What follows belongs to an exercise in optimizing a design on an open flow for small area, a short achievable clock period and few clock cycles; a production flow would make more cautious choices.
Only simulation tests tie the RTL to the original design; equivalence was not proved.
Not every run is shown, and edits may drop behaviour that the tests do not exercise.

<file path="run.sh">
#!/bin/bash
# synth_recipe.tcl (not shown) runs the flow's synth.tcl, then flattens the netlist and writes it again
# the make line also repeats each setting of config.mk as NAME=value (left out here)
make -C /OpenROAD-flow-scripts/flow DESIGN_CONFIG=/design/flow/config.mk WORK_HOME=/design/flow/orfs CLKGATE_MAP_FILE= SYNTH_SCRIPT=/design/flow/synth_recipe.tcl finish
</file>
<file path="config.mk">
export PLATFORM = sky130hd
export DESIGN_NAME = RV32ICore
export DESIGN_NICKNAME = RV32ICore
export VERILOG_FILES = /design/flow/design.v
export SDC_FILE = /design/flow/constraint.sdc
export NUM_CORES = 4
export LEC_CHECK = 0
export CAP_MARGIN = 20
export CELL_PAD_IN_SITES_DETAIL_PLACEMENT = 1
export CELL_PAD_IN_SITES_GLOBAL_PLACEMENT = 2
export CORE_MARGIN = 2
export CORE_UTILIZATION = 30
export SLEW_MARGIN = 20
</file>
<file path="constraint.sdc">
create_clock -name core_clock -period 12.0 [get_ports {CPU_CLK}]
set_input_delay 2.4000 -clock core_clock [delete_from_list [all_inputs] [get_ports {CPU_CLK}]]
set_output_delay 2.4000 -clock core_clock [all_outputs]
set_load 0.01 [all_outputs]
</file>
<file path="design.v">
`timescale 1ns / 1ps
module RV32ICore(
    input         CPU_CLK,
    input         CPU_RST,
    output [31:0] imem_addr,
    input  [31:0] imem_rdata,
    output        dmem_rd,
    output [3:0]  dmem_wstrb,
    output [31:0] dmem_addr,
    output [31:0] dmem_wdata,
    input  [31:0] dmem_rdata,
    input         dmem_wait
    );
    wire clk = CPU_CLK;
    wire rst = CPU_RST;
    reg  [31:0] pc_f;
    reg  [31:0] pc_d;
    reg         v_d, pt_d, use_hold;
    reg  [31:0] ir_hold;
    reg         bp_v;
    reg  [31:0] bp_tag, bp_tgt;
    reg         e_valid, e_pt;
    reg  [31:0] e_pc, e_rs1v, e_rs2v, e_imm;
    reg  [4:0]  e_rd;
    reg         e_we, e_load, e_store, e_br, e_jal, e_jalr, e_csr;
    reg         e_f1, e_f2, e_bimm;
    reg  [2:0]  e_f3;
    reg         e_sub, e_left, e_arith;
    reg         r_add, r_slt, r_sltu, r_xor, r_or, r_and, r_sh, r_link;
    reg  [3:0]  e_csr_a;
    reg         m_we, m_rdreq, m_load;
    reg  [3:0]  m_wstrb;
    reg  [31:0] m_res, m_wdata;
    reg  [4:0]  m_rd;
    reg  [2:0]  m_f3;
    reg         w_we, w_load;
    reg  [4:0]  w_rd;
    reg  [31:0] w_res;
    reg  [2:0]  w_f3;
    reg  [31:0] rf [1:31];
    reg  [31:1] rf_v;
    reg  [31:0] csr [0:15];
    reg  [15:0] csr_v;
    wire stall_m = (m_rdreq | (|m_wstrb)) & dmem_wait;
    wire redirect;
    wire [31:0] redirect_pc;
    wire luse;
    assign imem_addr = pc_f;
    wire bp_hit = bp_v & (pc_f == bp_tag);
    always @(posedge clk) begin
        if (rst) begin
            pc_f <= 32'b0;
            v_d <= 1'b0;
            pt_d <= 1'b0;
            use_hold <= 1'b0;
        end else if (redirect & ~stall_m) begin
            pc_f <= redirect_pc;
            v_d <= 1'b0;
            use_hold <= 1'b0;
        end else if (stall_m | luse) begin
            use_hold <= 1'b1;
        end else begin
            pc_f <= bp_hit ? bp_tgt : pc_f + 32'd4;
            pc_d <= pc_f;
            pt_d <= bp_hit;
            v_d <= 1'b1;
            use_hold <= 1'b0;
        end
    end
    wire [31:0] inst = use_hold ? ir_hold : imem_rdata;
    always @(posedge clk) ir_hold <= inst;
    wire [6:0] op  = inst[6:0];
    wire [4:0] rd  = inst[11:7];
    wire [2:0] f3  = inst[14:12];
    wire [4:0] rs1 = inst[19:15];
    wire [4:0] rs2 = inst[24:20];
    wire d_lui   = op == 7'b0110111;
    wire d_auipc = op == 7'b0010111;
    wire d_jal   = op == 7'b1101111;
    wire d_jalr  = op == 7'b1100111;
    wire d_br    = op == 7'b1100011;
    wire d_load  = op == 7'b0000011;
    wire d_store = op == 7'b0100011;
    wire d_opi   = op == 7'b0010011;
    wire d_op    = op == 7'b0110011;
    wire d_csr   = (op == 7'b1110011) & (f3[1:0] != 2'b00);
    wire d_csri  = d_csr & f3[2];
    wire d_wr    = d_lui | d_auipc | d_jal | d_jalr | d_load | d_opi | d_op | d_csr;
    wire d_we    = d_wr & (rd != 5'd0);
    wire use1    = d_jalr | d_br | d_load | d_store | d_opi | d_op | (d_csr & ~f3[2]);
    wire use2    = d_br | d_store | d_op;
    wire [31:0] imm_i = {{20{inst[31]}}, inst[31:20]};
    wire [31:0] imm_s = {{20{inst[31]}}, inst[31:25], inst[11:7]};
    wire [31:0] imm_b = {{19{inst[31]}}, inst[31], inst[7], inst[30:25], inst[11:8], 1'b0};
    wire [31:0] imm_u = {inst[31:12], 12'b0};
    wire [31:0] imm_j = {{11{inst[31]}}, inst[31], inst[19:12], inst[20], inst[30:21], 1'b0};
    wire [31:0] d_imm = d_store ? imm_s :
                        d_br    ? imm_b :
                        (d_lui | d_auipc) ? imm_u :
                        d_jal   ? imm_j : imm_i;
    wire [31:0] rf1 = (rs1 != 5'd0 && rf_v[rs1]) ? rf[rs1] : 32'b0;
    wire [31:0] rf2 = (rs2 != 5'd0 && rf_v[rs2]) ? rf[rs2] : 32'b0;
    wire [31:0] w_ext;
    wire [31:0] w_data = w_load ? w_ext : w_res;
    wire m_hit1 = m_we & ~m_load & (m_rd == rs1);
    wire m_hit2 = m_we & ~m_load & (m_rd == rs2);
    wire w_hit1 = w_we & (w_rd == rs1);
    wire w_hit2 = w_we & (w_rd == rs2);
    wire [31:0] byp1 = m_hit1 ? m_res : w_hit1 ? w_data : rf1;
    wire [31:0] byp2 = m_hit2 ? m_res : w_hit2 ? w_data : rf2;
    wire e_hit1 = e_valid & e_we & (e_rd == rs1);
    wire e_hit2 = e_valid & e_we & (e_rd == rs2);
    assign luse = v_d & (
        (use1 & ((e_hit1 & e_load) | (m_we & m_load & (m_rd == rs1)))) |
        (use2 & ((e_hit2 & e_load) | (m_we & m_load & (m_rd == rs2)))));
    wire alu_r = d_op;
    wire alu_i = d_opi;
    wire is_alu = alu_r | alu_i;
    wire d_sub   = (alu_r & f3 == 3'b000 & inst[30]) | d_br | (is_alu & (f3 == 3'b010 | f3 == 3'b011));
    wire d_sh    = is_alu & (f3 == 3'b001 | f3 == 3'b101);
    always @(posedge clk) begin
        if (rst) begin
            e_valid <= 1'b0;
            e_we <= 1'b0; e_load <= 1'b0; e_store <= 1'b0; e_br <= 1'b0;
            e_jal <= 1'b0; e_jalr <= 1'b0; e_csr <= 1'b0; e_pt <= 1'b0;
        end else if (~stall_m) begin
            e_valid <= v_d & ~redirect & ~luse;
            e_pt    <= pt_d;
            e_pc    <= pc_d;
            e_rs1v  <= d_lui ? 32'b0 : d_auipc ? pc_d : d_csri ? {27'b0, rs1} : byp1;
            e_rs2v  <= byp2;
            e_imm   <= d_imm;
            e_f1    <= e_hit1 & use1;
            e_f2    <= e_hit2;
            e_rd    <= rd;
            e_we    <= d_we;
            e_load  <= d_load;
            e_store <= d_store;
            e_br    <= d_br;
            e_jal   <= d_jal;
            e_jalr  <= d_jalr;
            e_csr   <= d_csr;
            e_bimm  <= ~(d_op | d_br);
            e_f3    <= f3;
            e_sub   <= d_sub;
            e_left  <= f3 == 3'b001;
            e_arith <= inst[30];
            r_add   <= ~(is_alu & f3 != 3'b000) & ~d_jal & ~d_jalr & ~d_csr;
            r_slt   <= is_alu & f3 == 3'b010;
            r_sltu  <= is_alu & f3 == 3'b011;
            r_xor   <= is_alu & f3 == 3'b100;
            r_or    <= is_alu & f3 == 3'b110;
            r_and   <= is_alu & f3 == 3'b111;
            r_sh    <= d_sh;
            r_link  <= d_jal | d_jalr;
            e_csr_a <= inst[23:20];
        end
    end
    wire [31:0] a   = e_f1 ? m_res : e_rs1v;
    wire [31:0] r2  = e_f2 ? m_res : e_rs2v;
    wire [31:0] b   = e_bimm ? e_imm : r2;
    wire [31:0] bx  = e_sub ? ~b : b;
    wire [32:0] sum = {1'b0, a} + {1'b0, bx} + {32'b0, e_sub};
    wire ltu = ~sum[32];
    wire lt  = (a[31] == b[31]) ? sum[31] : a[31];
    wire eq  = (a == b);
    function [31:0] rev32(input [31:0] x);
        integer k;
        for (k = 0; k < 32; k = k + 1) rev32[k] = x[31-k];
    endfunction
    wire [31:0] sh_in  = e_left ? rev32(a) : a;
    wire        sh_fill = e_arith & ~e_left & sh_in[31];
    wire [31:0] sh_r   = (sh_in >> b[4:0]) | ({32{sh_fill}} & ~(32'hffffffff >> b[4:0]));
    wire [31:0] sh_out = e_left ? rev32(sh_r) : sh_r;
    wire [31:0] pc4 = e_pc + 32'd4;
    wire [31:0] tgt = e_pc + e_imm;
    wire [31:0] csr_old = csr_v[e_csr_a] ? csr[e_csr_a] : 32'b0;
    wire [31:0] csr_new = (e_f3[1:0] == 2'b01) ? a :
                          (e_f3[1:0] == 2'b10) ? (csr_old | a) : (csr_old & ~a);
    wire [31:0] result =
        ({32{r_add}}  & sum[31:0]) |
        ({32{r_slt}}  & {31'b0, lt}) |
        ({32{r_sltu}} & {31'b0, ltu}) |
        ({32{r_xor}}  & (a ^ b)) |
        ({32{r_or}}   & (a | b)) |
        ({32{r_and}}  & (a & b)) |
        ({32{r_sh}}   & sh_out) |
        ({32{r_link}} & pc4) |
        ({32{e_csr}}  & csr_old);
    reg cond;
    always @(*) begin
        case (e_f3)
            3'b000: cond = eq;
            3'b001: cond = ~eq;
            3'b100: cond = lt;
            3'b101: cond = ~lt;
            3'b110: cond = ltu;
            3'b111: cond = ~ltu;
            default: cond = 1'b0;
        endcase
    end
    wire br_taken = e_br & cond;
    assign redirect = e_valid & (e_jal | e_jalr | (e_pt ^ br_taken));
    assign redirect_pc = e_jalr ? sum[31:0] : (br_taken | e_jal) ? tgt : pc4;
    wire [3:0] strb = (e_f3[1:0] == 2'b00) ? (4'b0001 << sum[1:0]) :
                      (e_f3[1:0] == 2'b01) ? (sum[1] ? 4'b1100 : 4'b0011) : 4'b1111;
    wire [31:0] wd  = (e_f3[1:0] == 2'b00) ? {4{r2[7:0]}} :
                      (e_f3[1:0] == 2'b01) ? {2{r2[15:0]}} : r2;
    always @(posedge clk) begin
        if (rst) begin
            csr_v <= 16'b0;
        end else if (e_valid & e_csr & ~stall_m) begin
            csr_v[e_csr_a] <= 1'b1;
        end
        if (e_valid & e_csr & ~stall_m)
            csr[e_csr_a] <= csr_new;
    end
    always @(posedge clk) begin
        if (rst)
            bp_v <= 1'b0;
        else if (e_valid & br_taken & ~e_pt & e_imm[31] & ~stall_m) begin
            bp_v <= 1'b1;
            bp_tag <= e_pc;
            bp_tgt <= tgt;
        end
    end
    always @(posedge clk) begin
        if (rst) begin
            m_we <= 1'b0; m_rdreq <= 1'b0; m_wstrb <= 4'b0; m_load <= 1'b0;
        end else if (~stall_m) begin
            m_we    <= e_valid & e_we;
            m_rdreq <= e_valid & e_load;
            m_wstrb <= (e_valid & e_store) ? strb : 4'b0;
            m_load  <= e_load;
            m_res   <= result;
            m_wdata <= wd;
            m_rd    <= e_rd;
            m_f3    <= e_f3;
        end
    end
    assign dmem_rd    = m_rdreq;
    assign dmem_wstrb = m_wstrb;
    assign dmem_addr  = m_res;
    assign dmem_wdata = m_wdata;
    always @(posedge clk) begin
        if (rst) begin
            w_we <= 1'b0;
        end else begin
            w_we <= m_we & ~stall_m;
        end
        w_load <= m_load;
        w_rd   <= m_rd;
        w_res  <= m_res;
        w_f3   <= m_f3;
    end
    wire [15:0] w_half = w_res[1] ? dmem_rdata[31:16] : dmem_rdata[15:0];
    wire [7:0]  w_byte = w_res[0] ? w_half[15:8] : w_half[7:0];
    assign w_ext = (w_f3[1:0] == 2'b00) ? {{24{w_byte[7] & ~w_f3[2]}}, w_byte} :
                   (w_f3[1:0] == 2'b01) ? {{16{w_half[15] & ~w_f3[2]}}, w_half} : dmem_rdata;
    always @(posedge clk) begin
        if (w_we) rf[w_rd] <= w_data;
    end
    always @(posedge clk) begin
        if (rst) rf_v <= 31'b0;
        else if (w_we) rf_v[w_rd] <= 1'b1;
    end
endmodule
</file>
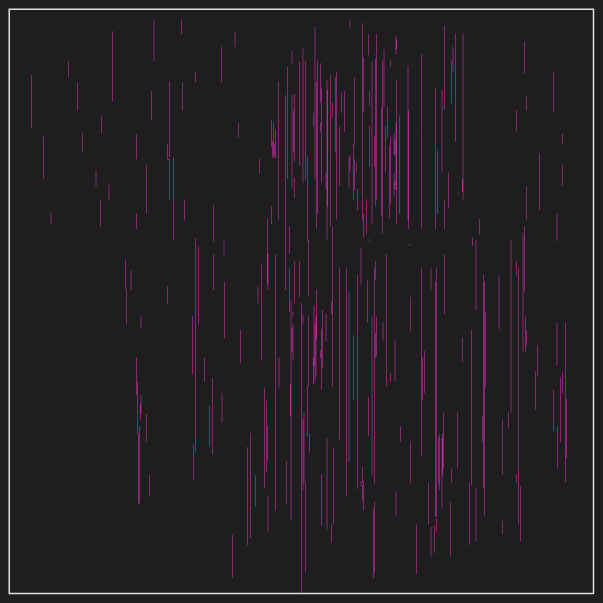
Fig. 1. Metal 4 (run 1).
(1 px per um)
The wires run mostly vertical. The layer holds 3.7% of the routed length. The longest straight run is 289 um. 160 nets have wire on it.
via count of the routed design: 79,492
wire length after detailed routing: 454,000 um

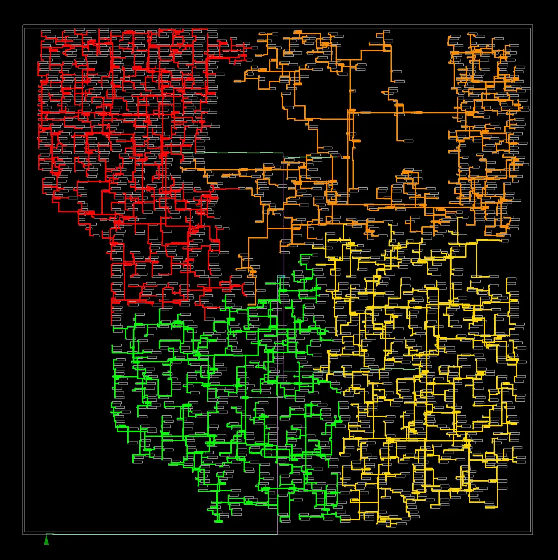
Fig. 2. The clock tree on the layout (run 1).
number of clock buffers inserted by TritonCTS: 232
final sequential cell count: 2,003
CTS root buffer: clkbuf_16

==> summary.txt, run 1 <==
The area share of the largest cell type after synthesis is 54.6%. The half-perimeter wire length after placement is 281,000 um. edfxtp_1 takes more of the synthesized area than any other cell. In this run, post-CTS repair resized a total of 0 instances. The count of port buffers added during placement is 167. The number of antenna violations at the first check in global routing is 37. The starting density of the core is 30.1%. The clock edge transition at the registers on the reported setup and hold paths is 0.07 ns. The number of flip-flops in the largest register is 992. The final routed DRC violation total came out at 0.

The total core area is 333,000 um2. The number of clock sinks seen by CTS is 2,003. For the final routed database, the setup TNS stands at 0 ns. The count of boundary I/O pins came out at 168. The kind of critical path is in -> reg.

Tracing the worst setup path back leads to its startpoint at imem_rdata[16]. The area of the mapped netlist is 100,000 um2. Dividing the final minimum period by the clock period gives 61.4%.

The die is 583 um tall. The relative max-transition margin came out at 16.7%. The first detailed-routing pass took 5 iterations. The die is 583 um wide. The via count normalized by instance count is 5.78. From synthesis to final layout, the design area changed by 15.1%. The async set-or-reset flop fraction in the synthesized netlist is 0%. The area of the multi-input gates came out at 39,600 um2. Ranked by flip-flop count, first place goes to rf.

The main flop type after synthesis is edfxtp_1. Counting flops with a built-in enable in the synthesized netlist gives 1,826. The final-report hold violation count was 0. The die covers 340,000 um2. The portion of the post-synthesis area used by sequential elements came out at 58.1%. Clock skew on the completed layout was measured at 0.0796 ns. Yosys attributes the largest share of cell area to edfxtp_1 55%, nand2_1 8.4%, mux4_2 4.7%. In the post-route analysis, the smallest setup slack over all paths is 4.63 ns. The post-route antenna net violation count came out at 0.

The final layout contains 9,372 nets. The layout filler cell count came out at 36,081. The number of buffers inserted for hold repair after clock tree synthesis is 0. The flow ran to the end and the layout has no timing, DRC or antenna violations. The clock reaches the later pin of the worst-skew pair after 0.96 ns.

The number of setup violations in the final report came out at 0. The number of rows in the core area came out at 212. The worst hold path begins at m_f3[0]. Max-cap violations in this run came to 0. After clock tree synthesis, the setup repair step added 0 buffers. The setup slack after placement came out at 4.20 ns.

The final number of max-transition violations came out at 0. The post-synthesis register bit count is 2,003. The count of synthesis-stage warnings from yosys is 1. The average cell area after synthesis is 10.9 um2. The via count of the first global-routing pass is 79,784.

The largest fanout of any net on the critical path is 62. The count of different cell masters after synthesis is 91. The kind of launch point of the worst setup path is a primary input. In the final layout, the registers with the most flip-flops are rf (992), csr (512). Counting I/O delays and the setup requirement, the final critical path takes 7.37 ns. The post-route cell area came out at 116,000 um2.

The post-detailed-placement cell area is 108,000 um2. TritonCTS built the clock tree. The upper clock frequency limit is 136 MHz. The deepest clock path buffer count is 4.

The startpoint of the worst-slack reg-to-reg timing path is e_f2. The class of the most critical hold timing path is reg -> reg. Entering global routing, the biggest net connects 144 pins.

The fraction of layout instances using a drive strength above 1 came out at 10.9%. The critical path data arrival time came out at 8.14 ns. STA puts the critical path data required time at 12.77 ns. The wire length of the first global-routing pass is 635,000 um. Setup repair after global routing left no endpoint under its margin. The endpoint class of the critical path is a flip-flop.

The register cell area after layout came out at 58,400 um2. Summed over all layers, the global routing overflow is 0.

CTS built an H-tree with a depth of 4. The final estimated routing congestion in global placement came out at 0.932. The post-synthesis net count came out at 9,416. The number of DRC markers after the initial detailed-route iteration came out at 7,819.

The slew at the pin with the worst max-slew slack came out at 1.23 ns. The instance count of the mapped netlist is 9,198.
Testbench counts for the RTL of run 1, summed over its fixed seeds: cycles 31,561.
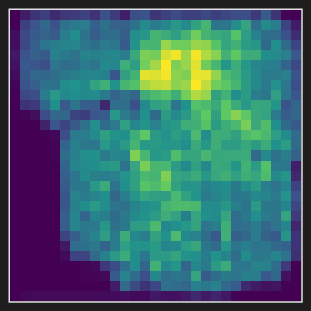
Fig. 3. Wiring heat map (run 1).
(0.5 px per um) 29 x 29 tiles, from dark purple (low) to yellow (high), scaled to the fullest tile. Values are wire area over tile area, all layers added.
32% of the tiles are over half the peak. 14% of the tiles are nearly empty. The emptiest ninth of the die: south-west. The densest ninth of the die: north.
GRT Resource Usage Total: 26.1%
Routed wire per std cell: 33.0 um

run 1: cell usage after synthesis (all sizes together), types with 8 or more instances:
master and count:
nor3 77, o221ai 43, o21bai 10, nor2 352, o22ai 46, buf 82, nand2 2252, a32oi 9
or3 16, inv 185, and2 28, nand3 923, a311oi 354, nor2b 27, mux4 212, a2bb2oi 10
a31oi 129, xnor2 165, dfxtp 177, a221o 44, o21ai 212, o211ai 68, a21oi 458, mux2 69
mux2i 153, edfxtp 1826, nand4 35, clkbuf 599, nor4 19, a221oi 17, and3 161, a211oi 37
nand2b 11, xor2 79, o21a 13, nand3b 8, a22oi 10, and4 8, a21o 27, ha 149
run 1: cell families after synthesis:
group / Yosys count / share of synthesized area (%)
compound gates: 1550 / 10.5
xor+xnor: 244 / 2.13
fa+ha+maj: 151 / 1.90
buf+inv: 869 / 3.30
flops: 2003 / 58.1
mux: 434 / 7.08
simple gates: 3947 / 17.0
run 1: metal layers:
metal  wire, um  vias to the layer above  share of wire [%]  global-route usage (%)
li1           -                    34072                  -                       -
met1     204000                    41948                 45                    37.0
met2     202000                     2835                 45                    40.3
met3      30100                      627                6.6                    3.98
met4      17000                       10                3.7                    8.88
met5         68                        -              0.015                       0
run 1: layout by cell type (no fill, tap or decap), types with 21 or more instances in the layout:
master / netlist / routed
o22ai_1: 46 / 46
edfxtp_1: 1826 / 1826
o221ai_1: 43 / 43
xnor2_1: 165 / 165
clkinv_2: 0 / 40
clkbuf_16: 0 / 241
o21ai_0: 207 / 198
buf_4: 1 / 212
and3_1: 161 / 156
a21oi_1: 458 / 436
mux2i_1: 150 / 116
o211ai_1: 68 / 68
a31oi_1: 129 / 113
xor2_1: 79 / 79
clkdlybuf4s50_1: 0 / 166
a221o_1: 44 / 44
mux2_2: 68 / 68
nor2_1: 352 / 319
mux4_2: 210 / 210
nand3_1: 921 / 919
mux2i_2: 2 / 22
nor2_4: 0 / 32
nand2_1: 2252 / 2250
clkbuf_1: 599 / 67
bufinv_16: 0 / 23
nor2b_1: 27 / 27
inv_1: 176 / 168
dfxtp_1: 177 / 170
a21o_1: 27 / 27
ha_1: 149 / 149
a21oi_2: 0 / 21
a211oi_1: 37 / 37
nor3_1: 76 / 75
a311oi_1: 354 / 354
nand4_1: 34 / 34
clkinv_1: 3 / 38
run 1: worst max-delay path: stages:
cell and delay [ns]:
clkdlybuf4s50_1 0.57, mux2i_4 0.20, buf_4 0.54, inv_8 0.35, xnor2_1 0.25, nand4_1 0.12, or3_1 0.38, o21a_1 0.18
o21ai_0 0.89, a21oi_1 0.21, buf_4 0.24, inv_1 0.16, a311o_2 0.26, clkinv_2 0.72, a221o_1 0.61
run 1: cell type report:
class	instances	share of cell area [%]
Clock inverter	113	1.05
Sequential cell	2003	50.5
Clock buffer	313	5.49
Timing Repair Buffer	403	3.27
Inverter	188	0.663
Tap cell	4387	4.75
Antenna cell	11	0.0238
Multi-Input combinational cell	6326	34.2
run 1: stage by stage:
stage	std cells	hold slack [ns]	util (%)
after floorplan	9198	0.323	-
after global placement	13299	0.328	32.3
after detailed placement	13302	0.329	32.3
after CTS	13728	0.312	34.6
after global routing	13735	0.322	34.7
final	13744	0.328	34.7
run 1: worst paths after layout:
path	end	slack [ns]	cells past startpoint
max	pc_f[26]	4.63	15
min	w_f3[0]	0.33	0
max reg2reg	pc_f[26]	4.87	18
min reg2reg	w_f3[0]	0.33	0
Fig. 4: run 1, metal 1
(1 px per um)
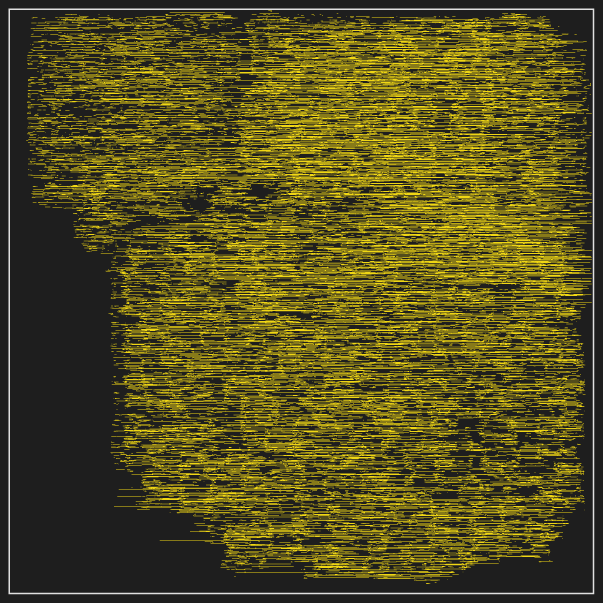

==> run 2, diff against run 1 <==
--- a/design.v
+++ b/design.v
@@ -14,9 +14,9 @@
     wire clk = CPU_CLK;
     wire rst = CPU_RST;
     reg  [31:0] pc_f;
-    reg  [31:0] pc_d;
-    reg         v_d, pt_d, use_hold;
-    reg  [31:0] ir_hold;
+    reg  [31:0] pc_r, pc_d;
+    reg         v_r, pt_r, v_d, pt_d, rhold;
+    reg  [31:0] rbuf, ir;
     reg         bp_v;
     reg  [31:0] bp_tag, bp_tgt;
     reg         e_valid, e_pt;
@@ -24,6 +24,7 @@
     reg  [4:0]  e_rd;
     reg         e_we, e_load, e_store, e_br, e_jal, e_jalr, e_csr;
     reg         e_f1, e_f2, e_bimm;
+    reg         e_off4, e_off8, e_off12;
     reg  [2:0]  e_f3;
     reg         e_sub, e_left, e_arith;
     reg         r_add, r_slt, r_sltu, r_xor, r_or, r_and, r_sh, r_link;
@@ -45,30 +46,39 @@
     wire redirect;
     wire [31:0] redirect_pc;
     wire luse;
+    wire skip1, skip2;
     assign imem_addr = pc_f;
     wire bp_hit = bp_v & (pc_f == bp_tag);
+    wire [31:0] inst_r = rhold ? rbuf : imem_rdata;
     always @(posedge clk) begin
         if (rst) begin
             pc_f <= 32'b0;
+            v_r <= 1'b0;
+            pt_r <= 1'b0;
             v_d <= 1'b0;
             pt_d <= 1'b0;
-            use_hold <= 1'b0;
+            rhold <= 1'b0;
         end else if (redirect & ~stall_m) begin
             pc_f <= redirect_pc;
+            v_r <= 1'b0;
             v_d <= 1'b0;
-            use_hold <= 1'b0;
-        end else if (stall_m | luse) begin
-            use_hold <= 1'b1;
+            rhold <= 1'b0;
+        end else if (stall_m | (luse & ~skip1 & ~skip2)) begin
+            rhold <= 1'b1;
+            if (~rhold) rbuf <= imem_rdata;
         end else begin
             pc_f <= bp_hit ? bp_tgt : pc_f + 32'd4;
-            pc_d <= pc_f;
-            pt_d <= bp_hit;
-            v_d <= 1'b1;
-            use_hold <= 1'b0;
-        end
-    end
-    wire [31:0] inst = use_hold ? ir_hold : imem_rdata;
-    always @(posedge clk) ir_hold <= inst;
+            pc_r <= pc_f;
+            pt_r <= bp_hit;
+            v_r <= 1'b1;
+            ir <= inst_r;
+            pc_d <= pc_r;
+            pt_d <= pt_r;
+            v_d <= v_r & ~skip2;
+            rhold <= 1'b0;
+        end
+    end
+    wire [31:0] inst = ir;
     wire [6:0] op  = inst[6:0];
     wire [4:0] rd  = inst[11:7];
     wire [2:0] f3  = inst[14:12];
@@ -124,12 +134,15 @@
             e_we <= 1'b0; e_load <= 1'b0; e_store <= 1'b0; e_br <= 1'b0;
             e_jal <= 1'b0; e_jalr <= 1'b0; e_csr <= 1'b0; e_pt <= 1'b0;
         end else if (~stall_m) begin
-            e_valid <= v_d & ~redirect & ~luse;
+            e_valid <= v_d & ~redirect & ~luse & ~skip1 & ~skip2;
             e_pt    <= pt_d;
             e_pc    <= pc_d;
             e_rs1v  <= d_lui ? 32'b0 : d_auipc ? pc_d : d_csri ? {27'b0, rs1} : byp1;
             e_rs2v  <= byp2;
             e_imm   <= d_imm;
+            e_off4  <= (d_br | d_jal) & (d_imm == 32'd4);
+            e_off8  <= (d_br | d_jal) & (d_imm == 32'd8);
+            e_off12 <= (d_br | d_jal) & (d_imm == 32'd12);
             e_f1    <= e_hit1 & use1;
             e_f2    <= e_hit2;
             e_rd    <= rd;
@@ -200,7 +213,12 @@
         endcase
     end
     wire br_taken = e_br & cond;
-    assign redirect = e_valid & (e_jal | e_jalr | (e_pt ^ br_taken));
+    wire jump    = e_jal | br_taken;
+    wire sk1     = jump & ~e_pt & e_off8 & ~pt_d;
+    wire sk2     = jump & ~e_pt & e_off12 & ~pt_d & ~pt_r;
+    assign skip1 = e_valid & sk1;
+    assign skip2 = e_valid & sk2;
+    assign redirect = e_valid & (e_jalr | (jump & ~e_pt & ~e_off4 & ~sk1 & ~sk2) | (e_pt & ~br_taken));
     assign redirect_pc = e_jalr ? sum[31:0] : (br_taken | e_jal) ? tgt : pc4;
     wire [3:0] strb = (e_f3[1:0] == 2'b00) ? (4'b0001 << sum[1:0]) :
                       (e_f3[1:0] == 2'b01) ? (sum[1] ? 4'b1100 : 4'b0011) : 4'b1111;
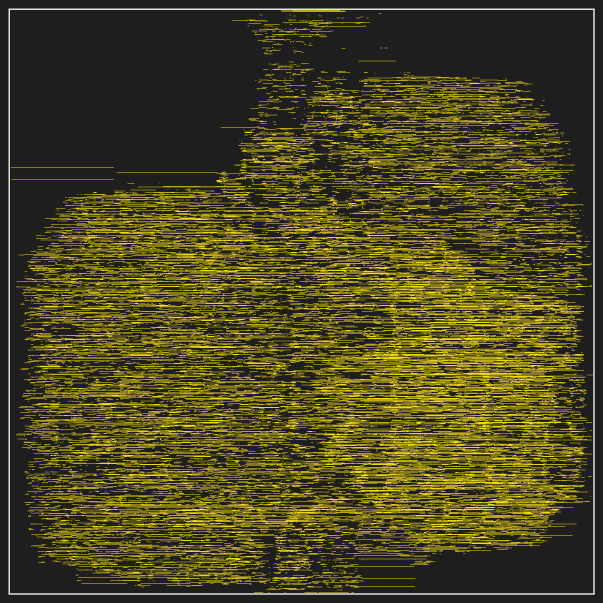
Fig. 5. Metal 1 (run 2).
(1 px per um)
The layer carries 167 mm of wire. 6,542 nets have wire on it. The layer holds 42% of the routed length.

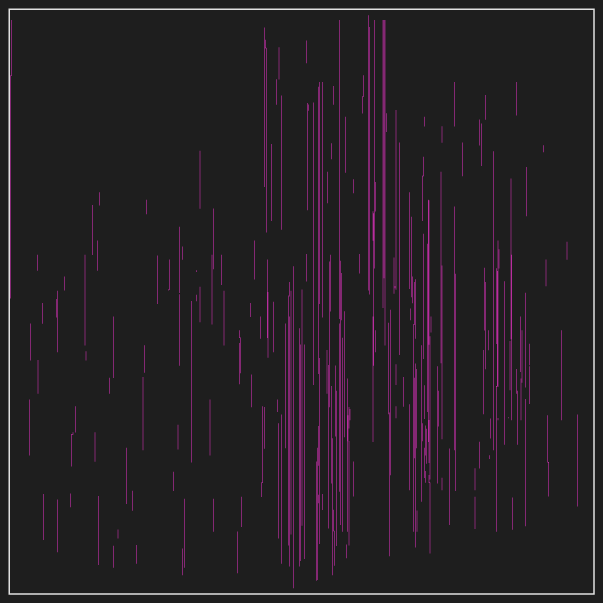
Fig. 6. Metal 4 (run 2).
(1 px per um)
The wires run mostly vertical. 139 nets have wire on it. The layer holds 4.8% of the routed length. The layer carries 19,200 um of wire.

==> run 2 against run 1 <==
Against the previous run: largest cell class unchanged; worst setup slack worse by 1.7 ns; still clean on timing, DRC and antenna; cell count fell by 19%.
==> summary.txt, run 2 <==
The number of levels the H-tree was split into was 4 (unchanged). The portion of the post-synthesis area used by sequential elements was 60.6% (was 58.1%). The data required time of the worst path came out at 12.77 ns (about the same).

The largest net degree at the start of global routing came out at 145 (was 144). The number of max-cap violations is 0 (unchanged). The smallest hold slack came out at 0.347 ns (was 0.328 ns).

Top cells by area, synth: edfxtp_1 57%, mux4_2 18%, dfxtp_1 3.1% (was edfxtp_1 55%, nand2_1 8.4%, mux4_2 4.7%). The kind of critical path is reg -> reg (was in -> reg). The area growth from synthesis to final layout is 15.4% (was 15.1%). The number of setup violations in the final report came out at 0 (unchanged).

The delay of the slowest cell on the worst path came to 0.92 ns (was 0.89 ns). The family of cells with the greatest summed delay on the critical path is buffers and inverters (unchanged). The wire length after detailed routing is 402,000 um (was 454,000 um). The most numerous cell on the critical path was buf_4 (unchanged). The most common library cell in the layout ignoring fill and taps is edfxtp_1 (was nand2_1). The via count normalized by instance count is 5.65 (was 5.78). The register containing the most flip-flops in the final layout is rf (unchanged). The count of different cell masters after synthesis is 92 (was 91).

The slew at the pin with the worst max-slew slack was 1.14 ns (was 1.23 ns). The post-route cell area came out at 116,000 um2 (about the same). The final routed DRC violation total is 0 (unchanged). The die span in x is 583 um (about the same).

The half-perimeter wire length after placement was 265,000 um (was 281,000 um). The area of the multi-input gates is 37,900 um2 (was 39,600 um2). The count of synthesis-stage warnings from yosys is 1 (unchanged).

The clock edge transition at the registers on the reported setup and hold paths is 0.06 ns (was 0.07 ns). The number of clock sinks seen by CTS came out at 2,082 (was 2,003). The most repeated cell in the gate-level netlist after synthesis is edfxtp_1 (was nand2_1). The final number of max-transition violations came to 0 (unchanged).

The instance count on the critical path came to 23 (was 15). The setup slack of the critical path after layout was 2.92 ns (was 4.63 ns). The number of enable flip-flop cells after synthesis came to 1,925 (was 1,826). Worst-path cell chain: buf_4 -> mux2_4 -> o21ai_2 -> buf_4 -> inv_2 -> o21ai_0 -> fa_1 -> nor2b_1 -> o21a_1 -> o21ai_0 -> a21oi_1 -> a31oi_1 -> buf_4 -> o31ai_1 -> nand3b_1 -> nand4_1 -> or3_4 -> o31a_1 -> o31ai_2 -> nand3_2 -> inv_6 -> buf_4 -> mux2_2 (was clkdlybuf4s50_1 -> mux2i_4 -> buf_4 -> inv_8 -> xnor2_1 -> nand4_1 -> or3_1 -> o21a_1 -> o21ai_0 -> a21oi_1 -> buf_4 -> inv_1 -> a311o_2 -> clkinv_2 -> a221o_1). The register cell area after layout was 61,000 um2 (was 58,400 um2). The fraction of the cycle the final worst path needs is 75.7% (was 61.4%). The layout filler cell count was 33,917 (was 36,081).

The number of antenna violations at the first check in global routing is 27 (was 37). The final worst clock skew came out at 0.0880 ns (was 0.0796 ns). The setup fix buffers added after clock tree synthesis was 0 (unchanged). The clock root buffer is clkbuf_16 (unchanged). Most frequent cells in the layout: 1,925 x edfxtp_1, 787 x mux4_2, 415 x nand2_1, 275 x a21oi_1, 273 x mux2i_1 (was 2,250 x nand2_1, 1,826 x edfxtp_1, 919 x nand3_1, 436 x a21oi_1, 354 x a311oi_1). The total iterations of the first detailed-routing run came out at 6 (was 5). The post-synthesis net count was 6,610 (was 9,416). The post-route antenna net violation count is 0 (unchanged). The library cell with the largest summed area after synthesis is edfxtp_1 (unchanged). Unrepaired setup endpoints after global routing: false (unchanged).

The post-detailed-placement cell area came out at 108,000 um2 (about the same). The core occupancy in the finished layout is 34.8% (was 34.7%). The via count is 63,052 (was 79,492).

The class of the most critical hold timing path is reg -> reg (unchanged). The die footprint is 340,000 um2 (about the same). The main flop type after synthesis is edfxtp_1 (unchanged). The instance count of the mapped netlist is 6,394 (was 9,198).

The number of cells in the design after placement is 10,708 (was 13,302). The number of rows in the core area is 212 (unchanged). The final-report hold violation count is 0 (unchanged). The critical path data arrival time came out at 9.85 ns (was 8.14 ns).

The async set-or-reset flop fraction in the synthesized netlist came to 0% (unchanged). The largest fanout of any net on the critical path is 33 (was 62). The area share of the largest cell type after synthesis came to 57.4% (was 54.6%). Most frequent cells after synthesis: 1,925 x edfxtp_1, 787 x mux4_2, 418 x nand2_1 (was 2,252 x nand2_1, 1,826 x edfxtp_1, 921 x nand3_1).

The CTS buffer count came out at 235 (was 232). The number of nets at the end of the flow is 6,774 (was 9,372). The wire length of the first global-routing pass is 552,000 um (was 635,000 um). The summed negative setup slack over all endpoints came out at 0 ns (unchanged). The highest-delay cell along the critical path is o31ai_1 (was o21ai_0). The path depth of the worst reg2reg path came to 23 (was 18). The count of boundary I/O pins came out at 168 (unchanged).

The clock period minus worst slack was 9.08 ns (was 7.37 ns). The deepest clock path buffer count came out at 4 (unchanged). The post-route non-filler standard cell count is 11,154 (was 13,744). The number of instances on the worst hold path is 0 (unchanged). The number of buffers and inverters on the critical path came to 6 (unchanged). The average cell area after synthesis came out at 15.7 um2 (was 10.9 um2). The total core area is 334,000 um2 (was 333,000 um2).

The clock tree from TritonCTS is built (unchanged). Registers with the most flip-flops: rf (992), csr (512) (unchanged). The residual overflow from global routing is 0 (unchanged).

The starting density of the core is 30.2% (was 30.1%). Outcome: finished clean (unchanged). The count of port buffers added during placement came out at 167 (unchanged). The number of gates given a new drive strength after cts is 0 (unchanged). The floorplan die height is 583 um (about the same). The number of DRC markers after the initial detailed-route iteration is 6,759 (was 7,819). The post-synthesis register bit count came to 2,082 (was 2,003). The area of the mapped netlist is 101,000 um2 (was 100,000 um2). The number of buffers inserted for hold repair after clock tree synthesis is 0 (unchanged).

The via count of the first global-routing pass is 65,205 (was 79,784). The setup slack after placement is 2.92 ns (was 4.20 ns). The number of flip-flops in the largest register came to 992 (unchanged).

The upper clock frequency limit is 110 MHz (was 136 MHz). The final estimated routing congestion in global placement came out at 0.924 (was 0.932). The relative max-transition margin came out at 21.7% (was 16.7%). The fraction of layout instances using a drive strength above 1 came out at 23.0% (was 10.9%). The kind of launch point of the worst setup path is a flip-flop (was primary input). The later-pin clock latency in the skew report came to 0.94 ns (was 0.96 ns). The endpoint class of the critical path is a flip-flop (unchanged).
Testbench counts for the RTL of run 2, summed over its fixed seeds: cycles 31,203.
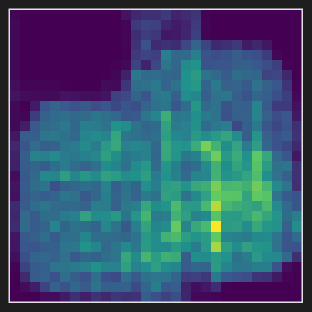
Fig. 7. Wiring heat map (run 2).
(0.5 px per um) 29 x 29 tiles, from dark purple (low) to yellow (high), scaled to the fullest tile. Values are wire area over tile area, all layers added.
GRT Resource Usage Total: 23.2%
Routed wire per std cell: 36.0 um

## run 2: cell types whose count changed after synthesis, sizes merged, moves of 82 or more
cell and change:
a21oi -167, clkbuf -287, a311oi -352, and3 -125, edfxtp +99, mux4 +575, a31oi -82, nand2 -1834
mux2i +124, nand3 -817
## run 2: cell families (layout without fill, tap and decap cells)
| logic type | Yosys count | after routing | synth area share (%) |
|---|---|---|---|
| muxes | 1168 | 1168 | 21.5 |
| xor gates and xnor gates | 253 | 253 | 2.20 |
| AOI/OAI and AO/OA | 1031 | 1031 | 6.58 |
| adders and majority gates | 149 | 149 | 1.87 |
| and+or+nand+nor | 1116 | 1116 | 5.01 |
| other | 0 | 12 | 0 |
| buffers and inverters | 595 | 956 | 2.24 |
| DFF | 2082 | 2082 | 60.6 |
## run 2: worst paths after layout
kind	endpoint	startpoint	slack, ns
setup / recovery	flip-flop	e_f2	2.92
hold / removal	w_f3[1]	m_f3[1]	0.35
setup reg to reg	flip-flop	e_f2	2.92
hold reg to reg	w_f3[1]	m_f3[1]	0.35
## run 2: final cells by class
cell class / instances / share of cell area, %
multi-input combinational: 3717 / 32.7
clock buffer: 275 / 5.20
sequential: 2082 / 52.5
antenna: 12 / 0.0259
timing repair buffer: 368 / 2.81
clock inverter: 159 / 1.53
tap: 4387 / 4.73
inverter: 154 / 0.502
## run 2: layer usage
metal  track usage [%]  vias up  part of all wire [%]
li1                  -    26075                     -
met2              38.3     2093                    48
met5                 0        -                0.0090
met3              3.18      522                   5.5
met1              30.7    34356                    42
met4              9.73        6                   4.8
Fig. 8: run 2, the clock tree on the layout
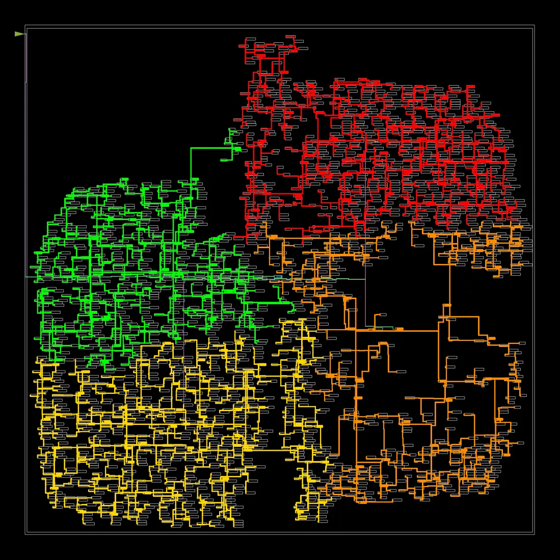

==> run 3, diff against run 2 <==
--- a/config.mk
+++ b/config.mk
@@ -5,9 +5,11 @@
 export SDC_FILE = /design/flow/constraint.sdc
 export NUM_CORES = 4
 export LEC_CHECK = 0
+export ABC_CLOCK_PERIOD_IN_PS = 4000
 export CAP_MARGIN = 20
 export CELL_PAD_IN_SITES_DETAIL_PLACEMENT = 1
 export CELL_PAD_IN_SITES_GLOBAL_PLACEMENT = 2
 export CORE_MARGIN = 2
 export CORE_UTILIZATION = 30
+export SETUP_SLACK_MARGIN = 5
 export SLEW_MARGIN = 20
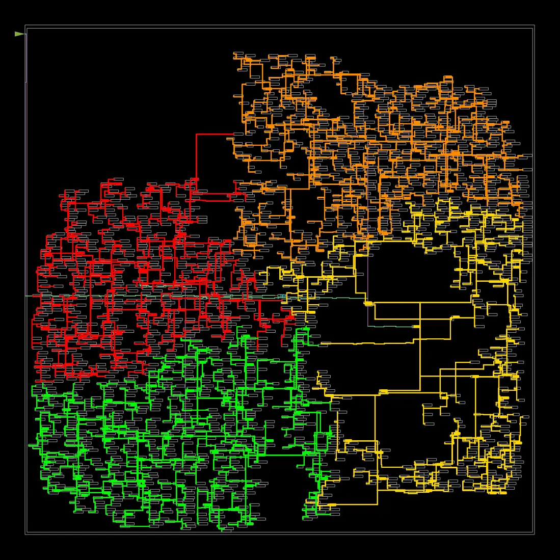
Fig. 9. The clock tree on the layout (run 3).
number of sinks driven by the clock tree: 2,082
H-tree levels: 4

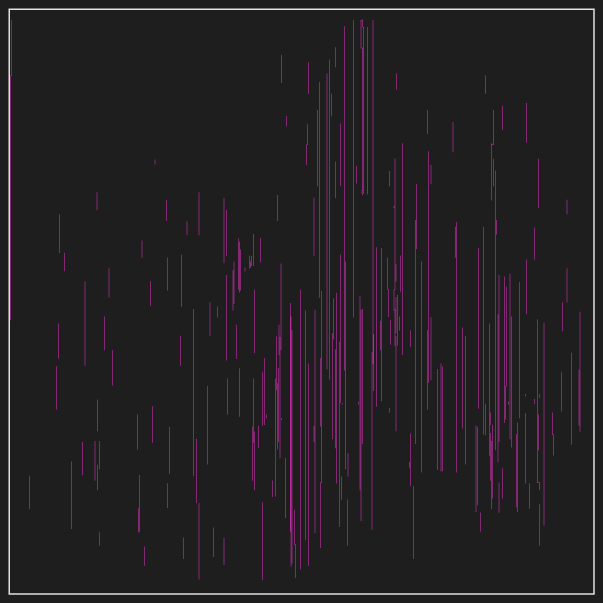
Fig. 10. Metal 4 (run 3).
(1 px per um)
The layer holds 4.3% of the routed length. 123 nets have wire on it. The layer carries 17,100 um of wire. The longest straight run is 344 um. The wires run mostly vertical.
wire length after detailed routing: 399,000 um
via count of the routed design: 62,718

==> run 3 against run 2 <==
Against the previous run: synthesized area is the same; critical path depth down 5; still clean on timing, DRC and antenna; sequential share of layout area decreased by 0.099 points; non-clock buffer count unchanged; synthesized cell count stayed put; via count shrank 0.53%; first-iteration DRC count is 0.31% higher; utilization grew 0.066 points; global-route usage fell by 0.17 points; critical path type unchanged.
==> summary.txt, run 3 <==
Outcome: finished clean (unchanged). The post-detailed-placement cell area came out at 108,000 um2 (about the same). The clock tree from TritonCTS is built (unchanged).

The most common library cell in the layout ignoring fill and taps was edfxtp_1 (unchanged). The summed negative setup slack over all endpoints came out at 0 ns (unchanged). The number of enable flip-flop cells after synthesis is 1,925 (unchanged). The area share of the largest cell type after synthesis came out at 57.4% (unchanged). The die footprint was 340,000 um2 (unchanged). The fraction of layout instances using a drive strength above 1 came out at 23.2% (was 23.0%).

The number of setup violations in the final report is 0 (unchanged). The slack of the worst reg-to-reg path is 5.38 ns (was 2.92 ns). The portion of the post-synthesis area used by sequential elements came to 60.6% (unchanged). The library cell with the largest summed area after synthesis is edfxtp_1 (unchanged). The CTS buffer count was 232 (was 235). The final estimated routing congestion in global placement came out at 0.930 (was 0.924).

The half-perimeter wire length after placement is 263,000 um (was 265,000 um). The deepest clock path buffer count came out at 4 (unchanged). The most repeated cell in the gate-level netlist after synthesis was edfxtp_1 (unchanged). The async set-or-reset flop fraction in the synthesized netlist is 0% (unchanged).

The fraction of the cycle the final worst path needs came out at 55.2% (was 75.7%).

The largest fanout of any net on the critical path is 56 (was 33). The register containing the most flip-flops in the final layout is rf (unchanged). The post-route cell area was 116,000 um2 (about the same). The final number of max-transition violations was 0 (unchanged). The via count normalized by instance count was 5.62 (was 5.65). The largest net degree at the start of global routing came out at 99 (was 145). The instance count of the mapped netlist is 6,394 (unchanged). The number of flip-flops in the largest register is 992 (unchanged).

The core occupancy in the finished layout is 34.9% (was 34.8%). The number of nets at the end of the flow came to 6,772 (was 6,774). Most frequent cells after synthesis: 1,925 x edfxtp_1, 787 x mux4_2, 418 x nand2_1 (unchanged). The final worst clock skew came to 0.0614 ns (was 0.0880 ns). The die span in x is 583 um (unchanged).

The class of the most critical hold timing path is reg -> reg (unchanged). Registers with the most flip-flops: rf (992), csr (512) (unchanged). The total core area came to 334,000 um2 (unchanged). The count of boundary I/O pins came to 168 (unchanged). The later-pin clock latency in the skew report was 0.93 ns (was 0.94 ns). The clock period minus worst slack came out at 6.62 ns (was 9.08 ns).

The kind of launch point of the worst setup path is a flip-flop (unchanged). The endpoint class of the critical path is a flip-flop (unchanged). Most frequent cells in the layout: 1,925 x edfxtp_1, 787 x mux4_2, 415 x nand2_1, 273 x a21oi_1, 268 x mux2i_1 (was 1,925 x edfxtp_1, 787 x mux4_2, 415 x nand2_1, 275 x a21oi_1, 273 x mux2i_1).

The area growth from synthesis to final layout came to 15.6% (was 15.4%). The smallest hold slack came out at 0.360 ns (was 0.347 ns). The main flop type after synthesis was edfxtp_1 (unchanged).

The data required time of the worst path was 12.55 ns (was 12.77 ns). The final routed DRC violation total was 0 (unchanged). The count of synthesis-stage warnings from yosys came out at 1 (unchanged).

The number of DRC markers after the initial detailed-route iteration is 6,780 (was 6,759). The kind of critical path is reg -> reg (unchanged). The via count of the first global-routing pass came out at 64,154 (was 65,205).

The starting density of the core was 30.2% (unchanged). The number of rows in the core area is 212 (unchanged). The wire length of the first global-routing pass came out at 547,000 um (was 552,000 um). Unrepaired setup endpoints after global routing: false (unchanged). The critical path data arrival time came out at 7.17 ns (was 9.85 ns). The final-report hold violation count is 0 (unchanged). The post-synthesis register bit count is 2,082 (unchanged). The number of antenna violations at the first check in global routing came out at 41 (was 27). The area of the mapped netlist came out at 101,000 um2 (unchanged). The post-synthesis net count came out at 6,610 (unchanged). Top cells by area, synth: edfxtp_1 57%, mux4_2 18%, dfxtp_1 3.1% (unchanged). The count of port buffers added during placement is 167 (unchanged). The count of different cell masters after synthesis came out at 92 (unchanged). The clock root buffer was clkbuf_16 (unchanged). The upper clock frequency limit came to 151 MHz (was 110 MHz).

The post-route antenna net violation count came out at 0 (unchanged). The average cell area after synthesis came out at 15.7 um2 (unchanged). The total iterations of the first detailed-routing run is 6 (unchanged). The number of max-cap violations is 0 (unchanged). The residual overflow from global routing is 0 (unchanged).

The floorplan die height is 583 um (unchanged). The relative max-transition margin came out at 18.8% (was 21.7%). The slew at the pin with the worst max-slew slack is 1.18 ns (was 1.14 ns). The clock edge transition at the registers on the reported setup and hold paths was 0.06 ns (about the same).
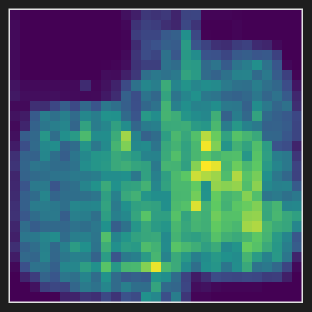
Fig. 11. Wiring heat map (run 3).
(0.5 px per um) 29 x 29 tiles, from dark purple (low) to yellow (high), scaled to the fullest tile. Values are wire area over tile area, all layers added.
GRT Resource Usage Total: 23.1%
Routed wire per std cell: 35.8 um

-- run 3: worst paths after layout --
check	startpoint	to	cells after the start
worst max-delay path	e_f1	pc_r[14]	18
worst min-delay path	m_f3[0]	w_f3[0]	0
worst max register to register	e_f1	pc_r[14]	18
worst min register to register	m_f3[0]	w_f3[0]	0
-- run 3: worst max-delay path: stages (launching register included) --
cell	delay, ns
edfxtp_1	0.33
buf_4	0.57
mux2i_1	0.64
inv_1	0.25
ha_1	0.44
and3_1	0.29
nand4_1	0.18
o311ai_4	0.46
o221ai_2	0.22
o21ai_2	0.28
a31oi_4	0.18
o211a_1	0.31
o31a_1	0.33
buf_4	0.23
o31a_1	0.36
o31ai_4	0.26
nand3_4	0.17
inv_12	0.24
buf_12	0.30
-- run 3: cells by family (layout without fill, tap and decap cells) --
logic type | Yosys count | in the layout | synth area share (%)
multiplexers | 1168 | 1168 | 21.5
other | 0 | 18 | 0
AO/OA/AOI/OAI | 1031 | 1031 | 6.58
buffers and inverters | 595 | 954 | 2.24
flip-flops | 2082 | 2082 | 60.6
AND/OR/NAND/NOR | 1116 | 1117 | 5.01
adder cells (fa/ha/maj) | 149 | 149 | 1.87
XOR/XNOR | 253 | 253 | 2.20
-- run 3: timing repair --
item | CTS | global route
resized for setup | 12 | 10
pin swaps | 2 | 1
setup endpoints to repair | 167 | 130
cloned | 1 | 0
setup buffers | 2 | 2
hold buffers | 0 | 0
-- run 3: per-layer routing --
layer / GRT usage (%) / up-vias / wire length (um)
met5: 0 / - / 99
met4: 8.49 / 14 / 17100
li1: - / 26057 / -
met3: 3.13 / 507 / 22500
met1: 30.5 / 34048 / 166000
met2: 38.6 / 2092 / 194000
-- run 3: layout make-up --
type	count	area, um2
Antenna cell	18	45.0
Clock buffer	284	6100
Clock inverter	148	1760
Fill cell	33865	217000
Inverter	154	593
Multi-Input combinational cell	3718	38000
Sequential cell	2082	61000
Tap cell	4387	5490
Timing Repair Buffer	368	3300
-- run 3: metrics by stage --
| stage | std cells | setup slack, ns |
|---|---|---|
| 6_report | 11159 | 5.38 |
| 5_1_grt | 11148 | 5.03 |
| 4_1_cts | 11138 | 5.00 |
| 3_5_place_dp | 10703 | 3.64 |
| 3_3_place_gp | 10703 | 3.73 |
| 2_1_floorplan | 6394 | 5.23 |
Fig. 12: run 3, placement density heat map
(0.5 px per um) 29 x 29 tiles, from dark purple (low) to yellow (high), 0 to 100% covered.
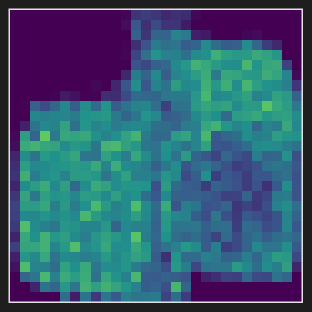

==> run 4, diff against run 3 <==
--- a/design.v
+++ b/design.v
@@ -108,8 +108,16 @@
                         d_br    ? imm_b :
                         (d_lui | d_auipc) ? imm_u :
                         d_jal   ? imm_j : imm_i;
-    wire [31:0] rf1 = (rs1 != 5'd0 && rf_v[rs1]) ? rf[rs1] : 32'b0;
-    wire [31:0] rf2 = (rs2 != 5'd0 && rf_v[rs2]) ? rf[rs2] : 32'b0;
+    reg  [31:0] rf1, rf2;
+    integer ri;
+    always @(*) begin
+        rf1 = 32'b0;
+        rf2 = 32'b0;
+        for (ri = 1; ri < 32; ri = ri + 1) begin
+            rf1 = rf1 | ({32{rs1 == ri && rf_v[ri]}} & rf[ri]);
+            rf2 = rf2 | ({32{rs2 == ri && rf_v[ri]}} & rf[ri]);
+        end
+    end
     wire [31:0] w_ext;
     wire [31:0] w_data = w_load ? w_ext : w_res;
     wire m_hit1 = m_we & ~m_load & (m_rd == rs1);
@@ -187,7 +195,13 @@
     wire [31:0] sh_out = e_left ? rev32(sh_r) : sh_r;
     wire [31:0] pc4 = e_pc + 32'd4;
     wire [31:0] tgt = e_pc + e_imm;
-    wire [31:0] csr_old = csr_v[e_csr_a] ? csr[e_csr_a] : 32'b0;
+    reg  [31:0] csr_old;
+    integer ci;
+    always @(*) begin
+        csr_old = 32'b0;
+        for (ci = 0; ci < 16; ci = ci + 1)
+            csr_old = csr_old | ({32{e_csr_a == ci && csr_v[ci]}} & csr[ci]);
+    end
     wire [31:0] csr_new = (e_f3[1:0] == 2'b01) ? a :
                           (e_f3[1:0] == 2'b10) ? (csr_old | a) : (csr_old & ~a);
     wire [31:0] result =
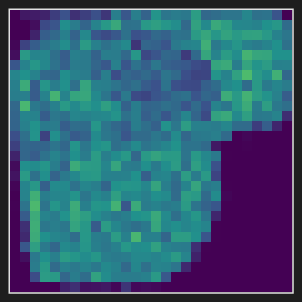
Fig. 13. Placement density heat map (run 4).
(0.5 px per um) 28 x 28 tiles, from dark purple (low) to yellow (high), 0 to 100% covered.
The fullest tile reaches 68%. The emptiest ninth of the die: south-east. The mean over all tiles is 33%.

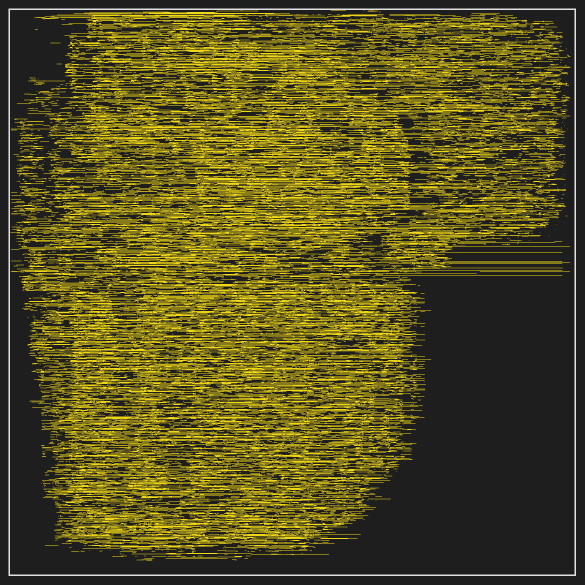
Fig. 14. Metal 1 (run 4).
(1 px per um)
The wires run mostly horizontal. 7,153 nets have wire on it. The layer carries 208 mm of wire. The longest straight run is 194 um. The layer holds 41% of the routed length.
met1 GRT Util: 42.8%
wire length after detailed routing: 509,000 um

==> run 4 against run 3 <==
Against the previous run: still clean; wire length increased by 28%; via count grew 22%; clock skew rose by 0.028 ns; non-clock buffer count grew 67; worst setup slack worse by 0.0049 ns; cell count up 4.4%; die area down 6.3%; count of clock-buffer cells in the layout up 6; sequential share of layout area up 3.0 points.
==> summary.txt, run 4 <==
The final-report hold violation count came out at 0 (unchanged). The count of boundary I/O pins came out at 168 (unchanged). The final routed DRC violation total is 0 (unchanged). The most repeated cell in the gate-level netlist after synthesis is edfxtp_1 (unchanged). The path depth of the worst reg2reg path came out at 16 (was 18). The floorplan die height is 565 um (was 583 um). The final worst clock skew is 0.0897 ns (was 0.0614 ns). The startpoint of the worst-slack reg-to-reg timing path is e_f1 (unchanged). The number of flip-flops in the largest register came out at 992 (unchanged).

The portion of the post-synthesis area used by sequential elements is 64.4% (was 60.6%). The post-detailed-placement cell area is 102,000 um2 (was 108,000 um2). The number of setup violations in the final report is 0 (unchanged). The via count of the first global-routing pass came out at 73,163 (was 64,154).

The relative max-transition margin came to 17.8% (was 18.8%). The kind of critical path is reg -> reg (unchanged). The core occupancy in the finished layout is 35.0% (was 34.9%). The clock edge transition at the registers on the reported setup and hold paths is 0.06 ns (about the same). The clock root buffer is clkbuf_16 (unchanged). The final number of max-transition violations was 0 (unchanged).

The wire length of the first global-routing pass is 674,000 um (was 547,000 um). The post-synthesis register bit count came out at 2,068 (was 2,082). The main flop type after synthesis is edfxtp_1 (unchanged).

The post-route non-filler standard cell count was 11,649 (was 11,159). The later-pin clock latency in the skew report came to 0.96 ns (was 0.93 ns). Unrepaired setup endpoints after global routing: false (unchanged). The critical path data arrival time came out at 7.13 ns (was 7.17 ns). The source of the worst hold timing path was m_f3[1] (was m_f3[0]). The area of the mapped netlist is 94,300 um2 (was 101,000 um2). The number of antenna violations at the first check in global routing came out at 42 (was 41). The count of different cell masters after synthesis is 84 (was 92).

Outcome: finished clean (unchanged). The smallest hold slack is 0.288 ns (was 0.360 ns). The count of port buffers added during placement came out at 167 (unchanged). The clock tree from TritonCTS is built (unchanged). The number of enable flip-flop cells after synthesis is 1,925 (unchanged).

The post-route cell area came out at 109,000 um2 (was 116,000 um2). The kind of launch point of the worst setup path is a flip-flop (unchanged). The residual overflow from global routing came to 0 (unchanged). Registers with the most flip-flops: rf (992), csr (512) (unchanged). The average detailed-routed wire length per instance came out at 43.7 um (was 35.8 um). The data required time of the worst path is 12.50 ns (was 12.55 ns). The fraction of the cycle the final worst path needs came out at 55.2% (about the same).

The post-route antenna net violation count came to 0 (unchanged). The summed negative setup slack over all endpoints came to 0 ns (unchanged). The half-perimeter wire length after placement is 319,000 um (was 263,000 um). The number of nets at the end of the flow is 7,503 (was 6,772). The fraction of layout instances using a drive strength above 1 is 13.1% (was 23.2%). The async set-or-reset flop fraction in the synthesized netlist came out at 0% (unchanged). The overall global routing resource usage came out at 31.0% (was 23.1%).

The most crowded layer after global routing is met2 (unchanged). The number of clock sinks seen by CTS is 2,068 (was 2,082). The via count normalized by instance count is 6.56 (was 5.62).

The library cell with the largest summed area after synthesis is edfxtp_1 (unchanged). The endpoint class of the critical path is a flip-flop (unchanged). The die span in x is 565 um (was 583 um). The final estimated routing congestion in global placement was 0.993 (was 0.930). The most common library cell in the layout ignoring fill and taps is edfxtp_1 (unchanged). The number of cells in the design after placement came out at 11,196 (was 10,703). The total core area is 312,000 um2 (was 334,000 um2). The starting density of the core came out at 30.2% (about the same). The number of levels the H-tree was split into came to 4 (unchanged).

The CTS buffer count is 230 (was 232).
Testbench counts for the RTL of run 4, summed over its fixed seeds: cycles 31,203.
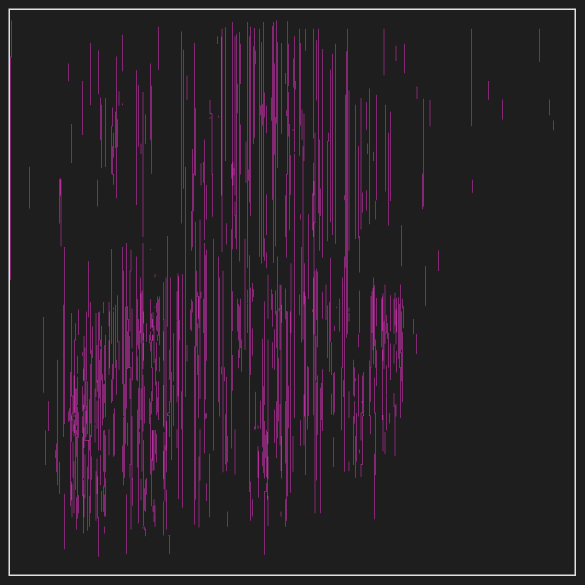
Fig. 15. Metal 4 (run 4).
(1 px per um)
via count of the routed design: 76,367

-- run 4: cell types whose count changed in the layout (fill, tap and decap cells not counted), sizes merged, moves of 90 or more --
cell	before	now
and3	36	126
nor2	305	428
a222oi	1	96
a22oi	17	675
a221oi	18	247
mux2i	277	92
mux4	787	39
a22o	4	218
nand3	107	286
nand4	34	173
-- run 4: final timing paths --
kind	end	slack [ns]
setup / recovery	ir[6]	5.37
hold / removal	w_f3[1]	0.29
setup reg to reg	ir[6]	5.37
hold reg to reg	w_f3[1]	0.29
-- run 4: routing by layer --
layer / part of all wire [%] / routed length, um
met5: 0.020 / 103
met4: 6.8 / 34700
met3: 11 / 56400
met2: 41 / 210000
met1: 41 / 208000
-- run 4: kinds of logic after synthesis --
logic type,count (synthesis),synth area share (%)
DFF,2068,64.4
muxes,233,3.15
AOI/OAI and AO/OA,2156,17.0
and+or+nand+nor,1641,8.49
xor gates and xnor gates,247,2.29
buffers and inverters,686,2.76
adders and majority gates,147,1.97
-- run 4: metrics by stage --
stage               setup WS (ns)
floorplan                    3.92
global placement             5.20
detailed placement           4.96
CTS                          5.23
global route                 5.10
finish                       5.37
-- run 4: final cells by class --
| class | count | area [um2] |
|---|---|---|
| fillers | 32469 | 203000 |
| flip-flops and latches | 2068 | 60700 |
| multi-input cells | 4424 | 31800 |
| clock buffers | 290 | 6080 |
| well taps | 4140 | 5180 |
| repair buffers | 435 | 3700 |
| clock inverters | 137 | 1350 |
| inverters | 130 | 490 |
| diodes | 25 | 62.6 |
-- run 4: critical path: stages, from the launching register on --
cell,delay [ns]
edfxtp_1,0.33
buf_4,0.49
mux2i_1,0.86
inv_1,0.51
ha_1,0.56
a21oi_1,0.19
o21bai_1,0.13
a311oi_1,0.38
xor2_1,0.18
o21ai_0,0.11
mux2_4,0.36
mux2_4,0.40
a21oi_1,0.27
nor2_2,0.07
buf_4,0.29
nor3_4,0.23
buf_4,0.73
-- run 4: repair_timing --
| action | in CTS | in global routing |
|---|---|---|
| gates cloned | 0 | 0 |
| gates resized for setup | 1 | 3 |
| setup endpoints to repair | 32 | 99 |
| buffers inserted | 0 | 0 |
| hold buffers | 0 | 0 |
Fig. 16: run 4, the clock tree on the layout
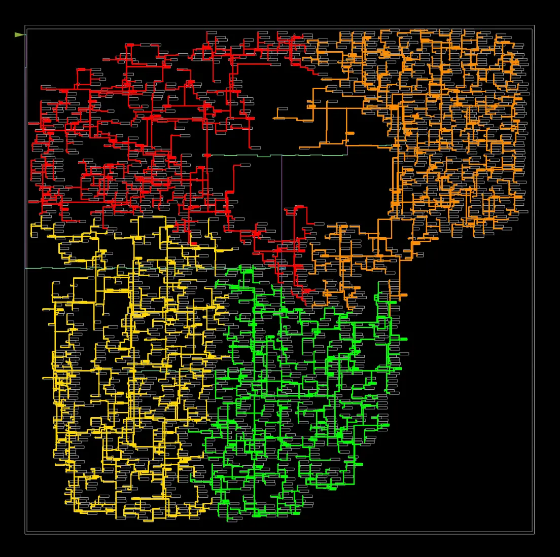

==> run 5, diff against run 4 <==
==> flow/run.sh (new file) <==
#!/bin/bash
# The standard layout (standard.sh: standard synthesis, floorplan,
# place, CTS, route, finish) with a larger setup margin for ORFS's
# repair_timing, so that timing repair keeps working below the period.
# Clock, constraints and every other setting are the standard flow's.
set -euo pipefail
bash standard.sh SETUP_SLACK_MARGIN=8 finish > standard_flow.log 2>&1
==> standard.sh (new file) <==
#!/bin/bash
# synth_recipe.tcl (not shown) runs the flow's synth.tcl, then flattens the netlist and writes it again
# the make line also repeats each setting of config.mk as NAME=value (left out here)
make -C /OpenROAD-flow-scripts/flow DESIGN_CONFIG=/design/flow/config.mk WORK_HOME=/design/flow/orfs CLKGATE_MAP_FILE= SYNTH_SCRIPT=/design/flow/synth_recipe.tcl "${@:-finish}"
--- a/config.mk
+++ b/config.mk
@@ -5,11 +5,9 @@
 export SDC_FILE = /design/flow/constraint.sdc
 export NUM_CORES = 4
 export LEC_CHECK = 0
-export ABC_CLOCK_PERIOD_IN_PS = 4000
 export CAP_MARGIN = 20
 export CELL_PAD_IN_SITES_DETAIL_PLACEMENT = 1
 export CELL_PAD_IN_SITES_GLOBAL_PLACEMENT = 2
 export CORE_MARGIN = 2
 export CORE_UTILIZATION = 30
-export SETUP_SLACK_MARGIN = 5
 export SLEW_MARGIN = 20
removed: run.sh
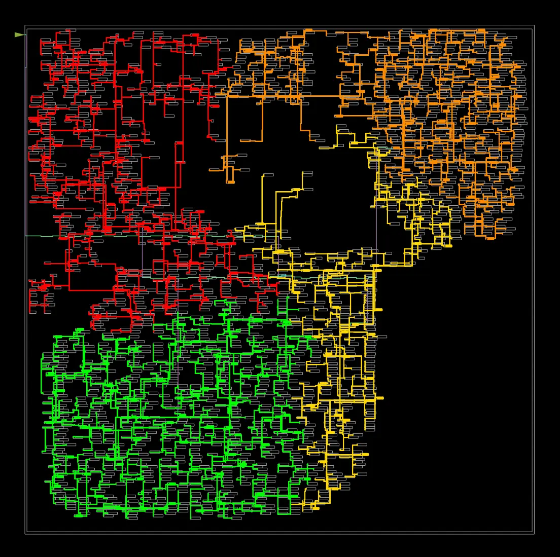
Fig. 17. The clock tree on the layout (run 5).
number of sinks driven by the clock tree: 2,068
final sequential cell count: 2,068
number of clock buffers inserted by TritonCTS: 231

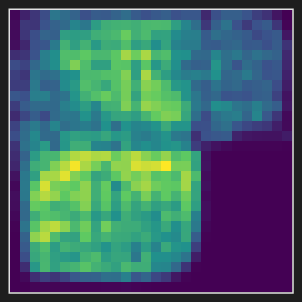
Fig. 18. Wiring heat map (run 5).
(0.5 px per um) 28 x 28 tiles, from dark purple (low) to yellow (high), scaled to the fullest tile. Values are wire area over tile area, all layers added.
The fullest tile reaches 0.77. The mean over all tiles is 0.30. 20% of the tiles are nearly empty. The densest ninth of the die: center.

==> run 5 against run 4 <==
Against the previous run: critical endpoint is now pc_f[4]; global-route usage is 1.3 points higher; critical path depth is 4 higher; highest routed layer unchanged; clock skew is 0.025 ns higher; worst setup slack better by 1.6 ns; fmax is 32% higher; hold slack better by 0.054 ns; register-to-register slack better by 1.6 ns; synthesized cell count stayed put; sequential share of layout area is 4.7 points lower.
==> summary.txt, run 5 <==
Outcome: finished clean (unchanged). The deepest clock path buffer count came out at 4 (unchanged). The highest-delay cell along the critical path was a211oi_1 (was mux2i_1). The post-synthesis register bit count came to 2,068 (unchanged). The average cell area after synthesis is 13.1 um2 (unchanged). The via count of the first global-routing pass is 76,152 (was 73,163). The number of antenna violations at the first check in global routing is 41 (was 42).

Most frequent cells after synthesis: 1,925 x edfxtp_1, 675 x a22oi_1, 487 x clkbuf_1 (unchanged). The main flop type after synthesis is edfxtp_1 (unchanged). The kind of critical path is reg -> reg (unchanged). The endpoint class of the critical path was a flip-flop (unchanged). The starting density of the core came out at 30.2% (unchanged). The portion of the post-synthesis area used by sequential elements is 64.4% (unchanged). The clock period minus worst slack is 5.03 ns (was 6.63 ns). The path depth of the worst reg2reg path is 20 (was 16). Unrepaired setup endpoints after global routing: true (was false). The half-perimeter wire length after placement came out at 313,000 um (was 319,000 um). The number of buffers inserted for hold repair after clock tree synthesis came to 0 (unchanged). The number of flip-flops in the largest register is 992 (unchanged). The number of DRC markers after the initial detailed-route iteration is 14,341 (was 13,563).

Most frequent cells in the layout: 1,925 x edfxtp_1, 674 x a22oi_1, 510 x buf_4, 357 x nor2_1, 333 x nand2_1 (was 1,925 x edfxtp_1, 675 x a22oi_1, 376 x nor2_1, 340 x nand2_1, 283 x nand3_1). The count of boundary I/O pins came out at 168 (unchanged). The clock root buffer was clkbuf_16 (unchanged).

The most common library cell in the layout ignoring fill and taps is edfxtp_1 (unchanged). Registers with the most flip-flops: rf (992), csr (512) (unchanged). The count of synthesis-stage warnings from yosys came out at 1 (unchanged).

The die span in x came out at 565 um (unchanged). The number of max-cap violations is 0 (unchanged). The class of the most critical hold timing path is reg -> reg (unchanged). The total iterations of the first detailed-routing run is 9 (was 10). The slew at the pin with the worst max-slew slack is 1.25 ns (was 1.23 ns). The count of port buffers added during placement is 167 (unchanged).

The library cell with the largest summed area after synthesis is edfxtp_1 (unchanged). The register containing the most flip-flops in the final layout is rf (unchanged).

The final number of max-transition violations came to 0 (unchanged). The final worst clock skew came out at 0.115 ns (was 0.0897 ns). The die footprint came out at 319,000 um2 (unchanged). The number of rows in the core area is 205 (unchanged). The via count normalized by instance count is 6.56 (about the same).

The smallest hold slack is 0.342 ns (was 0.288 ns). The count of different cell masters after synthesis was 84 (unchanged). The residual overflow from global routing came out at 0 (unchanged).

The final routed DRC violation total came out at 0 (unchanged). The largest fanout of any net on the critical path was 9 (was 68).

The number of nets at the end of the flow came out at 8,015 (was 7,503). The fraction of the cycle the final worst path needs came out at 41.9% (was 55.2%). The later-pin clock latency in the skew report was 0.96 ns (about the same). The average detailed-routed wire length per instance was 44.1 um (was 43.7 um). The most numerous cell on the critical path is mux2_4 (was buf_4). The most repeated cell in the gate-level netlist after synthesis is edfxtp_1 (unchanged). The data required time of the worst path came out at 12.89 ns (was 12.50 ns). The post-route cell area is 120,000 um2 (was 109,000 um2). The layout filler cell count was 32,030 (was 32,469). The area growth from synthesis to final layout came out at 27.0% (was 16.0%).

The fraction of layout instances using a drive strength above 1 came out at 25.8% (was 13.1%). The async set-or-reset flop fraction in the synthesized netlist is 0% (unchanged). The number of instances on the worst hold path came out at 0 (unchanged). The area of the multi-input gates was 35,600 um2 (was 31,800 um2). The final-report hold violation count is 0 (unchanged). The critical path data arrival time came to 5.93 ns (was 7.13 ns). The delay of the slowest cell on the worst path is 0.68 ns (was 0.86 ns). The wire length of the first global-routing pass is 700,000 um (was 674,000 um). The kind of launch point of the worst setup path is a flip-flop (unchanged).

The floorplan die height is 565 um (unchanged). The largest net degree at the start of global routing came out at 66 (was 138). The upper clock frequency limit came out at 199 MHz (was 151 MHz). The relative max-transition margin came out at 16.7% (was 17.8%). The instance count of the mapped netlist is 7,178 (unchanged). The post-detailed-placement cell area was 102,000 um2 (about the same). The register cell area after layout came out at 60,800 um2 (was 60,700 um2). The area share of the largest cell type after synthesis came to 61.3% (unchanged). The area of the mapped netlist came out at 94,300 um2 (unchanged).

The number of enable flip-flop cells after synthesis came out at 1,925 (unchanged). Top cells by area, synth: edfxtp_1 61%, a22oi_1 5.4%, dfxtp_1 3.0% (unchanged). The total core area came out at 312,000 um2 (unchanged). The final estimated routing congestion in global placement is 0.963 (was 0.993).

Worst-path cell chain: buf_6 -> buf_16 -> mux2_4 -> mux2i_4 -> xnor2_2 -> ha_1 -> nand4_1 -> buf_6 -> nor4_4 -> o2111ai_2 -> nand3_4 -> o21ai_4 -> mux2_4 -> mux2_4 -> buf_4 -> buf_12 -> nand2_8 -> o211ai_1 -> a211oi_1 -> a221o_1 (was buf_4 -> mux2i_1 -> inv_1 -> ha_1 -> a21oi_1 -> o21bai_1 -> a311oi_1 -> xor2_1 -> o21ai_0 -> mux2_4 -> mux2_4 -> a21oi_1 -> nor2_2 -> buf_4 -> nor3_4 -> buf_4). The overall global routing resource usage is 32.3% (was 31.0%). The number of levels the H-tree was split into is 4 (unchanged). The clock tree from TritonCTS is built (unchanged). The clock edge transition at the registers on the reported setup and hold paths was 0.07 ns (was 0.06 ns). The post-route antenna net violation count came out at 0 (unchanged). The summed negative setup slack over all endpoints came out at 0 ns (unchanged). The number of setup violations in the final report came out at 0 (unchanged).

The post-synthesis net count is 7,392 (unchanged).
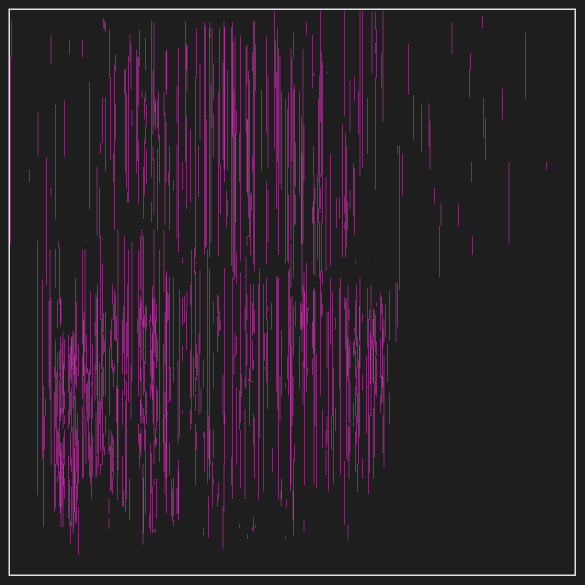
Fig. 19. Metal 4 (run 5).
(1 px per um)
via count of the routed design: 79,688
wire length after detailed routing: 536,000 um

[run 5: cell counts after synthesis]
No cell type changed its count.
[run 5: final timing paths]
path / startpoint / to / slack, ns
setup / recovery: e_f2 / pc_f[4] / 6.97
hold / removal: m_f3[1] / w_f3[1] / 0.34
setup reg to reg: e_f2 / pc_f[4] / 6.97
hold reg to reg: m_f3[1] / w_f3[1] / 0.34
[run 5: kinds of logic (layout without fill, tap and decap cells)]
logic type | Yosys count | count (layout) | synth area share (%)
AOI/OAI and AO/OA | 2156 | 2170 | 17.0
DFF | 2068 | 2068 | 64.4
and+or+nand+nor | 1641 | 1647 | 8.49
buffers and inverters | 686 | 1476 | 2.76
xor gates and xnor gates | 247 | 247 | 2.29
muxes | 233 | 234 | 3.15
adders and majority gates | 147 | 147 | 1.97
other | 0 | 24 | 0
[run 5: metrics by stage]
| stage | util, % | worst slack [ns] | instances |
|---|---|---|---|
| after global routing | 38.3 | 6.94 | 12132 |
| after global placement | 32.7 | 5.29 | 11178 |
| after floorplan | - | 3.92 | 7178 |
| after CTS | 37.5 | 7.16 | 11995 |
| final | 38.4 | 6.97 | 12153 |
| after detailed placement | 32.7 | 5.27 | 11178 |
[run 5: critical path, delay by kind of cell (launching register included)]
kind	cells	cell delay, ns
XOR/XNOR	1	0.12
AO/OA/AOI/OAI	5	1.29
flip-flops	1	0.41
buffers and inverters	5	0.79
adder cells (fa/ha/maj)	1	0.36
AND/OR/NAND/NOR	4	0.75
multiplexers	4	1.29
[run 5: final cells by class]
| class | count | share of cell area (%) |
|---|---|---|
| clock inverter | 144 | 1.18 |
| timing repair buffer | 919 | 8.38 |
| sequential | 2068 | 50.8 |
| timing repair inverter | 6 | 0.0251 |
| clock buffer | 277 | 5.08 |
| antenna | 24 | 0.0502 |
| tap | 4140 | 4.33 |
| inverter | 130 | 0.440 |
| multi-input combinational | 4445 | 29.7 |
[run 5: routing by layer]
metal	up-vias	GRT usage (%)	share of wire (%)	wire (um)
li1	30315	-	-	-
met1	41413	43.8	39	209000
met2	6417	45.6	41	218000
met3	1529	8.79	13	67600
met4	14	20.0	7.6	40900
met5	-	0	0.019	100
[run 5: timing repair]
| action | CTS | global route |
|---|---|---|
| cloned | 68 | 15 |
| setup buffers | 328 | 118 |
| endpoints found under the setup margin | 1895 | 611 |
| gates resized for setup | 1197 | 321 |
| pin swaps | 144 | 169 |
Fig. 20: run 5, metal 1
(1 px per um)
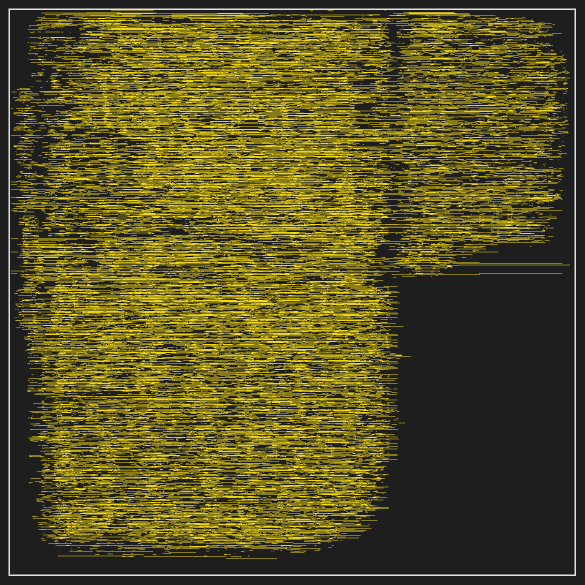

## Run 6: files that changed since run 5, shown whole
==> design.v <==
`timescale 1ns / 1ps
module RV32ICore(
    input         CPU_CLK,
    input         CPU_RST,
    output [31:0] imem_addr,
    input  [31:0] imem_rdata,
    output        dmem_rd,
    output [3:0]  dmem_wstrb,
    output [31:0] dmem_addr,
    output [31:0] dmem_wdata,
    input  [31:0] dmem_rdata,
    input         dmem_wait
    );
    wire clk = CPU_CLK;
    wire rst = CPU_RST;
    reg  [31:0] pc_f;
    reg  [31:0] pc_r, pc_d;
    reg         v_r, pt_r, v_d, pt_d, rhold;
    reg  [31:0] rbuf, ir;
    reg         bp_v;
    reg  [31:0] bp_tag, bp_tgt;
    reg         e_valid, e_pt, e_ptf;
    reg  [31:0] e_pc, e_a, e_b, e_x;
    reg  [4:0]  e_rd;
    reg         e_we, e_load, e_store, e_br, e_jal, e_jalr, e_csr;
    reg         e_off4, e_off8, e_off12, e_bwd;
    reg  [2:0]  e_f3;
    reg         e_sub, e_left, e_arith;
    reg         r_add, r_slt, r_sltu, r_xor, r_or, r_and, r_sh, r_link;
    reg  [3:0]  e_csr_a;
    reg         c_eq, c_ne, c_lt, c_ge, c_ltu, c_geu;
    reg         m_we, m_rdreq, m_load;
    reg  [3:0]  m_wstrb;
    reg  [31:0] m_res, m_wdata, m_pc4;
    reg  [4:0]  m_rd;
    reg  [2:0]  m_f3;
    reg         w_we, w_load;
    reg  [4:0]  w_rd;
    reg  [31:0] w_res;
    reg  [2:0]  w_f3;
    reg  [31:0] rf [1:31];
    reg  [31:1] rf_v;
    reg  [31:0] csr [0:15];
    reg  [15:0] csr_v;
    wire stall_m = (m_rdreq | (|m_wstrb)) & dmem_wait;
    wire redirect;
    wire [31:0] redirect_pc;
    wire luse;
    wire skip1, skip2;
    wire id_redir;
    wire [31:0] d_tgt;
    assign imem_addr = pc_f;
    wire bp_hit = bp_v & (pc_f == bp_tag);
    wire [31:0] inst_r = rhold ? rbuf : imem_rdata;
    always @(posedge clk) begin
        if (~rhold) rbuf <= imem_rdata;
        if (~luse) begin
            pc_r <= pc_f;
            pt_r <= bp_hit;
            ir <= inst_r;
            pc_d <= pc_r;
            pt_d <= pt_r;
        end
    end
    always @(posedge clk) begin
        if (rst) begin
            pc_f <= 32'b0;
            v_r <= 1'b0;
            v_d <= 1'b0;
            rhold <= 1'b0;
        end else if (stall_m) begin
            pc_f <= m_pc4;
            v_r <= 1'b0;
            v_d <= 1'b0;
            rhold <= 1'b0;
        end else if (redirect) begin
            pc_f <= redirect_pc;
            v_r <= 1'b0;
            v_d <= 1'b0;
            rhold <= 1'b0;
        end else if (id_redir) begin
            pc_f <= d_tgt;
            v_r <= 1'b0;
            v_d <= 1'b0;
            rhold <= 1'b0;
        end else if (luse) begin
            rhold <= 1'b1;
            if (skip1 | skip2) v_d <= 1'b0;
            if (skip2) v_r <= 1'b0;
        end else begin
            pc_f <= bp_hit ? bp_tgt : pc_f + 32'd4;
            v_r <= 1'b1;
            v_d <= v_r & ~skip2;
            rhold <= 1'b0;
        end
    end
    wire [31:0] inst = ir;
    wire [6:0] op  = inst[6:0];
    wire [4:0] rd  = inst[11:7];
    wire [2:0] f3  = inst[14:12];
    wire [4:0] rs1 = inst[19:15];
    wire [4:0] rs2 = inst[24:20];
    wire d_lui   = op == 7'b0110111;
    wire d_auipc = op == 7'b0010111;
    wire d_jal   = op == 7'b1101111;
    wire d_jalr  = op == 7'b1100111;
    wire d_br    = op == 7'b1100011;
    wire d_load  = op == 7'b0000011;
    wire d_store = op == 7'b0100011;
    wire d_opi   = op == 7'b0010011;
    wire d_op    = op == 7'b0110011;
    wire d_csr   = (op == 7'b1110011) & (f3[1:0] != 2'b00);
    wire d_csri  = d_csr & f3[2];
    wire d_wr    = d_lui | d_auipc | d_jal | d_jalr | d_load | d_opi | d_op | d_csr;
    wire d_we    = d_wr & (rd != 5'd0);
    wire use1    = d_jalr | d_br | d_load | d_store | d_opi | d_op | (d_csr & ~f3[2]);
    wire use2    = d_br | d_store | d_op;
    wire [31:0] imm_i = {{20{inst[31]}}, inst[31:20]};
    wire [31:0] imm_s = {{20{inst[31]}}, inst[31:25], inst[11:7]};
    wire [31:0] imm_b = {{19{inst[31]}}, inst[31], inst[7], inst[30:25], inst[11:8], 1'b0};
    wire [31:0] imm_u = {inst[31:12], 12'b0};
    wire [31:0] imm_j = {{11{inst[31]}}, inst[31], inst[19:12], inst[20], inst[30:21], 1'b0};
    wire [31:0] d_imm = d_store ? imm_s :
                        d_br    ? imm_b :
                        (d_lui | d_auipc) ? imm_u :
                        d_jal   ? imm_j : imm_i;
    reg  [31:0] rf1, rf2;
    integer ri;
    always @(*) begin
        rf1 = 32'b0;
        rf2 = 32'b0;
        for (ri = 1; ri < 32; ri = ri + 1) begin
            rf1 = rf1 | ({32{rs1 == ri && rf_v[ri]}} & rf[ri]);
            rf2 = rf2 | ({32{rs2 == ri && rf_v[ri]}} & rf[ri]);
        end
    end
    wire [31:0] w_ext;
    wire [31:0] w_data = w_load ? w_ext : w_res;
    wire m_hit1 = m_we & ~m_load & (m_rd == rs1);
    wire m_hit2 = m_we & ~m_load & (m_rd == rs2);
    wire w_hit1 = w_we & (w_rd == rs1);
    wire w_hit2 = w_we & (w_rd == rs2);
    wire [31:0] byp1 = m_hit1 ? m_res : w_hit1 ? w_data : rf1;
    wire [31:0] byp2 = m_hit2 ? m_res : w_hit2 ? w_data : rf2;
    wire e_hit1 = e_valid & e_we & (e_rd == rs1);
    wire e_hit2 = e_valid & e_we & (e_rd == rs2);
    wire [31:0] result;
    wire [31:0] fwd1 = e_hit1 ? result : byp1;
    wire [31:0] fwd2 = e_hit2 ? result : byp2;
    assign d_tgt = pc_d + d_imm;
    wire d_short = (d_imm == 32'd4) | (d_imm == 32'd8) | (d_imm == 32'd12);
    wire d_pred  = (d_br & d_imm[31]) | (d_jal & ~d_short);
    assign id_redir = v_d & ~pt_d & d_pred & ~luse & ~stall_m & ~redirect & ~skip1 & ~skip2;
    assign luse = v_d & (
        (use1 & ((e_hit1 & e_load) | (m_we & m_load & (m_rd == rs1)))) |
        (use2 & ((e_hit2 & e_load) | (m_we & m_load & (m_rd == rs2)))));
    wire alu_r = d_op;
    wire alu_i = d_opi;
    wire is_alu = alu_r | alu_i;
    wire d_sub   = (alu_r & f3 == 3'b000 & inst[30]) | d_br | (is_alu & (f3 == 3'b010 | f3 == 3'b011));
    wire d_sh    = is_alu & (f3 == 3'b001 | f3 == 3'b101);
    always @(posedge clk) begin
        e_valid <= ~rst & v_d & ~stall_m & ~redirect & ~luse & ~skip1 & ~skip2;
        begin
            e_pt    <= pt_d | (~pt_d & d_pred);
            e_ptf   <= pt_d;
            e_pc    <= pc_d;
            e_a     <= d_lui ? 32'b0 : d_auipc ? pc_d : d_csri ? {27'b0, rs1} : fwd1;
            e_b     <= (d_op | d_br) ? fwd2 : d_imm;
            e_x     <= d_store ? fwd2 : d_tgt;
            e_bwd   <= d_imm[31];
            e_off4  <= (d_br | d_jal) & (d_imm == 32'd4);
            e_off8  <= (d_br | d_jal) & (d_imm == 32'd8);
            e_off12 <= (d_br | d_jal) & (d_imm == 32'd12);
            e_rd    <= rd;
            e_we    <= d_we;
            e_load  <= d_load;
            e_store <= d_store;
            e_br    <= d_br;
            e_jal   <= d_jal;
            e_jalr  <= d_jalr;
            e_csr   <= d_csr;
            e_f3    <= f3;
            c_eq    <= d_br & (f3 == 3'b000);
            c_ne    <= d_br & (f3 == 3'b001);
            c_lt    <= d_br & (f3 == 3'b100);
            c_ge    <= d_br & (f3 == 3'b101);
            c_ltu   <= d_br & (f3 == 3'b110);
            c_geu   <= d_br & (f3 == 3'b111);
            e_sub   <= d_sub;
            e_left  <= f3 == 3'b001;
            e_arith <= inst[30];
            r_add   <= ~(is_alu & f3 != 3'b000) & ~d_jal & ~d_jalr & ~d_csr;
            r_slt   <= is_alu & f3 == 3'b010;
            r_sltu  <= is_alu & f3 == 3'b011;
            r_xor   <= is_alu & f3 == 3'b100;
            r_or    <= is_alu & f3 == 3'b110;
            r_and   <= is_alu & f3 == 3'b111;
            r_sh    <= d_sh;
            r_link  <= d_jal | d_jalr;
            e_csr_a <= inst[23:20];
        end
    end
    wire [31:0] a   = e_a;
    wire [31:0] b   = e_b;
    wire [31:0] bx  = e_sub ? ~b : b;
    wire [32:0] sum = {1'b0, a} + {1'b0, bx} + {32'b0, e_sub};
    wire ltu = ~sum[32];
    wire lt  = (a[31] == b[31]) ? sum[31] : a[31];
    wire eq  = (a == b);
    function [31:0] rev32(input [31:0] x);
        integer k;
        for (k = 0; k < 32; k = k + 1) rev32[k] = x[31-k];
    endfunction
    wire [31:0] sh_in  = e_left ? rev32(a) : a;
    wire        sh_fill = e_arith & ~e_left & sh_in[31];
    wire [31:0] sh_r   = (sh_in >> b[4:0]) | ({32{sh_fill}} & ~(32'hffffffff >> b[4:0]));
    wire [31:0] sh_out = e_left ? rev32(sh_r) : sh_r;
    wire [31:0] pc4 = e_pc + 32'd4;
    wire [31:0] tgt = e_x;
    reg  [31:0] csr_old;
    integer ci;
    always @(*) begin
        csr_old = 32'b0;
        for (ci = 0; ci < 16; ci = ci + 1)
            csr_old = csr_old | ({32{e_csr_a == ci && csr_v[ci]}} & csr[ci]);
    end
    wire [31:0] csr_new = (e_f3[1:0] == 2'b01) ? a :
                          (e_f3[1:0] == 2'b10) ? (csr_old | a) : (csr_old & ~a);
    assign result =
        ({32{r_add}}  & sum[31:0]) |
        ({32{r_slt}}  & {31'b0, lt}) |
        ({32{r_sltu}} & {31'b0, ltu}) |
        ({32{r_xor}}  & (a ^ b)) |
        ({32{r_or}}   & (a | b)) |
        ({32{r_and}}  & (a & b)) |
        ({32{r_sh}}   & sh_out) |
        ({32{r_link}} & pc4) |
        ({32{e_csr}}  & csr_old);
    wire br_taken = (c_eq & eq) | (c_ne & ~eq) | (c_lt & lt) | (c_ge & ~lt) |
                    (c_ltu & ltu) | (c_geu & ~ltu);
    wire jump    = e_jal | br_taken;
    wire sk1     = jump & ~e_pt & e_off8 & ~pt_d;
    wire sk2     = jump & ~e_pt & e_off12 & ~pt_d & ~pt_r;
    assign skip1 = e_valid & sk1;
    assign skip2 = e_valid & sk2;
    assign redirect = e_valid & (e_jalr | (jump & ~e_pt & ~e_off4 & ~sk1 & ~sk2) | (e_pt & ~jump));
    assign redirect_pc = e_jalr ? sum[31:0] : (br_taken | e_jal) ? tgt : pc4;
    wire [3:0] strb = (e_f3[1:0] == 2'b00) ? (4'b0001 << sum[1:0]) :
                      (e_f3[1:0] == 2'b01) ? (sum[1] ? 4'b1100 : 4'b0011) : 4'b1111;
    wire [31:0] wd  = (e_f3[1:0] == 2'b00) ? {4{e_x[7:0]}} :
                      (e_f3[1:0] == 2'b01) ? {2{e_x[15:0]}} : e_x;
    always @(posedge clk) begin
        if (rst) begin
            csr_v <= 16'b0;
        end else if (e_valid & e_csr & ~stall_m) begin
            csr_v[e_csr_a] <= 1'b1;
        end
        if (e_valid & e_csr & ~stall_m)
            csr[e_csr_a] <= csr_new;
    end
    always @(posedge clk) begin
        if (rst)
            bp_v <= 1'b0;
        else if (e_valid & e_br & e_bwd & ~e_ptf) begin
            bp_v <= br_taken;
            bp_tag <= e_pc;
            bp_tgt <= tgt;
        end
    end
    always @(posedge clk) begin
        if (rst) begin
            m_we <= 1'b0; m_rdreq <= 1'b0; m_wstrb <= 4'b0; m_load <= 1'b0;
        end else if (~stall_m) begin
            m_we    <= e_valid & e_we;
            m_rdreq <= e_valid & e_load;
            m_wstrb <= (e_valid & e_store) ? strb : 4'b0;
            m_load  <= e_load;
            m_res   <= result;
            m_wdata <= wd;
            m_pc4   <= pc4;
            m_rd    <= e_rd;
            m_f3    <= e_f3;
        end
    end
    assign dmem_rd    = m_rdreq;
    assign dmem_wstrb = m_wstrb;
    assign dmem_addr  = m_res;
    assign dmem_wdata = m_wdata;
    always @(posedge clk) begin
        if (rst) begin
            w_we <= 1'b0;
        end else begin
            w_we <= m_we & ~stall_m;
        end
        w_load <= m_load;
        w_rd   <= m_rd;
        w_res  <= m_res;
        w_f3   <= m_f3;
    end
    wire [15:0] w_half = w_res[1] ? dmem_rdata[31:16] : dmem_rdata[15:0];
    wire [7:0]  w_byte = w_res[0] ? w_half[15:8] : w_half[7:0];
    assign w_ext = (w_f3[1:0] == 2'b00) ? {{24{w_byte[7] & ~w_f3[2]}}, w_byte} :
                   (w_f3[1:0] == 2'b01) ? {{16{w_half[15] & ~w_f3[2]}}, w_half} : dmem_rdata;
    always @(posedge clk) begin
        if (w_we) rf[w_rd] <= w_data;
    end
    always @(posedge clk) begin
        if (rst) rf_v <= 31'b0;
        else if (w_we) rf_v[w_rd] <= 1'b1;
    end
endmodule
==> config.mk <==
export PLATFORM = sky130hd
export DESIGN_NAME = RV32ICore
export DESIGN_NICKNAME = RV32ICore
export VERILOG_FILES = /design/flow/design.v
export SDC_FILE = /design/flow/constraint.sdc
export NUM_CORES = 4
export LEC_CHECK = 0
export CAP_MARGIN = 20
export CELL_PAD_IN_SITES_DETAIL_PLACEMENT = 0
export CELL_PAD_IN_SITES_GLOBAL_PLACEMENT = 1
export CORE_MARGIN = 2
export CORE_UTILIZATION = 50
export CTS_BUF_LIST = sky130_fd_sc_hd__clkbuf_4 sky130_fd_sc_hd__clkbuf_8
export SLEW_MARGIN = 20
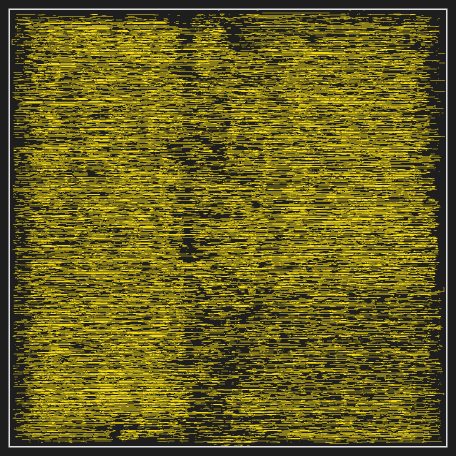
Fig. 21. Metal 1 (run 6).
(1 px per um)
7,533 nets have wire on it. The layer holds 34% of the routed length. The wires run mostly horizontal. The longest straight run is 129 um.

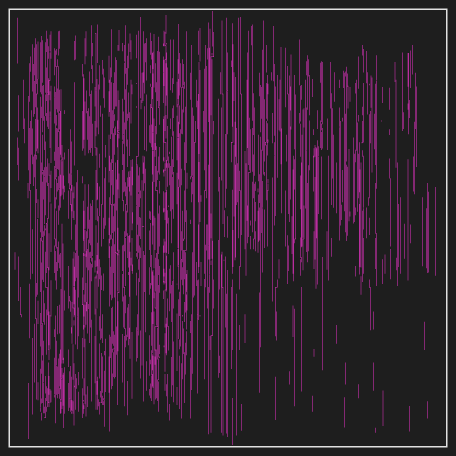
Fig. 22. Metal 4 (run 6).
(1 px per um)
503 nets have wire on it. The layer holds 9.8% of the routed length. The longest straight run is 231 um.
wire length after detailed routing: 462,000 um
via count of the routed design: 78,476

==> run 6 against run 5 <==
Against the previous run: critical path depth down 4; fmax up 7.9%; global-route usage up 14 points; hold slack better by 0.012 ns; critical endpoint is now pc_f[17]; highest routed layer unchanged; worst setup slack better by 0.37 ns; wire length down 14%; synthesized cell count down 0.72%; synthesized area down 1.0%.
==> summary.txt, run 6 <==
The layout filler cell count was 14,804 (was 32,030). The number of max-cap violations came out at 0 (unchanged). The final-report hold violation count is 0 (unchanged). The number of clock sinks seen by CTS is 2,105 (was 2,068). The final number of max-transition violations came to 0 (unchanged). The clock root buffer is clkbuf_8 (was clkbuf_16). The clock edge transition at the registers on the reported setup and hold paths was 0.07 ns (about the same). The largest fanout of any net on the critical path is 9 (unchanged). The number of antenna violations at the first check in global routing was 34 (was 41).

The wire length of the first global-routing pass came out at 611,000 um (was 700,000 um). The final estimated routing congestion in global placement was 1.04 (was 0.963). Most frequent cells in the layout: 1,770 x edfxtp_1, 458 x a22o_1, 453 x a221oi_1, 409 x buf_4, 399 x clkbuf_8 (was 1,925 x edfxtp_1, 674 x a22oi_1, 510 x buf_4, 357 x nor2_1, 333 x nand2_1). The number of levels the H-tree was split into is 5 (was 4). The post-route cell area is 112,000 um2 (was 120,000 um2). The family of cells with the greatest summed delay on the critical path is simple AND/OR/NAND/NOR gates (was multiplexers).

The average cell area after synthesis is 13.1 um2 (about the same). The overall global routing resource usage came out at 46.8% (was 32.3%).

The main flop type after synthesis was edfxtp_1 (unchanged). Outcome: finished clean (unchanged). The endpoint class of the critical path is a flip-flop (unchanged).

The CTS buffer count came out at 361 (was 231). Top cells by area, synth: edfxtp_1 57%, dfxtp_1 7.2%, a221oi_1 4.5% (was edfxtp_1 61%, a22oi_1 5.4%, dfxtp_1 3.0%). The final routed DRC violation total is 0 (unchanged). The final worst clock skew is 0.110 ns (was 0.115 ns).

The average detailed-routed wire length per instance was 44.3 um (was 44.1 um). The uppermost layer routed is met5 (unchanged). Worst-path cell chain: inv_1 -> ha_1 -> nor4_1 -> nand4_1 -> nor2_2 -> mux2i_2 -> or4b_4 -> buf_6 -> a21o_4 -> o21ai_4 -> nand4_1 -> buf_6 -> clkbuf_16 -> mux2i_1 -> o21ai_1 -> o22ai_1 (was buf_6 -> buf_16 -> mux2_4 -> mux2i_4 -> xnor2_2 -> ha_1 -> nand4_1 -> buf_6 -> nor4_4 -> o2111ai_2 -> nand3_4 -> o21ai_4 -> mux2_4 -> mux2_4 -> buf_4 -> buf_12 -> nand2_8 -> o211ai_1 -> a211oi_1 -> a221o_1). The largest net degree at the start of global routing is 66 (unchanged). The register containing the most flip-flops in the final layout was rf (unchanged). The number of buffers inserted for hold repair after clock tree synthesis was 0 (unchanged).

The count of different cell masters after synthesis was 93 (was 84). Most frequent cells after synthesis: 1,770 x edfxtp_1, 484 x clkbuf_1, 478 x a221oi_1 (was 1,925 x edfxtp_1, 675 x a22oi_1, 487 x clkbuf_1).

The post-detailed-placement cell area was 98,500 um2 (was 102,000 um2). The most common library cell in the layout ignoring fill and taps was edfxtp_1 (unchanged). The post-synthesis register bit count came out at 2,105 (was 2,068). The total iterations of the first detailed-routing run came out at 10 (was 9).

The area of the mapped netlist was 93,300 um2 (was 94,300 um2). The async set-or-reset flop fraction in the synthesized netlist came out at 0% (unchanged). The routed length on met3 is 66,900 um (was 67,600 um). The kind of launch point of the worst setup path was a flip-flop (unchanged).

The kind of critical path was reg -> reg (unchanged). The slew at the pin with the worst max-slew slack is 1.29 ns (was 1.25 ns). The count of synthesis-stage warnings from yosys is 1 (unchanged). The post-synthesis net count is 7,340 (was 7,392).

The number of setup violations in the final report came to 0 (unchanged). The half-perimeter wire length after placement is 267,000 um (was 313,000 um).

The residual overflow from global routing is 0 (unchanged). The wire length on met1 was 155,000 um (was 209,000 um). The portion of the post-synthesis area used by sequential elements is 64.2% (was 64.4%). The die span in x is 436 um (was 565 um).

The number of rows in the core area is 158 (was 205). The wire length on met2 is 194,000 um (was 218,000 um). The summed negative setup slack over all endpoints came out at 0 ns (unchanged). The count of boundary I/O pins is 168 (unchanged). The fraction of layout instances using a drive strength above 1 came out at 25.0% (was 25.8%).

The library cell with the largest summed area after synthesis is edfxtp_1 (unchanged). The number of buffers and inverters on the critical path is 4 (was 5). The count of port buffers added during placement was 167 (unchanged).

The area share of the largest cell type after synthesis is 57.0% (was 61.3%). The class of the most critical hold timing path is reg -> reg (unchanged). The floorplan die height was 436 um (was 565 um). Unrepaired setup endpoints after global routing: true (unchanged). The data required time of the worst path is 13.01 ns (was 12.89 ns). The via count normalized by instance count is 7.51 (was 6.56). The instance count of the mapped netlist came to 7,126 (was 7,178). The later-pin clock latency in the skew report came out at 1.15 ns (was 0.96 ns). The post-route antenna net violation count came out at 0 (unchanged).

The critical path data arrival time was 5.68 ns (was 5.93 ns). The fraction of the cycle the final worst path needs came to 38.9% (was 41.9%). Registers with the most flip-flops: rf (992), csr (512) (unchanged). The smallest hold slack is 0.354 ns (was 0.342 ns). The area growth from synthesis to final layout is 20.3% (was 27.0%).

The number of DRC markers after the initial detailed-route iteration was 14,888 (was 14,341). The via count of the first global-routing pass was 72,470 (was 76,152). The relative max-transition margin came out at 14.1% (was 16.7%).

The delay of the slowest cell on the worst path came out at 0.79 ns (was 0.68 ns). The clock tree from TritonCTS is built (unchanged). The number of enable flip-flop cells after synthesis was 1,770 (was 1,925). The upper clock frequency limit was 214 MHz (was 199 MHz). The die footprint is 190,000 um2 (was 319,000 um2). The number of nets at the end of the flow came out at 7,897 (was 8,015).

The number of flip-flops in the largest register was 992 (unchanged). The most repeated cell in the gate-level netlist after synthesis was edfxtp_1 (unchanged). The clock period minus worst slack is 4.67 ns (was 5.03 ns). The highest-delay cell along the critical path was dfxtp_1 (was a211oi_1). The deepest clock path buffer count came to 4 (unchanged).
Testbench counts for the RTL of run 6, summed over its fixed seeds: cycles 30,817.
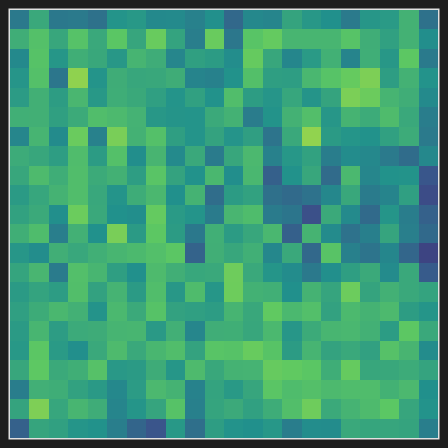
Fig. 23. Placement density heat map (run 6).
22 x 22 tiles, from dark purple (low) to yellow (high), 0 to 100% covered.
initial core utilization: 50.3%
final core utilization: 60.5%
placeable core region: 185,000 um2

-- run 6: cells by family (layout without fill, tap and decap cells) --
group | count (synthesis) | in the layout | share of synthesized area [%]
adders and majority gates | 147 | 147 | 1.99
muxes | 234 | 236 | 3.08
DFF | 2105 | 2105 | 64.2
and+or+nand+nor | 1522 | 1529 | 7.89
xor gates and xnor gates | 211 | 211 | 1.98
other | 0 | 12 | 0
buffers and inverters | 704 | 1502 | 2.89
AOI/OAI and AO/OA | 2203 | 2221 | 18.0
-- run 6: through the flow --
stage	utilization [%]	setup WS, ns	std cells
floorplan	-	7.09	7126
global placement	53.1	6.06	9421
detailed placement	53.1	5.99	9423
CTS	59.0	7.45	10303
global route	60.5	7.20	10435
finish	60.5	7.33	10443
-- run 6: worst paths after layout --
| path | startpoint | end | slack, ns | cells after the start |
|---|---|---|---|---|
| setup / recovery | e_a[7] | pc_f[17] | 7.33 | 16 |
| setup reg to reg | e_a[7] | pc_f[17] | 7.33 | 16 |
| hold / removal | m_f3[2] | w_f3[2] | 0.35 | 0 |
| hold reg to reg | m_f3[2] | w_f3[2] | 0.35 | 0 |
-- run 6: metal layers --
layer  vias to the layer above  GRT usage [%]
met5                         -          0.655
met1                     38496           56.4
li1                      29930              -
met2                      7658           68.1
met3                      2344           17.4
met4                        48           35.6
-- run 6: cell type report --
type / instances / area, um2 / area share [%]
diodes: 12 / 30.0 / 0.0268
repair buffers: 718 / 6840 / 6.09
multi-input cells: 4344 / 34500 / 30.8
repair inverters: 3 / 22.5 / 0.0201
flip-flops and latches: 2105 / 60000 / 53.5
clock buffers: 506 / 6290 / 5.60
well taps: 2480 / 3100 / 2.77
inverters: 150 / 584 / 0.521
clock inverters: 125 / 787 / 0.701
-- run 6: timing repair --
action,in CTS,in global routing
pin swaps,110,151
cloned,36,14
gates resized for setup,889,337
setup endpoints to repair,1141,466
buffers inserted,213,112
Fig. 24: run 6, the clock tree on the layout
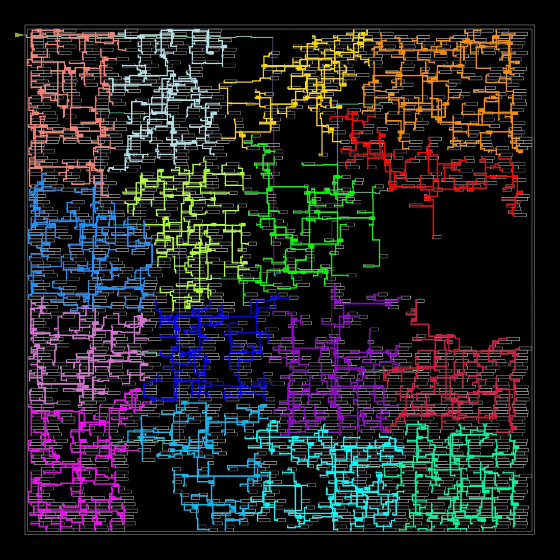

==> run 7, diff against run 6 <==
==> config.mk (replaced) <==
export PLATFORM = sky130hd
export DESIGN_NAME = RV32ICore
export DESIGN_NICKNAME = RV32ICore
export VERILOG_FILES = /design/flow/design.v
export SDC_FILE = /design/flow/constraint.sdc
export NUM_CORES = 4
export LEC_CHECK = 0
export CAP_MARGIN = 20
export CELL_PAD_IN_SITES_DETAIL_PLACEMENT = 1
export CELL_PAD_IN_SITES_GLOBAL_PLACEMENT = 2
export CORE_MARGIN = 2
export CORE_UTILIZATION = 30
export SLEW_MARGIN = 20
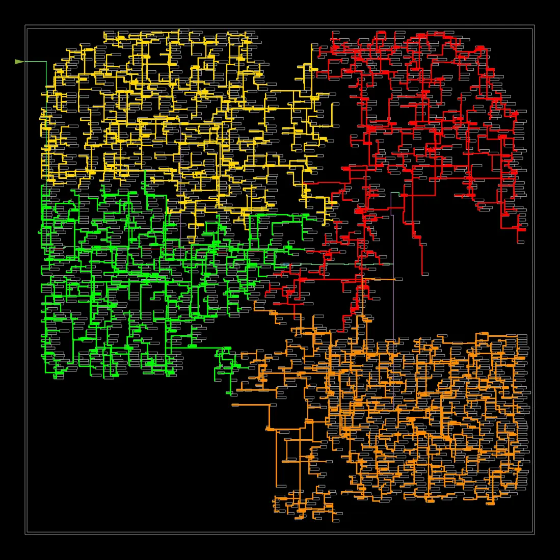
Fig. 25. The clock tree on the layout (run 7).
number of sinks driven by the clock tree: 2,105
number of clock buffers inserted by TritonCTS: 235
final sequential cell count: 2,105

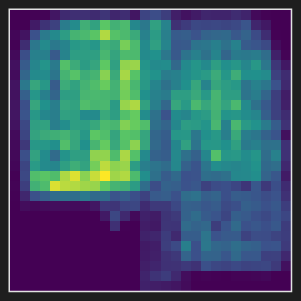
Fig. 26. Wiring heat map (run 7).
(0.5 px per um) 28 x 28 tiles, from dark purple (low) to yellow (high), scaled to the fullest tile. Values are wire area over tile area, all layers added.
The mean over all tiles is 0.29. The fullest tile reaches 0.88. 27% of the tiles are over half the peak. The emptiest ninth of the die: south-west.
GRT Resource Usage Total: 31.4%
wire length after detailed routing: 516,000 um

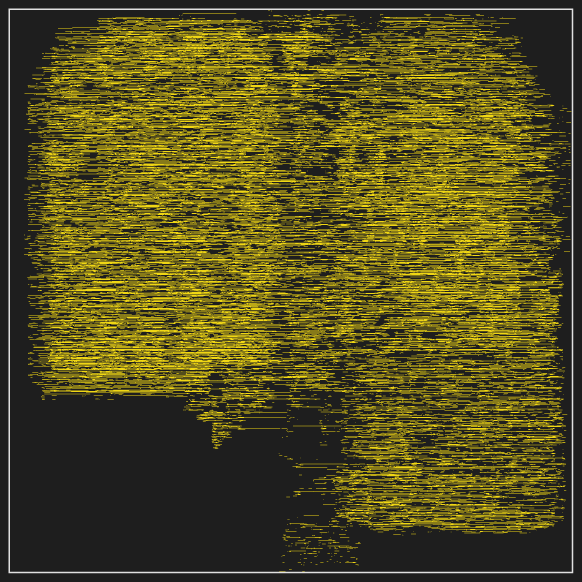
Fig. 27. Metal 1 (run 7).
(1 px per um)
7,525 nets have wire on it. The longest straight run is 180 um. The wires run mostly horizontal.
met1 GRT Util: 38.3%
via count of the routed design: 77,476

==> run 7 against run 6 <==
Against the previous run: synthesized cell count did not move; sequential share of layout area fell by 2.2 points; global-route usage fell by 15 points; design area rose by 4.3%; flip-flop and latch count did not move; count of clock-buffer cells in the layout fell by 225; via count fell by 1.3%; critical path type unchanged.
==> summary.txt, run 7 <==
The number of enable flip-flop cells after synthesis is 1,770 (unchanged). The count of port buffers added during placement came out at 167 (unchanged). The final worst clock skew came out at 0.0715 ns (was 0.110 ns). The number of nets at the end of the flow is 7,879 (was 7,897).

The total core area is 309,000 um2 (was 185,000 um2). The wire length of the first global-routing pass was 682,000 um (was 611,000 um). The library cell with the largest summed area after synthesis is edfxtp_1 (unchanged). The post-synthesis register bit count is 2,105 (unchanged). The final number of max-transition violations came out at 0 (unchanged). The largest net degree at the start of global routing is 66 (unchanged). The post-detailed-placement cell area is 101,000 um2 (was 98,500 um2). The kind of launch point of the worst setup path is a flip-flop (unchanged). The number of max-cap violations is 0 (unchanged). The largest fanout of any net on the critical path came to 3 (was 9). The average cell area after synthesis is 13.1 um2 (unchanged). The residual overflow from global routing came out at 0 (unchanged).

The floorplan die height came out at 562 um (was 436 um). The number of buffers inserted for hold repair after clock tree synthesis is 0 (unchanged). The layout filler cell count is 31,803 (was 14,804). The count of different cell masters after synthesis came out at 93 (unchanged). The number of setup violations in the final report was 0 (unchanged). The kind of critical path was reg -> reg (unchanged). The fraction of layout instances using a drive strength above 1 came out at 24.5% (was 25.0%).

The instance count of the mapped netlist came to 7,126 (unchanged). The area growth from synthesis to final layout came to 25.5% (was 20.3%). The die footprint is 315,000 um2 (was 190,000 um2). The area of the mapped netlist is 93,300 um2 (unchanged).

The post-route non-filler standard cell count is 12,004 (was 10,443). The post-synthesis net count is 7,340 (unchanged). The count of boundary I/O pins came to 168 (unchanged). The post-route antenna net violation count came to 0 (unchanged). The register containing the most flip-flops in the final layout is rf (unchanged).

The number of levels the H-tree was split into came out at 4 (was 5). The post-route cell area is 117,000 um2 (was 112,000 um2). The number of DRC markers after the initial detailed-route iteration came out at 11,826 (was 14,888). Outcome: finished clean (unchanged).

The smallest hold slack came out at 0.362 ns (was 0.354 ns). The via count of the first global-routing pass was 75,134 (was 72,470). The class of the most critical hold timing path is reg -> reg (unchanged).

The area share of the largest cell type after synthesis came out at 57.0% (unchanged). The main flop type after synthesis is edfxtp_1 (unchanged). The deepest clock path buffer count was 4 (unchanged). The number of antenna violations at the first check in global routing was 33 (was 34). The average detailed-routed wire length per instance is 43.0 um (was 44.3 um). The final-report hold violation count came out at 0 (unchanged). The summed negative setup slack over all endpoints came to 0 ns (unchanged). The slew at the pin with the worst max-slew slack was 1.25 ns (was 1.29 ns). Unrepaired setup endpoints after global routing: true (unchanged).

The clock period minus worst slack is 4.66 ns (was 4.67 ns). Most frequent cells after synthesis: 1,770 x edfxtp_1, 484 x clkbuf_1, 478 x a221oi_1 (unchanged). The data required time of the worst path came out at 12.81 ns (was 13.01 ns). The clock root buffer is clkbuf_16 (was clkbuf_8). The final routed DRC violation total is 0 (unchanged). The portion of the post-synthesis area used by sequential elements came out at 64.2% (unchanged). The critical path data arrival time came out at 5.46 ns (was 5.68 ns).

The count of synthesis-stage warnings from yosys came to 1 (unchanged). The final estimated routing congestion in global placement is 0.964 (was 1.04). The half-perimeter wire length after placement came out at 304,000 um (was 267,000 um). The fraction of the cycle the final worst path needs is 38.8% (was 38.9%). The starting density of the core is 30.2% (was 50.3%). The endpoint class of the critical path is a flip-flop (unchanged).

The number of cells in the design after placement came out at 11,111 (was 9,423). The most repeated cell in the gate-level netlist after synthesis was edfxtp_1 (unchanged). The via count normalized by instance count came out at 6.45 (was 7.51). The clock edge transition at the registers on the reported setup and hold paths came out at 0.07 ns (about the same). The async set-or-reset flop fraction in the synthesized netlist came to 0% (unchanged). The relative max-transition margin was 17.0% (was 14.1%). The total iterations of the first detailed-routing run was 7 (was 10). Most frequent cells in the layout: 1,770 x edfxtp_1, 480 x buf_4, 457 x a22o_1, 448 x a221oi_1, 382 x nand2_1 (was 1,770 x edfxtp_1, 458 x a22o_1, 453 x a221oi_1, 409 x buf_4, 399 x clkbuf_8). The number of rows in the core area was 204 (was 158). The most common library cell in the layout ignoring fill and taps is edfxtp_1 (unchanged).

Registers with the most flip-flops: rf (992), csr (512) (unchanged). The later-pin clock latency in the skew report came out at 0.97 ns (was 1.15 ns). The die span in x is 562 um (was 436 um).

Top cells by area, synth: edfxtp_1 57%, dfxtp_1 7.2%, a221oi_1 4.5% (unchanged). The upper clock frequency limit came out at 215 MHz (was 214 MHz). The number of flip-flops in the largest register is 992 (unchanged). The clock tree from TritonCTS is built (unchanged).
-- run 7: area by class of cell --
cell class	count	area [um2]	area share [%]
Tap cell	4120	5150	4.40
Clock buffer	281	6230	5.32
Sequential cell	2105	60000	51.3
Multi-Input combinational cell	4353	35200	30.0
Antenna cell	16	40.0	0.0342
Clock inverter	159	1870	1.60
Timing Repair inverter	8	57.6	0.0492
Inverter	150	604	0.516
Timing Repair Buffer	812	7900	6.75
-- run 7: per-layer routing --
metal	track usage, %	wire length, um
met3	9.17	58500
met1	38.3	189000
met4	17.9	36800
met5	0.331	422
met2	49.6	232000
-- run 7: timing repair --
action | in CTS | in global routing
pin swaps | 155 | 143
setup buffers | 291 | 82
endpoints found under the hold margin | 0 | 0
gates cloned | 57 | 6
resized for setup | 962 | 305
endpoints found under the setup margin | 1745 | 953
-- run 7: final timing paths --
path	startpoint	endpoint	slack [ns]	cells past startpoint
hold reg to reg	m_f3[1]	w_f3[1]	0.36	0
setup reg to reg	ir[4]	pc_f[30]	7.34	24
setup / recovery	ir[4]	pc_f[30]	7.34	24
hold / removal	m_f3[1]	w_f3[1]	0.36	0
-- run 7: cell families (layout without fill, tap and decap cells) --
family | Yosys count | after routing | synth area share (%)
buffers and inverters | 704 | 1410 | 2.89
AND/OR/NAND/NOR | 1522 | 1536 | 7.89
XOR/XNOR | 211 | 211 | 1.98
AO/OA/AOI/OAI | 2203 | 2223 | 18.0
flip-flops | 2105 | 2105 | 64.2
multiplexers | 234 | 236 | 3.08
adder cells (fa/ha/maj) | 147 | 147 | 1.99
other | 0 | 16 | 0
-- run 7: per-stage QoR --
stage / util, % / worst slack, ns
3_3_place_gp: 32.6 / 5.91
2_1_floorplan: - / 7.09
5_1_grt: 37.9 / 7.13
3_5_place_dp: 32.6 / 5.82
4_1_cts: 37.2 / 7.46
6_report: 37.9 / 7.34
-- run 7: critical path, cell delays in order (launching register included) --
cell and delay (ns):
edfxtp_1 0.45, buf_6 0.16, nor2b_4 0.12, nand4_1 0.20, inv_2 0.14, nor2_4 0.05
a32oi_4 0.28, inv_2 0.08, ha_4 0.17, inv_2 0.05, fa_2 0.20, nor2b_2 0.05
o31a_1 0.28, o211ai_1 0.19, buf_4 0.17, a21oi_4 0.06, o22ai_4 0.20, o31ai_4 0.10
a221oi_4 0.33, a41oi_2 0.18, a21o_1 0.21, a21oi_2 0.17, xor2_2 0.14, o2111a_1 0.26
a311oi_1 0.25
Fig. 28: run 7, placement density heat map
(0.5 px per um) 28 x 28 tiles, from dark purple (low) to yellow (high), 0 to 100% covered.
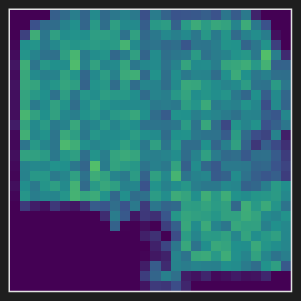

==> run 8, diff against run 7 <==
--- a/design.v
+++ b/design.v
@@ -32,6 +32,8 @@
     reg         m_we, m_rdreq, m_load;
     reg  [3:0]  m_wstrb;
     reg  [31:0] m_res, m_wdata, m_pc4;
+    reg         m_csr_we;
+    reg  [3:0]  m_csr_a;
     reg  [4:0]  m_rd;
     reg  [2:0]  m_f3;
     reg         w_we, w_load;
@@ -79,7 +81,7 @@
             v_d <= 1'b0;
             rhold <= 1'b0;
         end else if (id_redir) begin
-            pc_f <= d_tgt;
+            pc_f <= d_btgt;
             v_r <= 1'b0;
             v_d <= 1'b0;
             rhold <= 1'b0;
@@ -148,8 +150,8 @@
     wire [31:0] fwd1 = e_hit1 ? result : byp1;
     wire [31:0] fwd2 = e_hit2 ? result : byp2;
     assign d_tgt = pc_d + d_imm;
-    wire d_short = (d_imm == 32'd4) | (d_imm == 32'd8) | (d_imm == 32'd12);
-    wire d_pred  = (d_br & d_imm[31]) | (d_jal & ~d_short);
+    wire [31:0] d_btgt = pc_d + imm_b;
+    wire d_pred  = d_br & inst[31];
     assign id_redir = v_d & ~pt_d & d_pred & ~luse & ~stall_m & ~redirect & ~skip1 & ~skip2;
     assign luse = v_d & (
         (use1 & ((e_hit1 & e_load) | (m_we & m_load & (m_rd == rs1)))) |
@@ -218,13 +220,14 @@
     wire [31:0] sh_out = e_left ? rev32(sh_r) : sh_r;
     wire [31:0] pc4 = e_pc + 32'd4;
     wire [31:0] tgt = e_x;
-    reg  [31:0] csr_old;
+    reg  [31:0] csr_rd;
     integer ci;
     always @(*) begin
-        csr_old = 32'b0;
+        csr_rd = 32'b0;
         for (ci = 0; ci < 16; ci = ci + 1)
-            csr_old = csr_old | ({32{e_csr_a == ci && csr_v[ci]}} & csr[ci]);
+            csr_rd = csr_rd | ({32{e_csr_a == ci && csr_v[ci]}} & csr[ci]);
     end
+    wire [31:0] csr_old = (m_csr_we && m_csr_a == e_csr_a) ? m_wdata : csr_rd;
     wire [31:0] csr_new = (e_f3[1:0] == 2'b01) ? a :
                           (e_f3[1:0] == 2'b10) ? (csr_old | a) : (csr_old & ~a);
     assign result =
@@ -253,11 +256,11 @@
     always @(posedge clk) begin
         if (rst) begin
             csr_v <= 16'b0;
-        end else if (e_valid & e_csr & ~stall_m) begin
-            csr_v[e_csr_a] <= 1'b1;
+        end else if (m_csr_we) begin
+            csr_v[m_csr_a] <= 1'b1;
         end
-        if (e_valid & e_csr & ~stall_m)
-            csr[e_csr_a] <= csr_new;
+        if (m_csr_we)
+            csr[m_csr_a] <= m_wdata;
     end
     always @(posedge clk) begin
         if (rst)
@@ -271,13 +274,16 @@
     always @(posedge clk) begin
         if (rst) begin
             m_we <= 1'b0; m_rdreq <= 1'b0; m_wstrb <= 4'b0; m_load <= 1'b0;
+            m_csr_we <= 1'b0;
         end else if (~stall_m) begin
             m_we    <= e_valid & e_we;
+            m_csr_we <= e_valid & e_csr;
             m_rdreq <= e_valid & e_load;
             m_wstrb <= (e_valid & e_store) ? strb : 4'b0;
             m_load  <= e_load;
             m_res   <= result;
-            m_wdata <= wd;
+            m_wdata <= e_csr ? csr_new : wd;
+            m_csr_a <= e_csr_a;
             m_pc4   <= pc4;
             m_rd    <= e_rd;
             m_f3    <= e_f3;
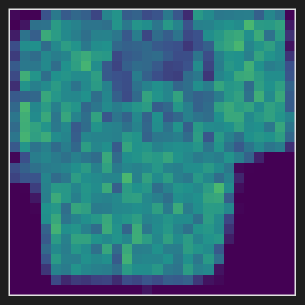
Fig. 29. Placement density heat map (run 8).
(0.5 px per um) 28 x 28 tiles, from dark purple (low) to yellow (high), 0 to 100% covered.
18% of the tiles are nearly empty. The mean over all tiles is 35%. The emptiest ninth of the die: south-east.
initial core utilization: 30.1%
final core utilization: 37.4%
placeable core region: 318,000 um2

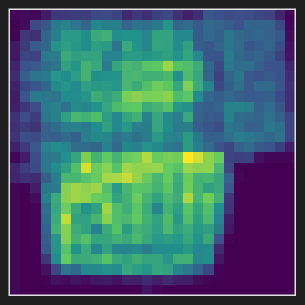
Fig. 30. Wiring heat map (run 8).
(0.5 px per um) 28 x 28 tiles, from dark purple (low) to yellow (high), scaled to the fullest tile. Values are wire area over tile area, all layers added.
The fullest tile reaches 0.79. 19% of the tiles are nearly empty. The emptiest ninth of the die: south-east. 34% of the tiles are over half the peak.

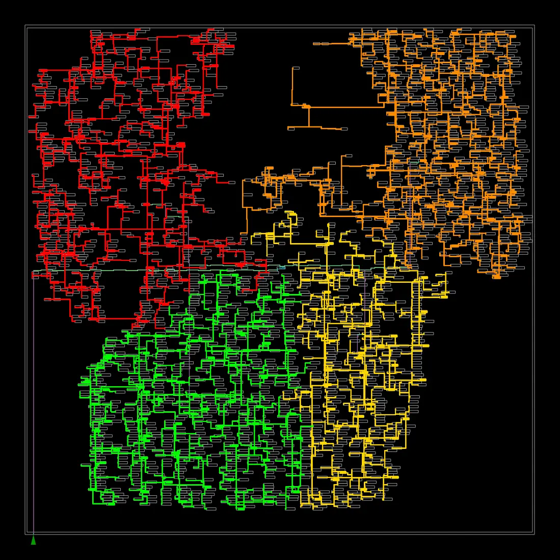
Fig. 31. The clock tree on the layout (run 8).
final sequential cell count: 2,110
number of sinks driven by the clock tree: 2,110
number of clock buffers inserted by TritonCTS: 239

==> run 8 against run 7 <==
Against the previous run: cell count is 4.4% higher; hold slack lost 0.013 ns; fmax rose by 7.6%; design area is 1.6% higher; register-to-register slack better by 0.33 ns; non-clock buffer count is 50 higher; utilization fell by 0.46 points; wire length grew 4.1%; via count increased by 4.3%; critical endpoint is now e_x[31].
==> summary.txt, run 8 <==
The fraction of the cycle the final worst path needs is 36.1% (was 38.8%). The post-route antenna net violation count came out at 0 (unchanged). The final worst clock skew came out at 0.0854 ns (was 0.0715 ns). The most repeated cell in the gate-level netlist after synthesis was edfxtp_1 (unchanged). The source of the worst hold timing path is m_f3[2] (was m_f3[1]). The clock tree from TritonCTS is built (unchanged). The number of flip-flops in the largest register was 992 (unchanged). Registers with the most flip-flops: rf (992), csr (512) (unchanged). The largest net degree at the start of global routing came out at 71 (was 66). The clock root buffer is clkbuf_16 (unchanged). The most common library cell in the layout ignoring fill and taps is edfxtp_1 (unchanged). The largest fanout of any net on the critical path was 5 (was 3). The average cell area after synthesis came out at 12.6 um2 (was 13.1 um2). The kind of critical path is reg -> reg (unchanged). Outcome: finished clean (unchanged). The final-report hold violation count is 0 (unchanged). Unrepaired setup endpoints after global routing: true (unchanged). The area share of the largest cell type after synthesis came out at 55.6% (was 57.0%).

The most numerous cell on the critical path was a21oi_2 (was inv_2). The upper clock frequency limit is 231 MHz (was 215 MHz).
Testbench counts for the RTL of run 8, summed over its fixed seeds: cycles 30,850.
[run 8: per-stage QoR]
step	hold WS [ns]	instance area [um2]	worst slack, ns
floorplan	0.323	96400	7.22
global placement	0.328	104000	5.64
detailed placement	0.332	104000	5.63
CTS	0.339	117000	7.73
global route	0.361	119000	7.56
finish	0.349	119000	7.67
[run 8: repair_timing]
action,in CTS,in global routing
cloned,38,2
pin swaps,157,134
setup buffers,297,76
setup endpoints to repair,950,460
gates resized for setup,1047,264
hold buffers,0,0
[run 8: cells by family (layout without fill, tap and decap cells)]
group / count (synthesis) / count (layout) / synth area share, %
xor gates and xnor gates: 240 / 240 / 2.19
other: 0 / 16 / 0
DFF: 2110 / 2110 / 62.6
muxes: 289 / 290 / 3.59
buffers and inverters: 715 / 1457 / 2.85
AOI/OAI and AO/OA: 2333 / 2353 / 17.9
adders and majority gates: 178 / 178 / 2.35
and+or+nand+nor: 1712 / 1714 / 8.52
[run 8: routing by layer]
layer,share of wire [%],GRT usage (%),vias to the layer above
met3,11,8.06,1308
met5,0.025,0,-
met4,7.4,19.4,20
li1,-,-,31411
met1,40,43.6,42179
met2,41,45.6,5874
[run 8: how the worst max path moves through the flow]
stage | start | slack, ns | cells after the start | endpoint
2_1_floorplan | dmem_wait | 7.22 | 4 | m_wstrb[2]
3_3_place_gp | dmem_rdata[15] | 5.64 | 13 | e_a[20]
3_5_place_dp | dmem_rdata[31] | 5.63 | 12 | e_x[25]
4_1_cts | e_sub | 7.73 | 18 | pc_f[27]
5_1_grt | ir[2] | 7.56 | 22 | e_x[31]
6_report | ir[3] | 7.67 | 20 | e_x[31]
[run 8: cell type report]
type	count	area, um2	share of cell area [%]
Timing Repair Buffer	862	8020	6.74
Clock inverter	129	1260	1.06
Tap cell	4180	5230	4.40
Inverter	150	599	0.504
Multi-Input combinational cell	4775	36900	31.1
Antenna cell	16	40.0	0.0337
Sequential cell	2110	60200	50.6
Clock buffer	315	6650	5.59
Timing Repair inverter	1	5.00	0.00421

==> layout pictures side by side <==
Placement density heat map.
panel A
(0.5 px per um) 28 x 28 tiles, from dark purple (low) to yellow (high), 0 to 100% covered.
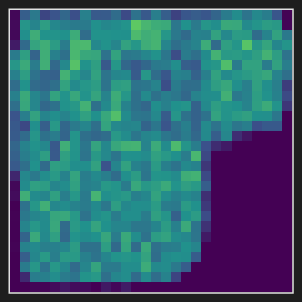
panel B
(0.5 px per um) 29 x 29 tiles, from dark purple (low) to yellow (high), 0 to 100% covered.
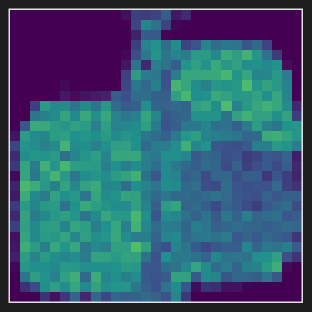
panel C
(0.5 px per um) 29 x 29 tiles, from dark purple (low) to yellow (high), 0 to 100% covered.
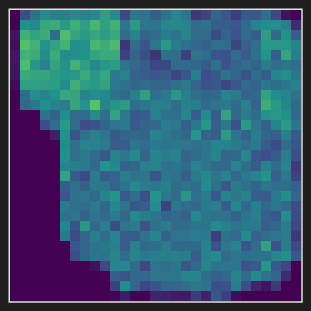
| from | picture |
|---|---|
| run 1 | panel C |
| run 5 | panel A |
| run 2 | panel B |

Key to panel C:
15% of the tiles are nearly empty. The densest ninth of the die: north-west. The emptiest ninth of the die: south-west. The mean over all tiles is 32%. The fullest tile reaches 72%.

==> what the ideal ports hide <==
Ports are ideal in the flow. The routed layouts listed here were re-timed in OpenROAD. Step 1: set_driving_cell puts a clkbuf_16 on CPU_CLK and a buf_2 on each other input, an assumption about the parent block. Step 2, shift: input delay + t, output delay - t, t = (earliest + latest rising clock arrival at the registers) / 2. This alone moves slack from input paths to output paths. Slacks: no drivers / after step 1 / after step 2; pairs: no drivers / after step 1.
run | shift t [ns] | setup WS [ns] | hold slack, ns | worst setup path at the end | worst register clock-pin slew, ns
run 1 | 1.018 | 4.628 / 4.706 / 3.688 | 0.328 / 0.328 / 0.328 | input to register | 0.07 / 0.07
run 2 | 0.992 | 2.918 / 2.918 / 2.918 | 0.347 / 0.347 / 0.347 | register to register | 0.07 / 0.07
run 3 | 1.002 | 5.376 / 5.376 / 5.376 | 0.360 / 0.360 / 0.360 | register to register | 0.09 / 0.09
run 4 | 1.016 | 5.371 / 5.371 / 5.371 | 0.288 / 0.288 / 0.288 | register to register | 0.07 / 0.07
run 5 | 1.003 | 6.966 / 6.966 / 6.675 | 0.342 / 0.342 / 0.342 | input to register | 0.07 / 0.07
run 6 | 1.191 | 7.334 / 7.334 / 6.659 | 0.354 / 0.354 / 0.354 | input to register | 0.07 / 0.07
run 7 | 1.027 | 7.345 / 7.345 / 6.958 | 0.362 / 0.362 / 0.362 | input to register | 0.07 / 0.07
run 8 | 1.019 | 7.674 / 7.674 / 6.941 | 0.349 / 0.349 / 0.349 | input to register | 0.07 / 0.07
After both steps setup and hold are still met in every run listed. For run 1, which loses most, drivers alone change the setup slack by +0.078 ns; drivers and shift together by -0.940 ns.
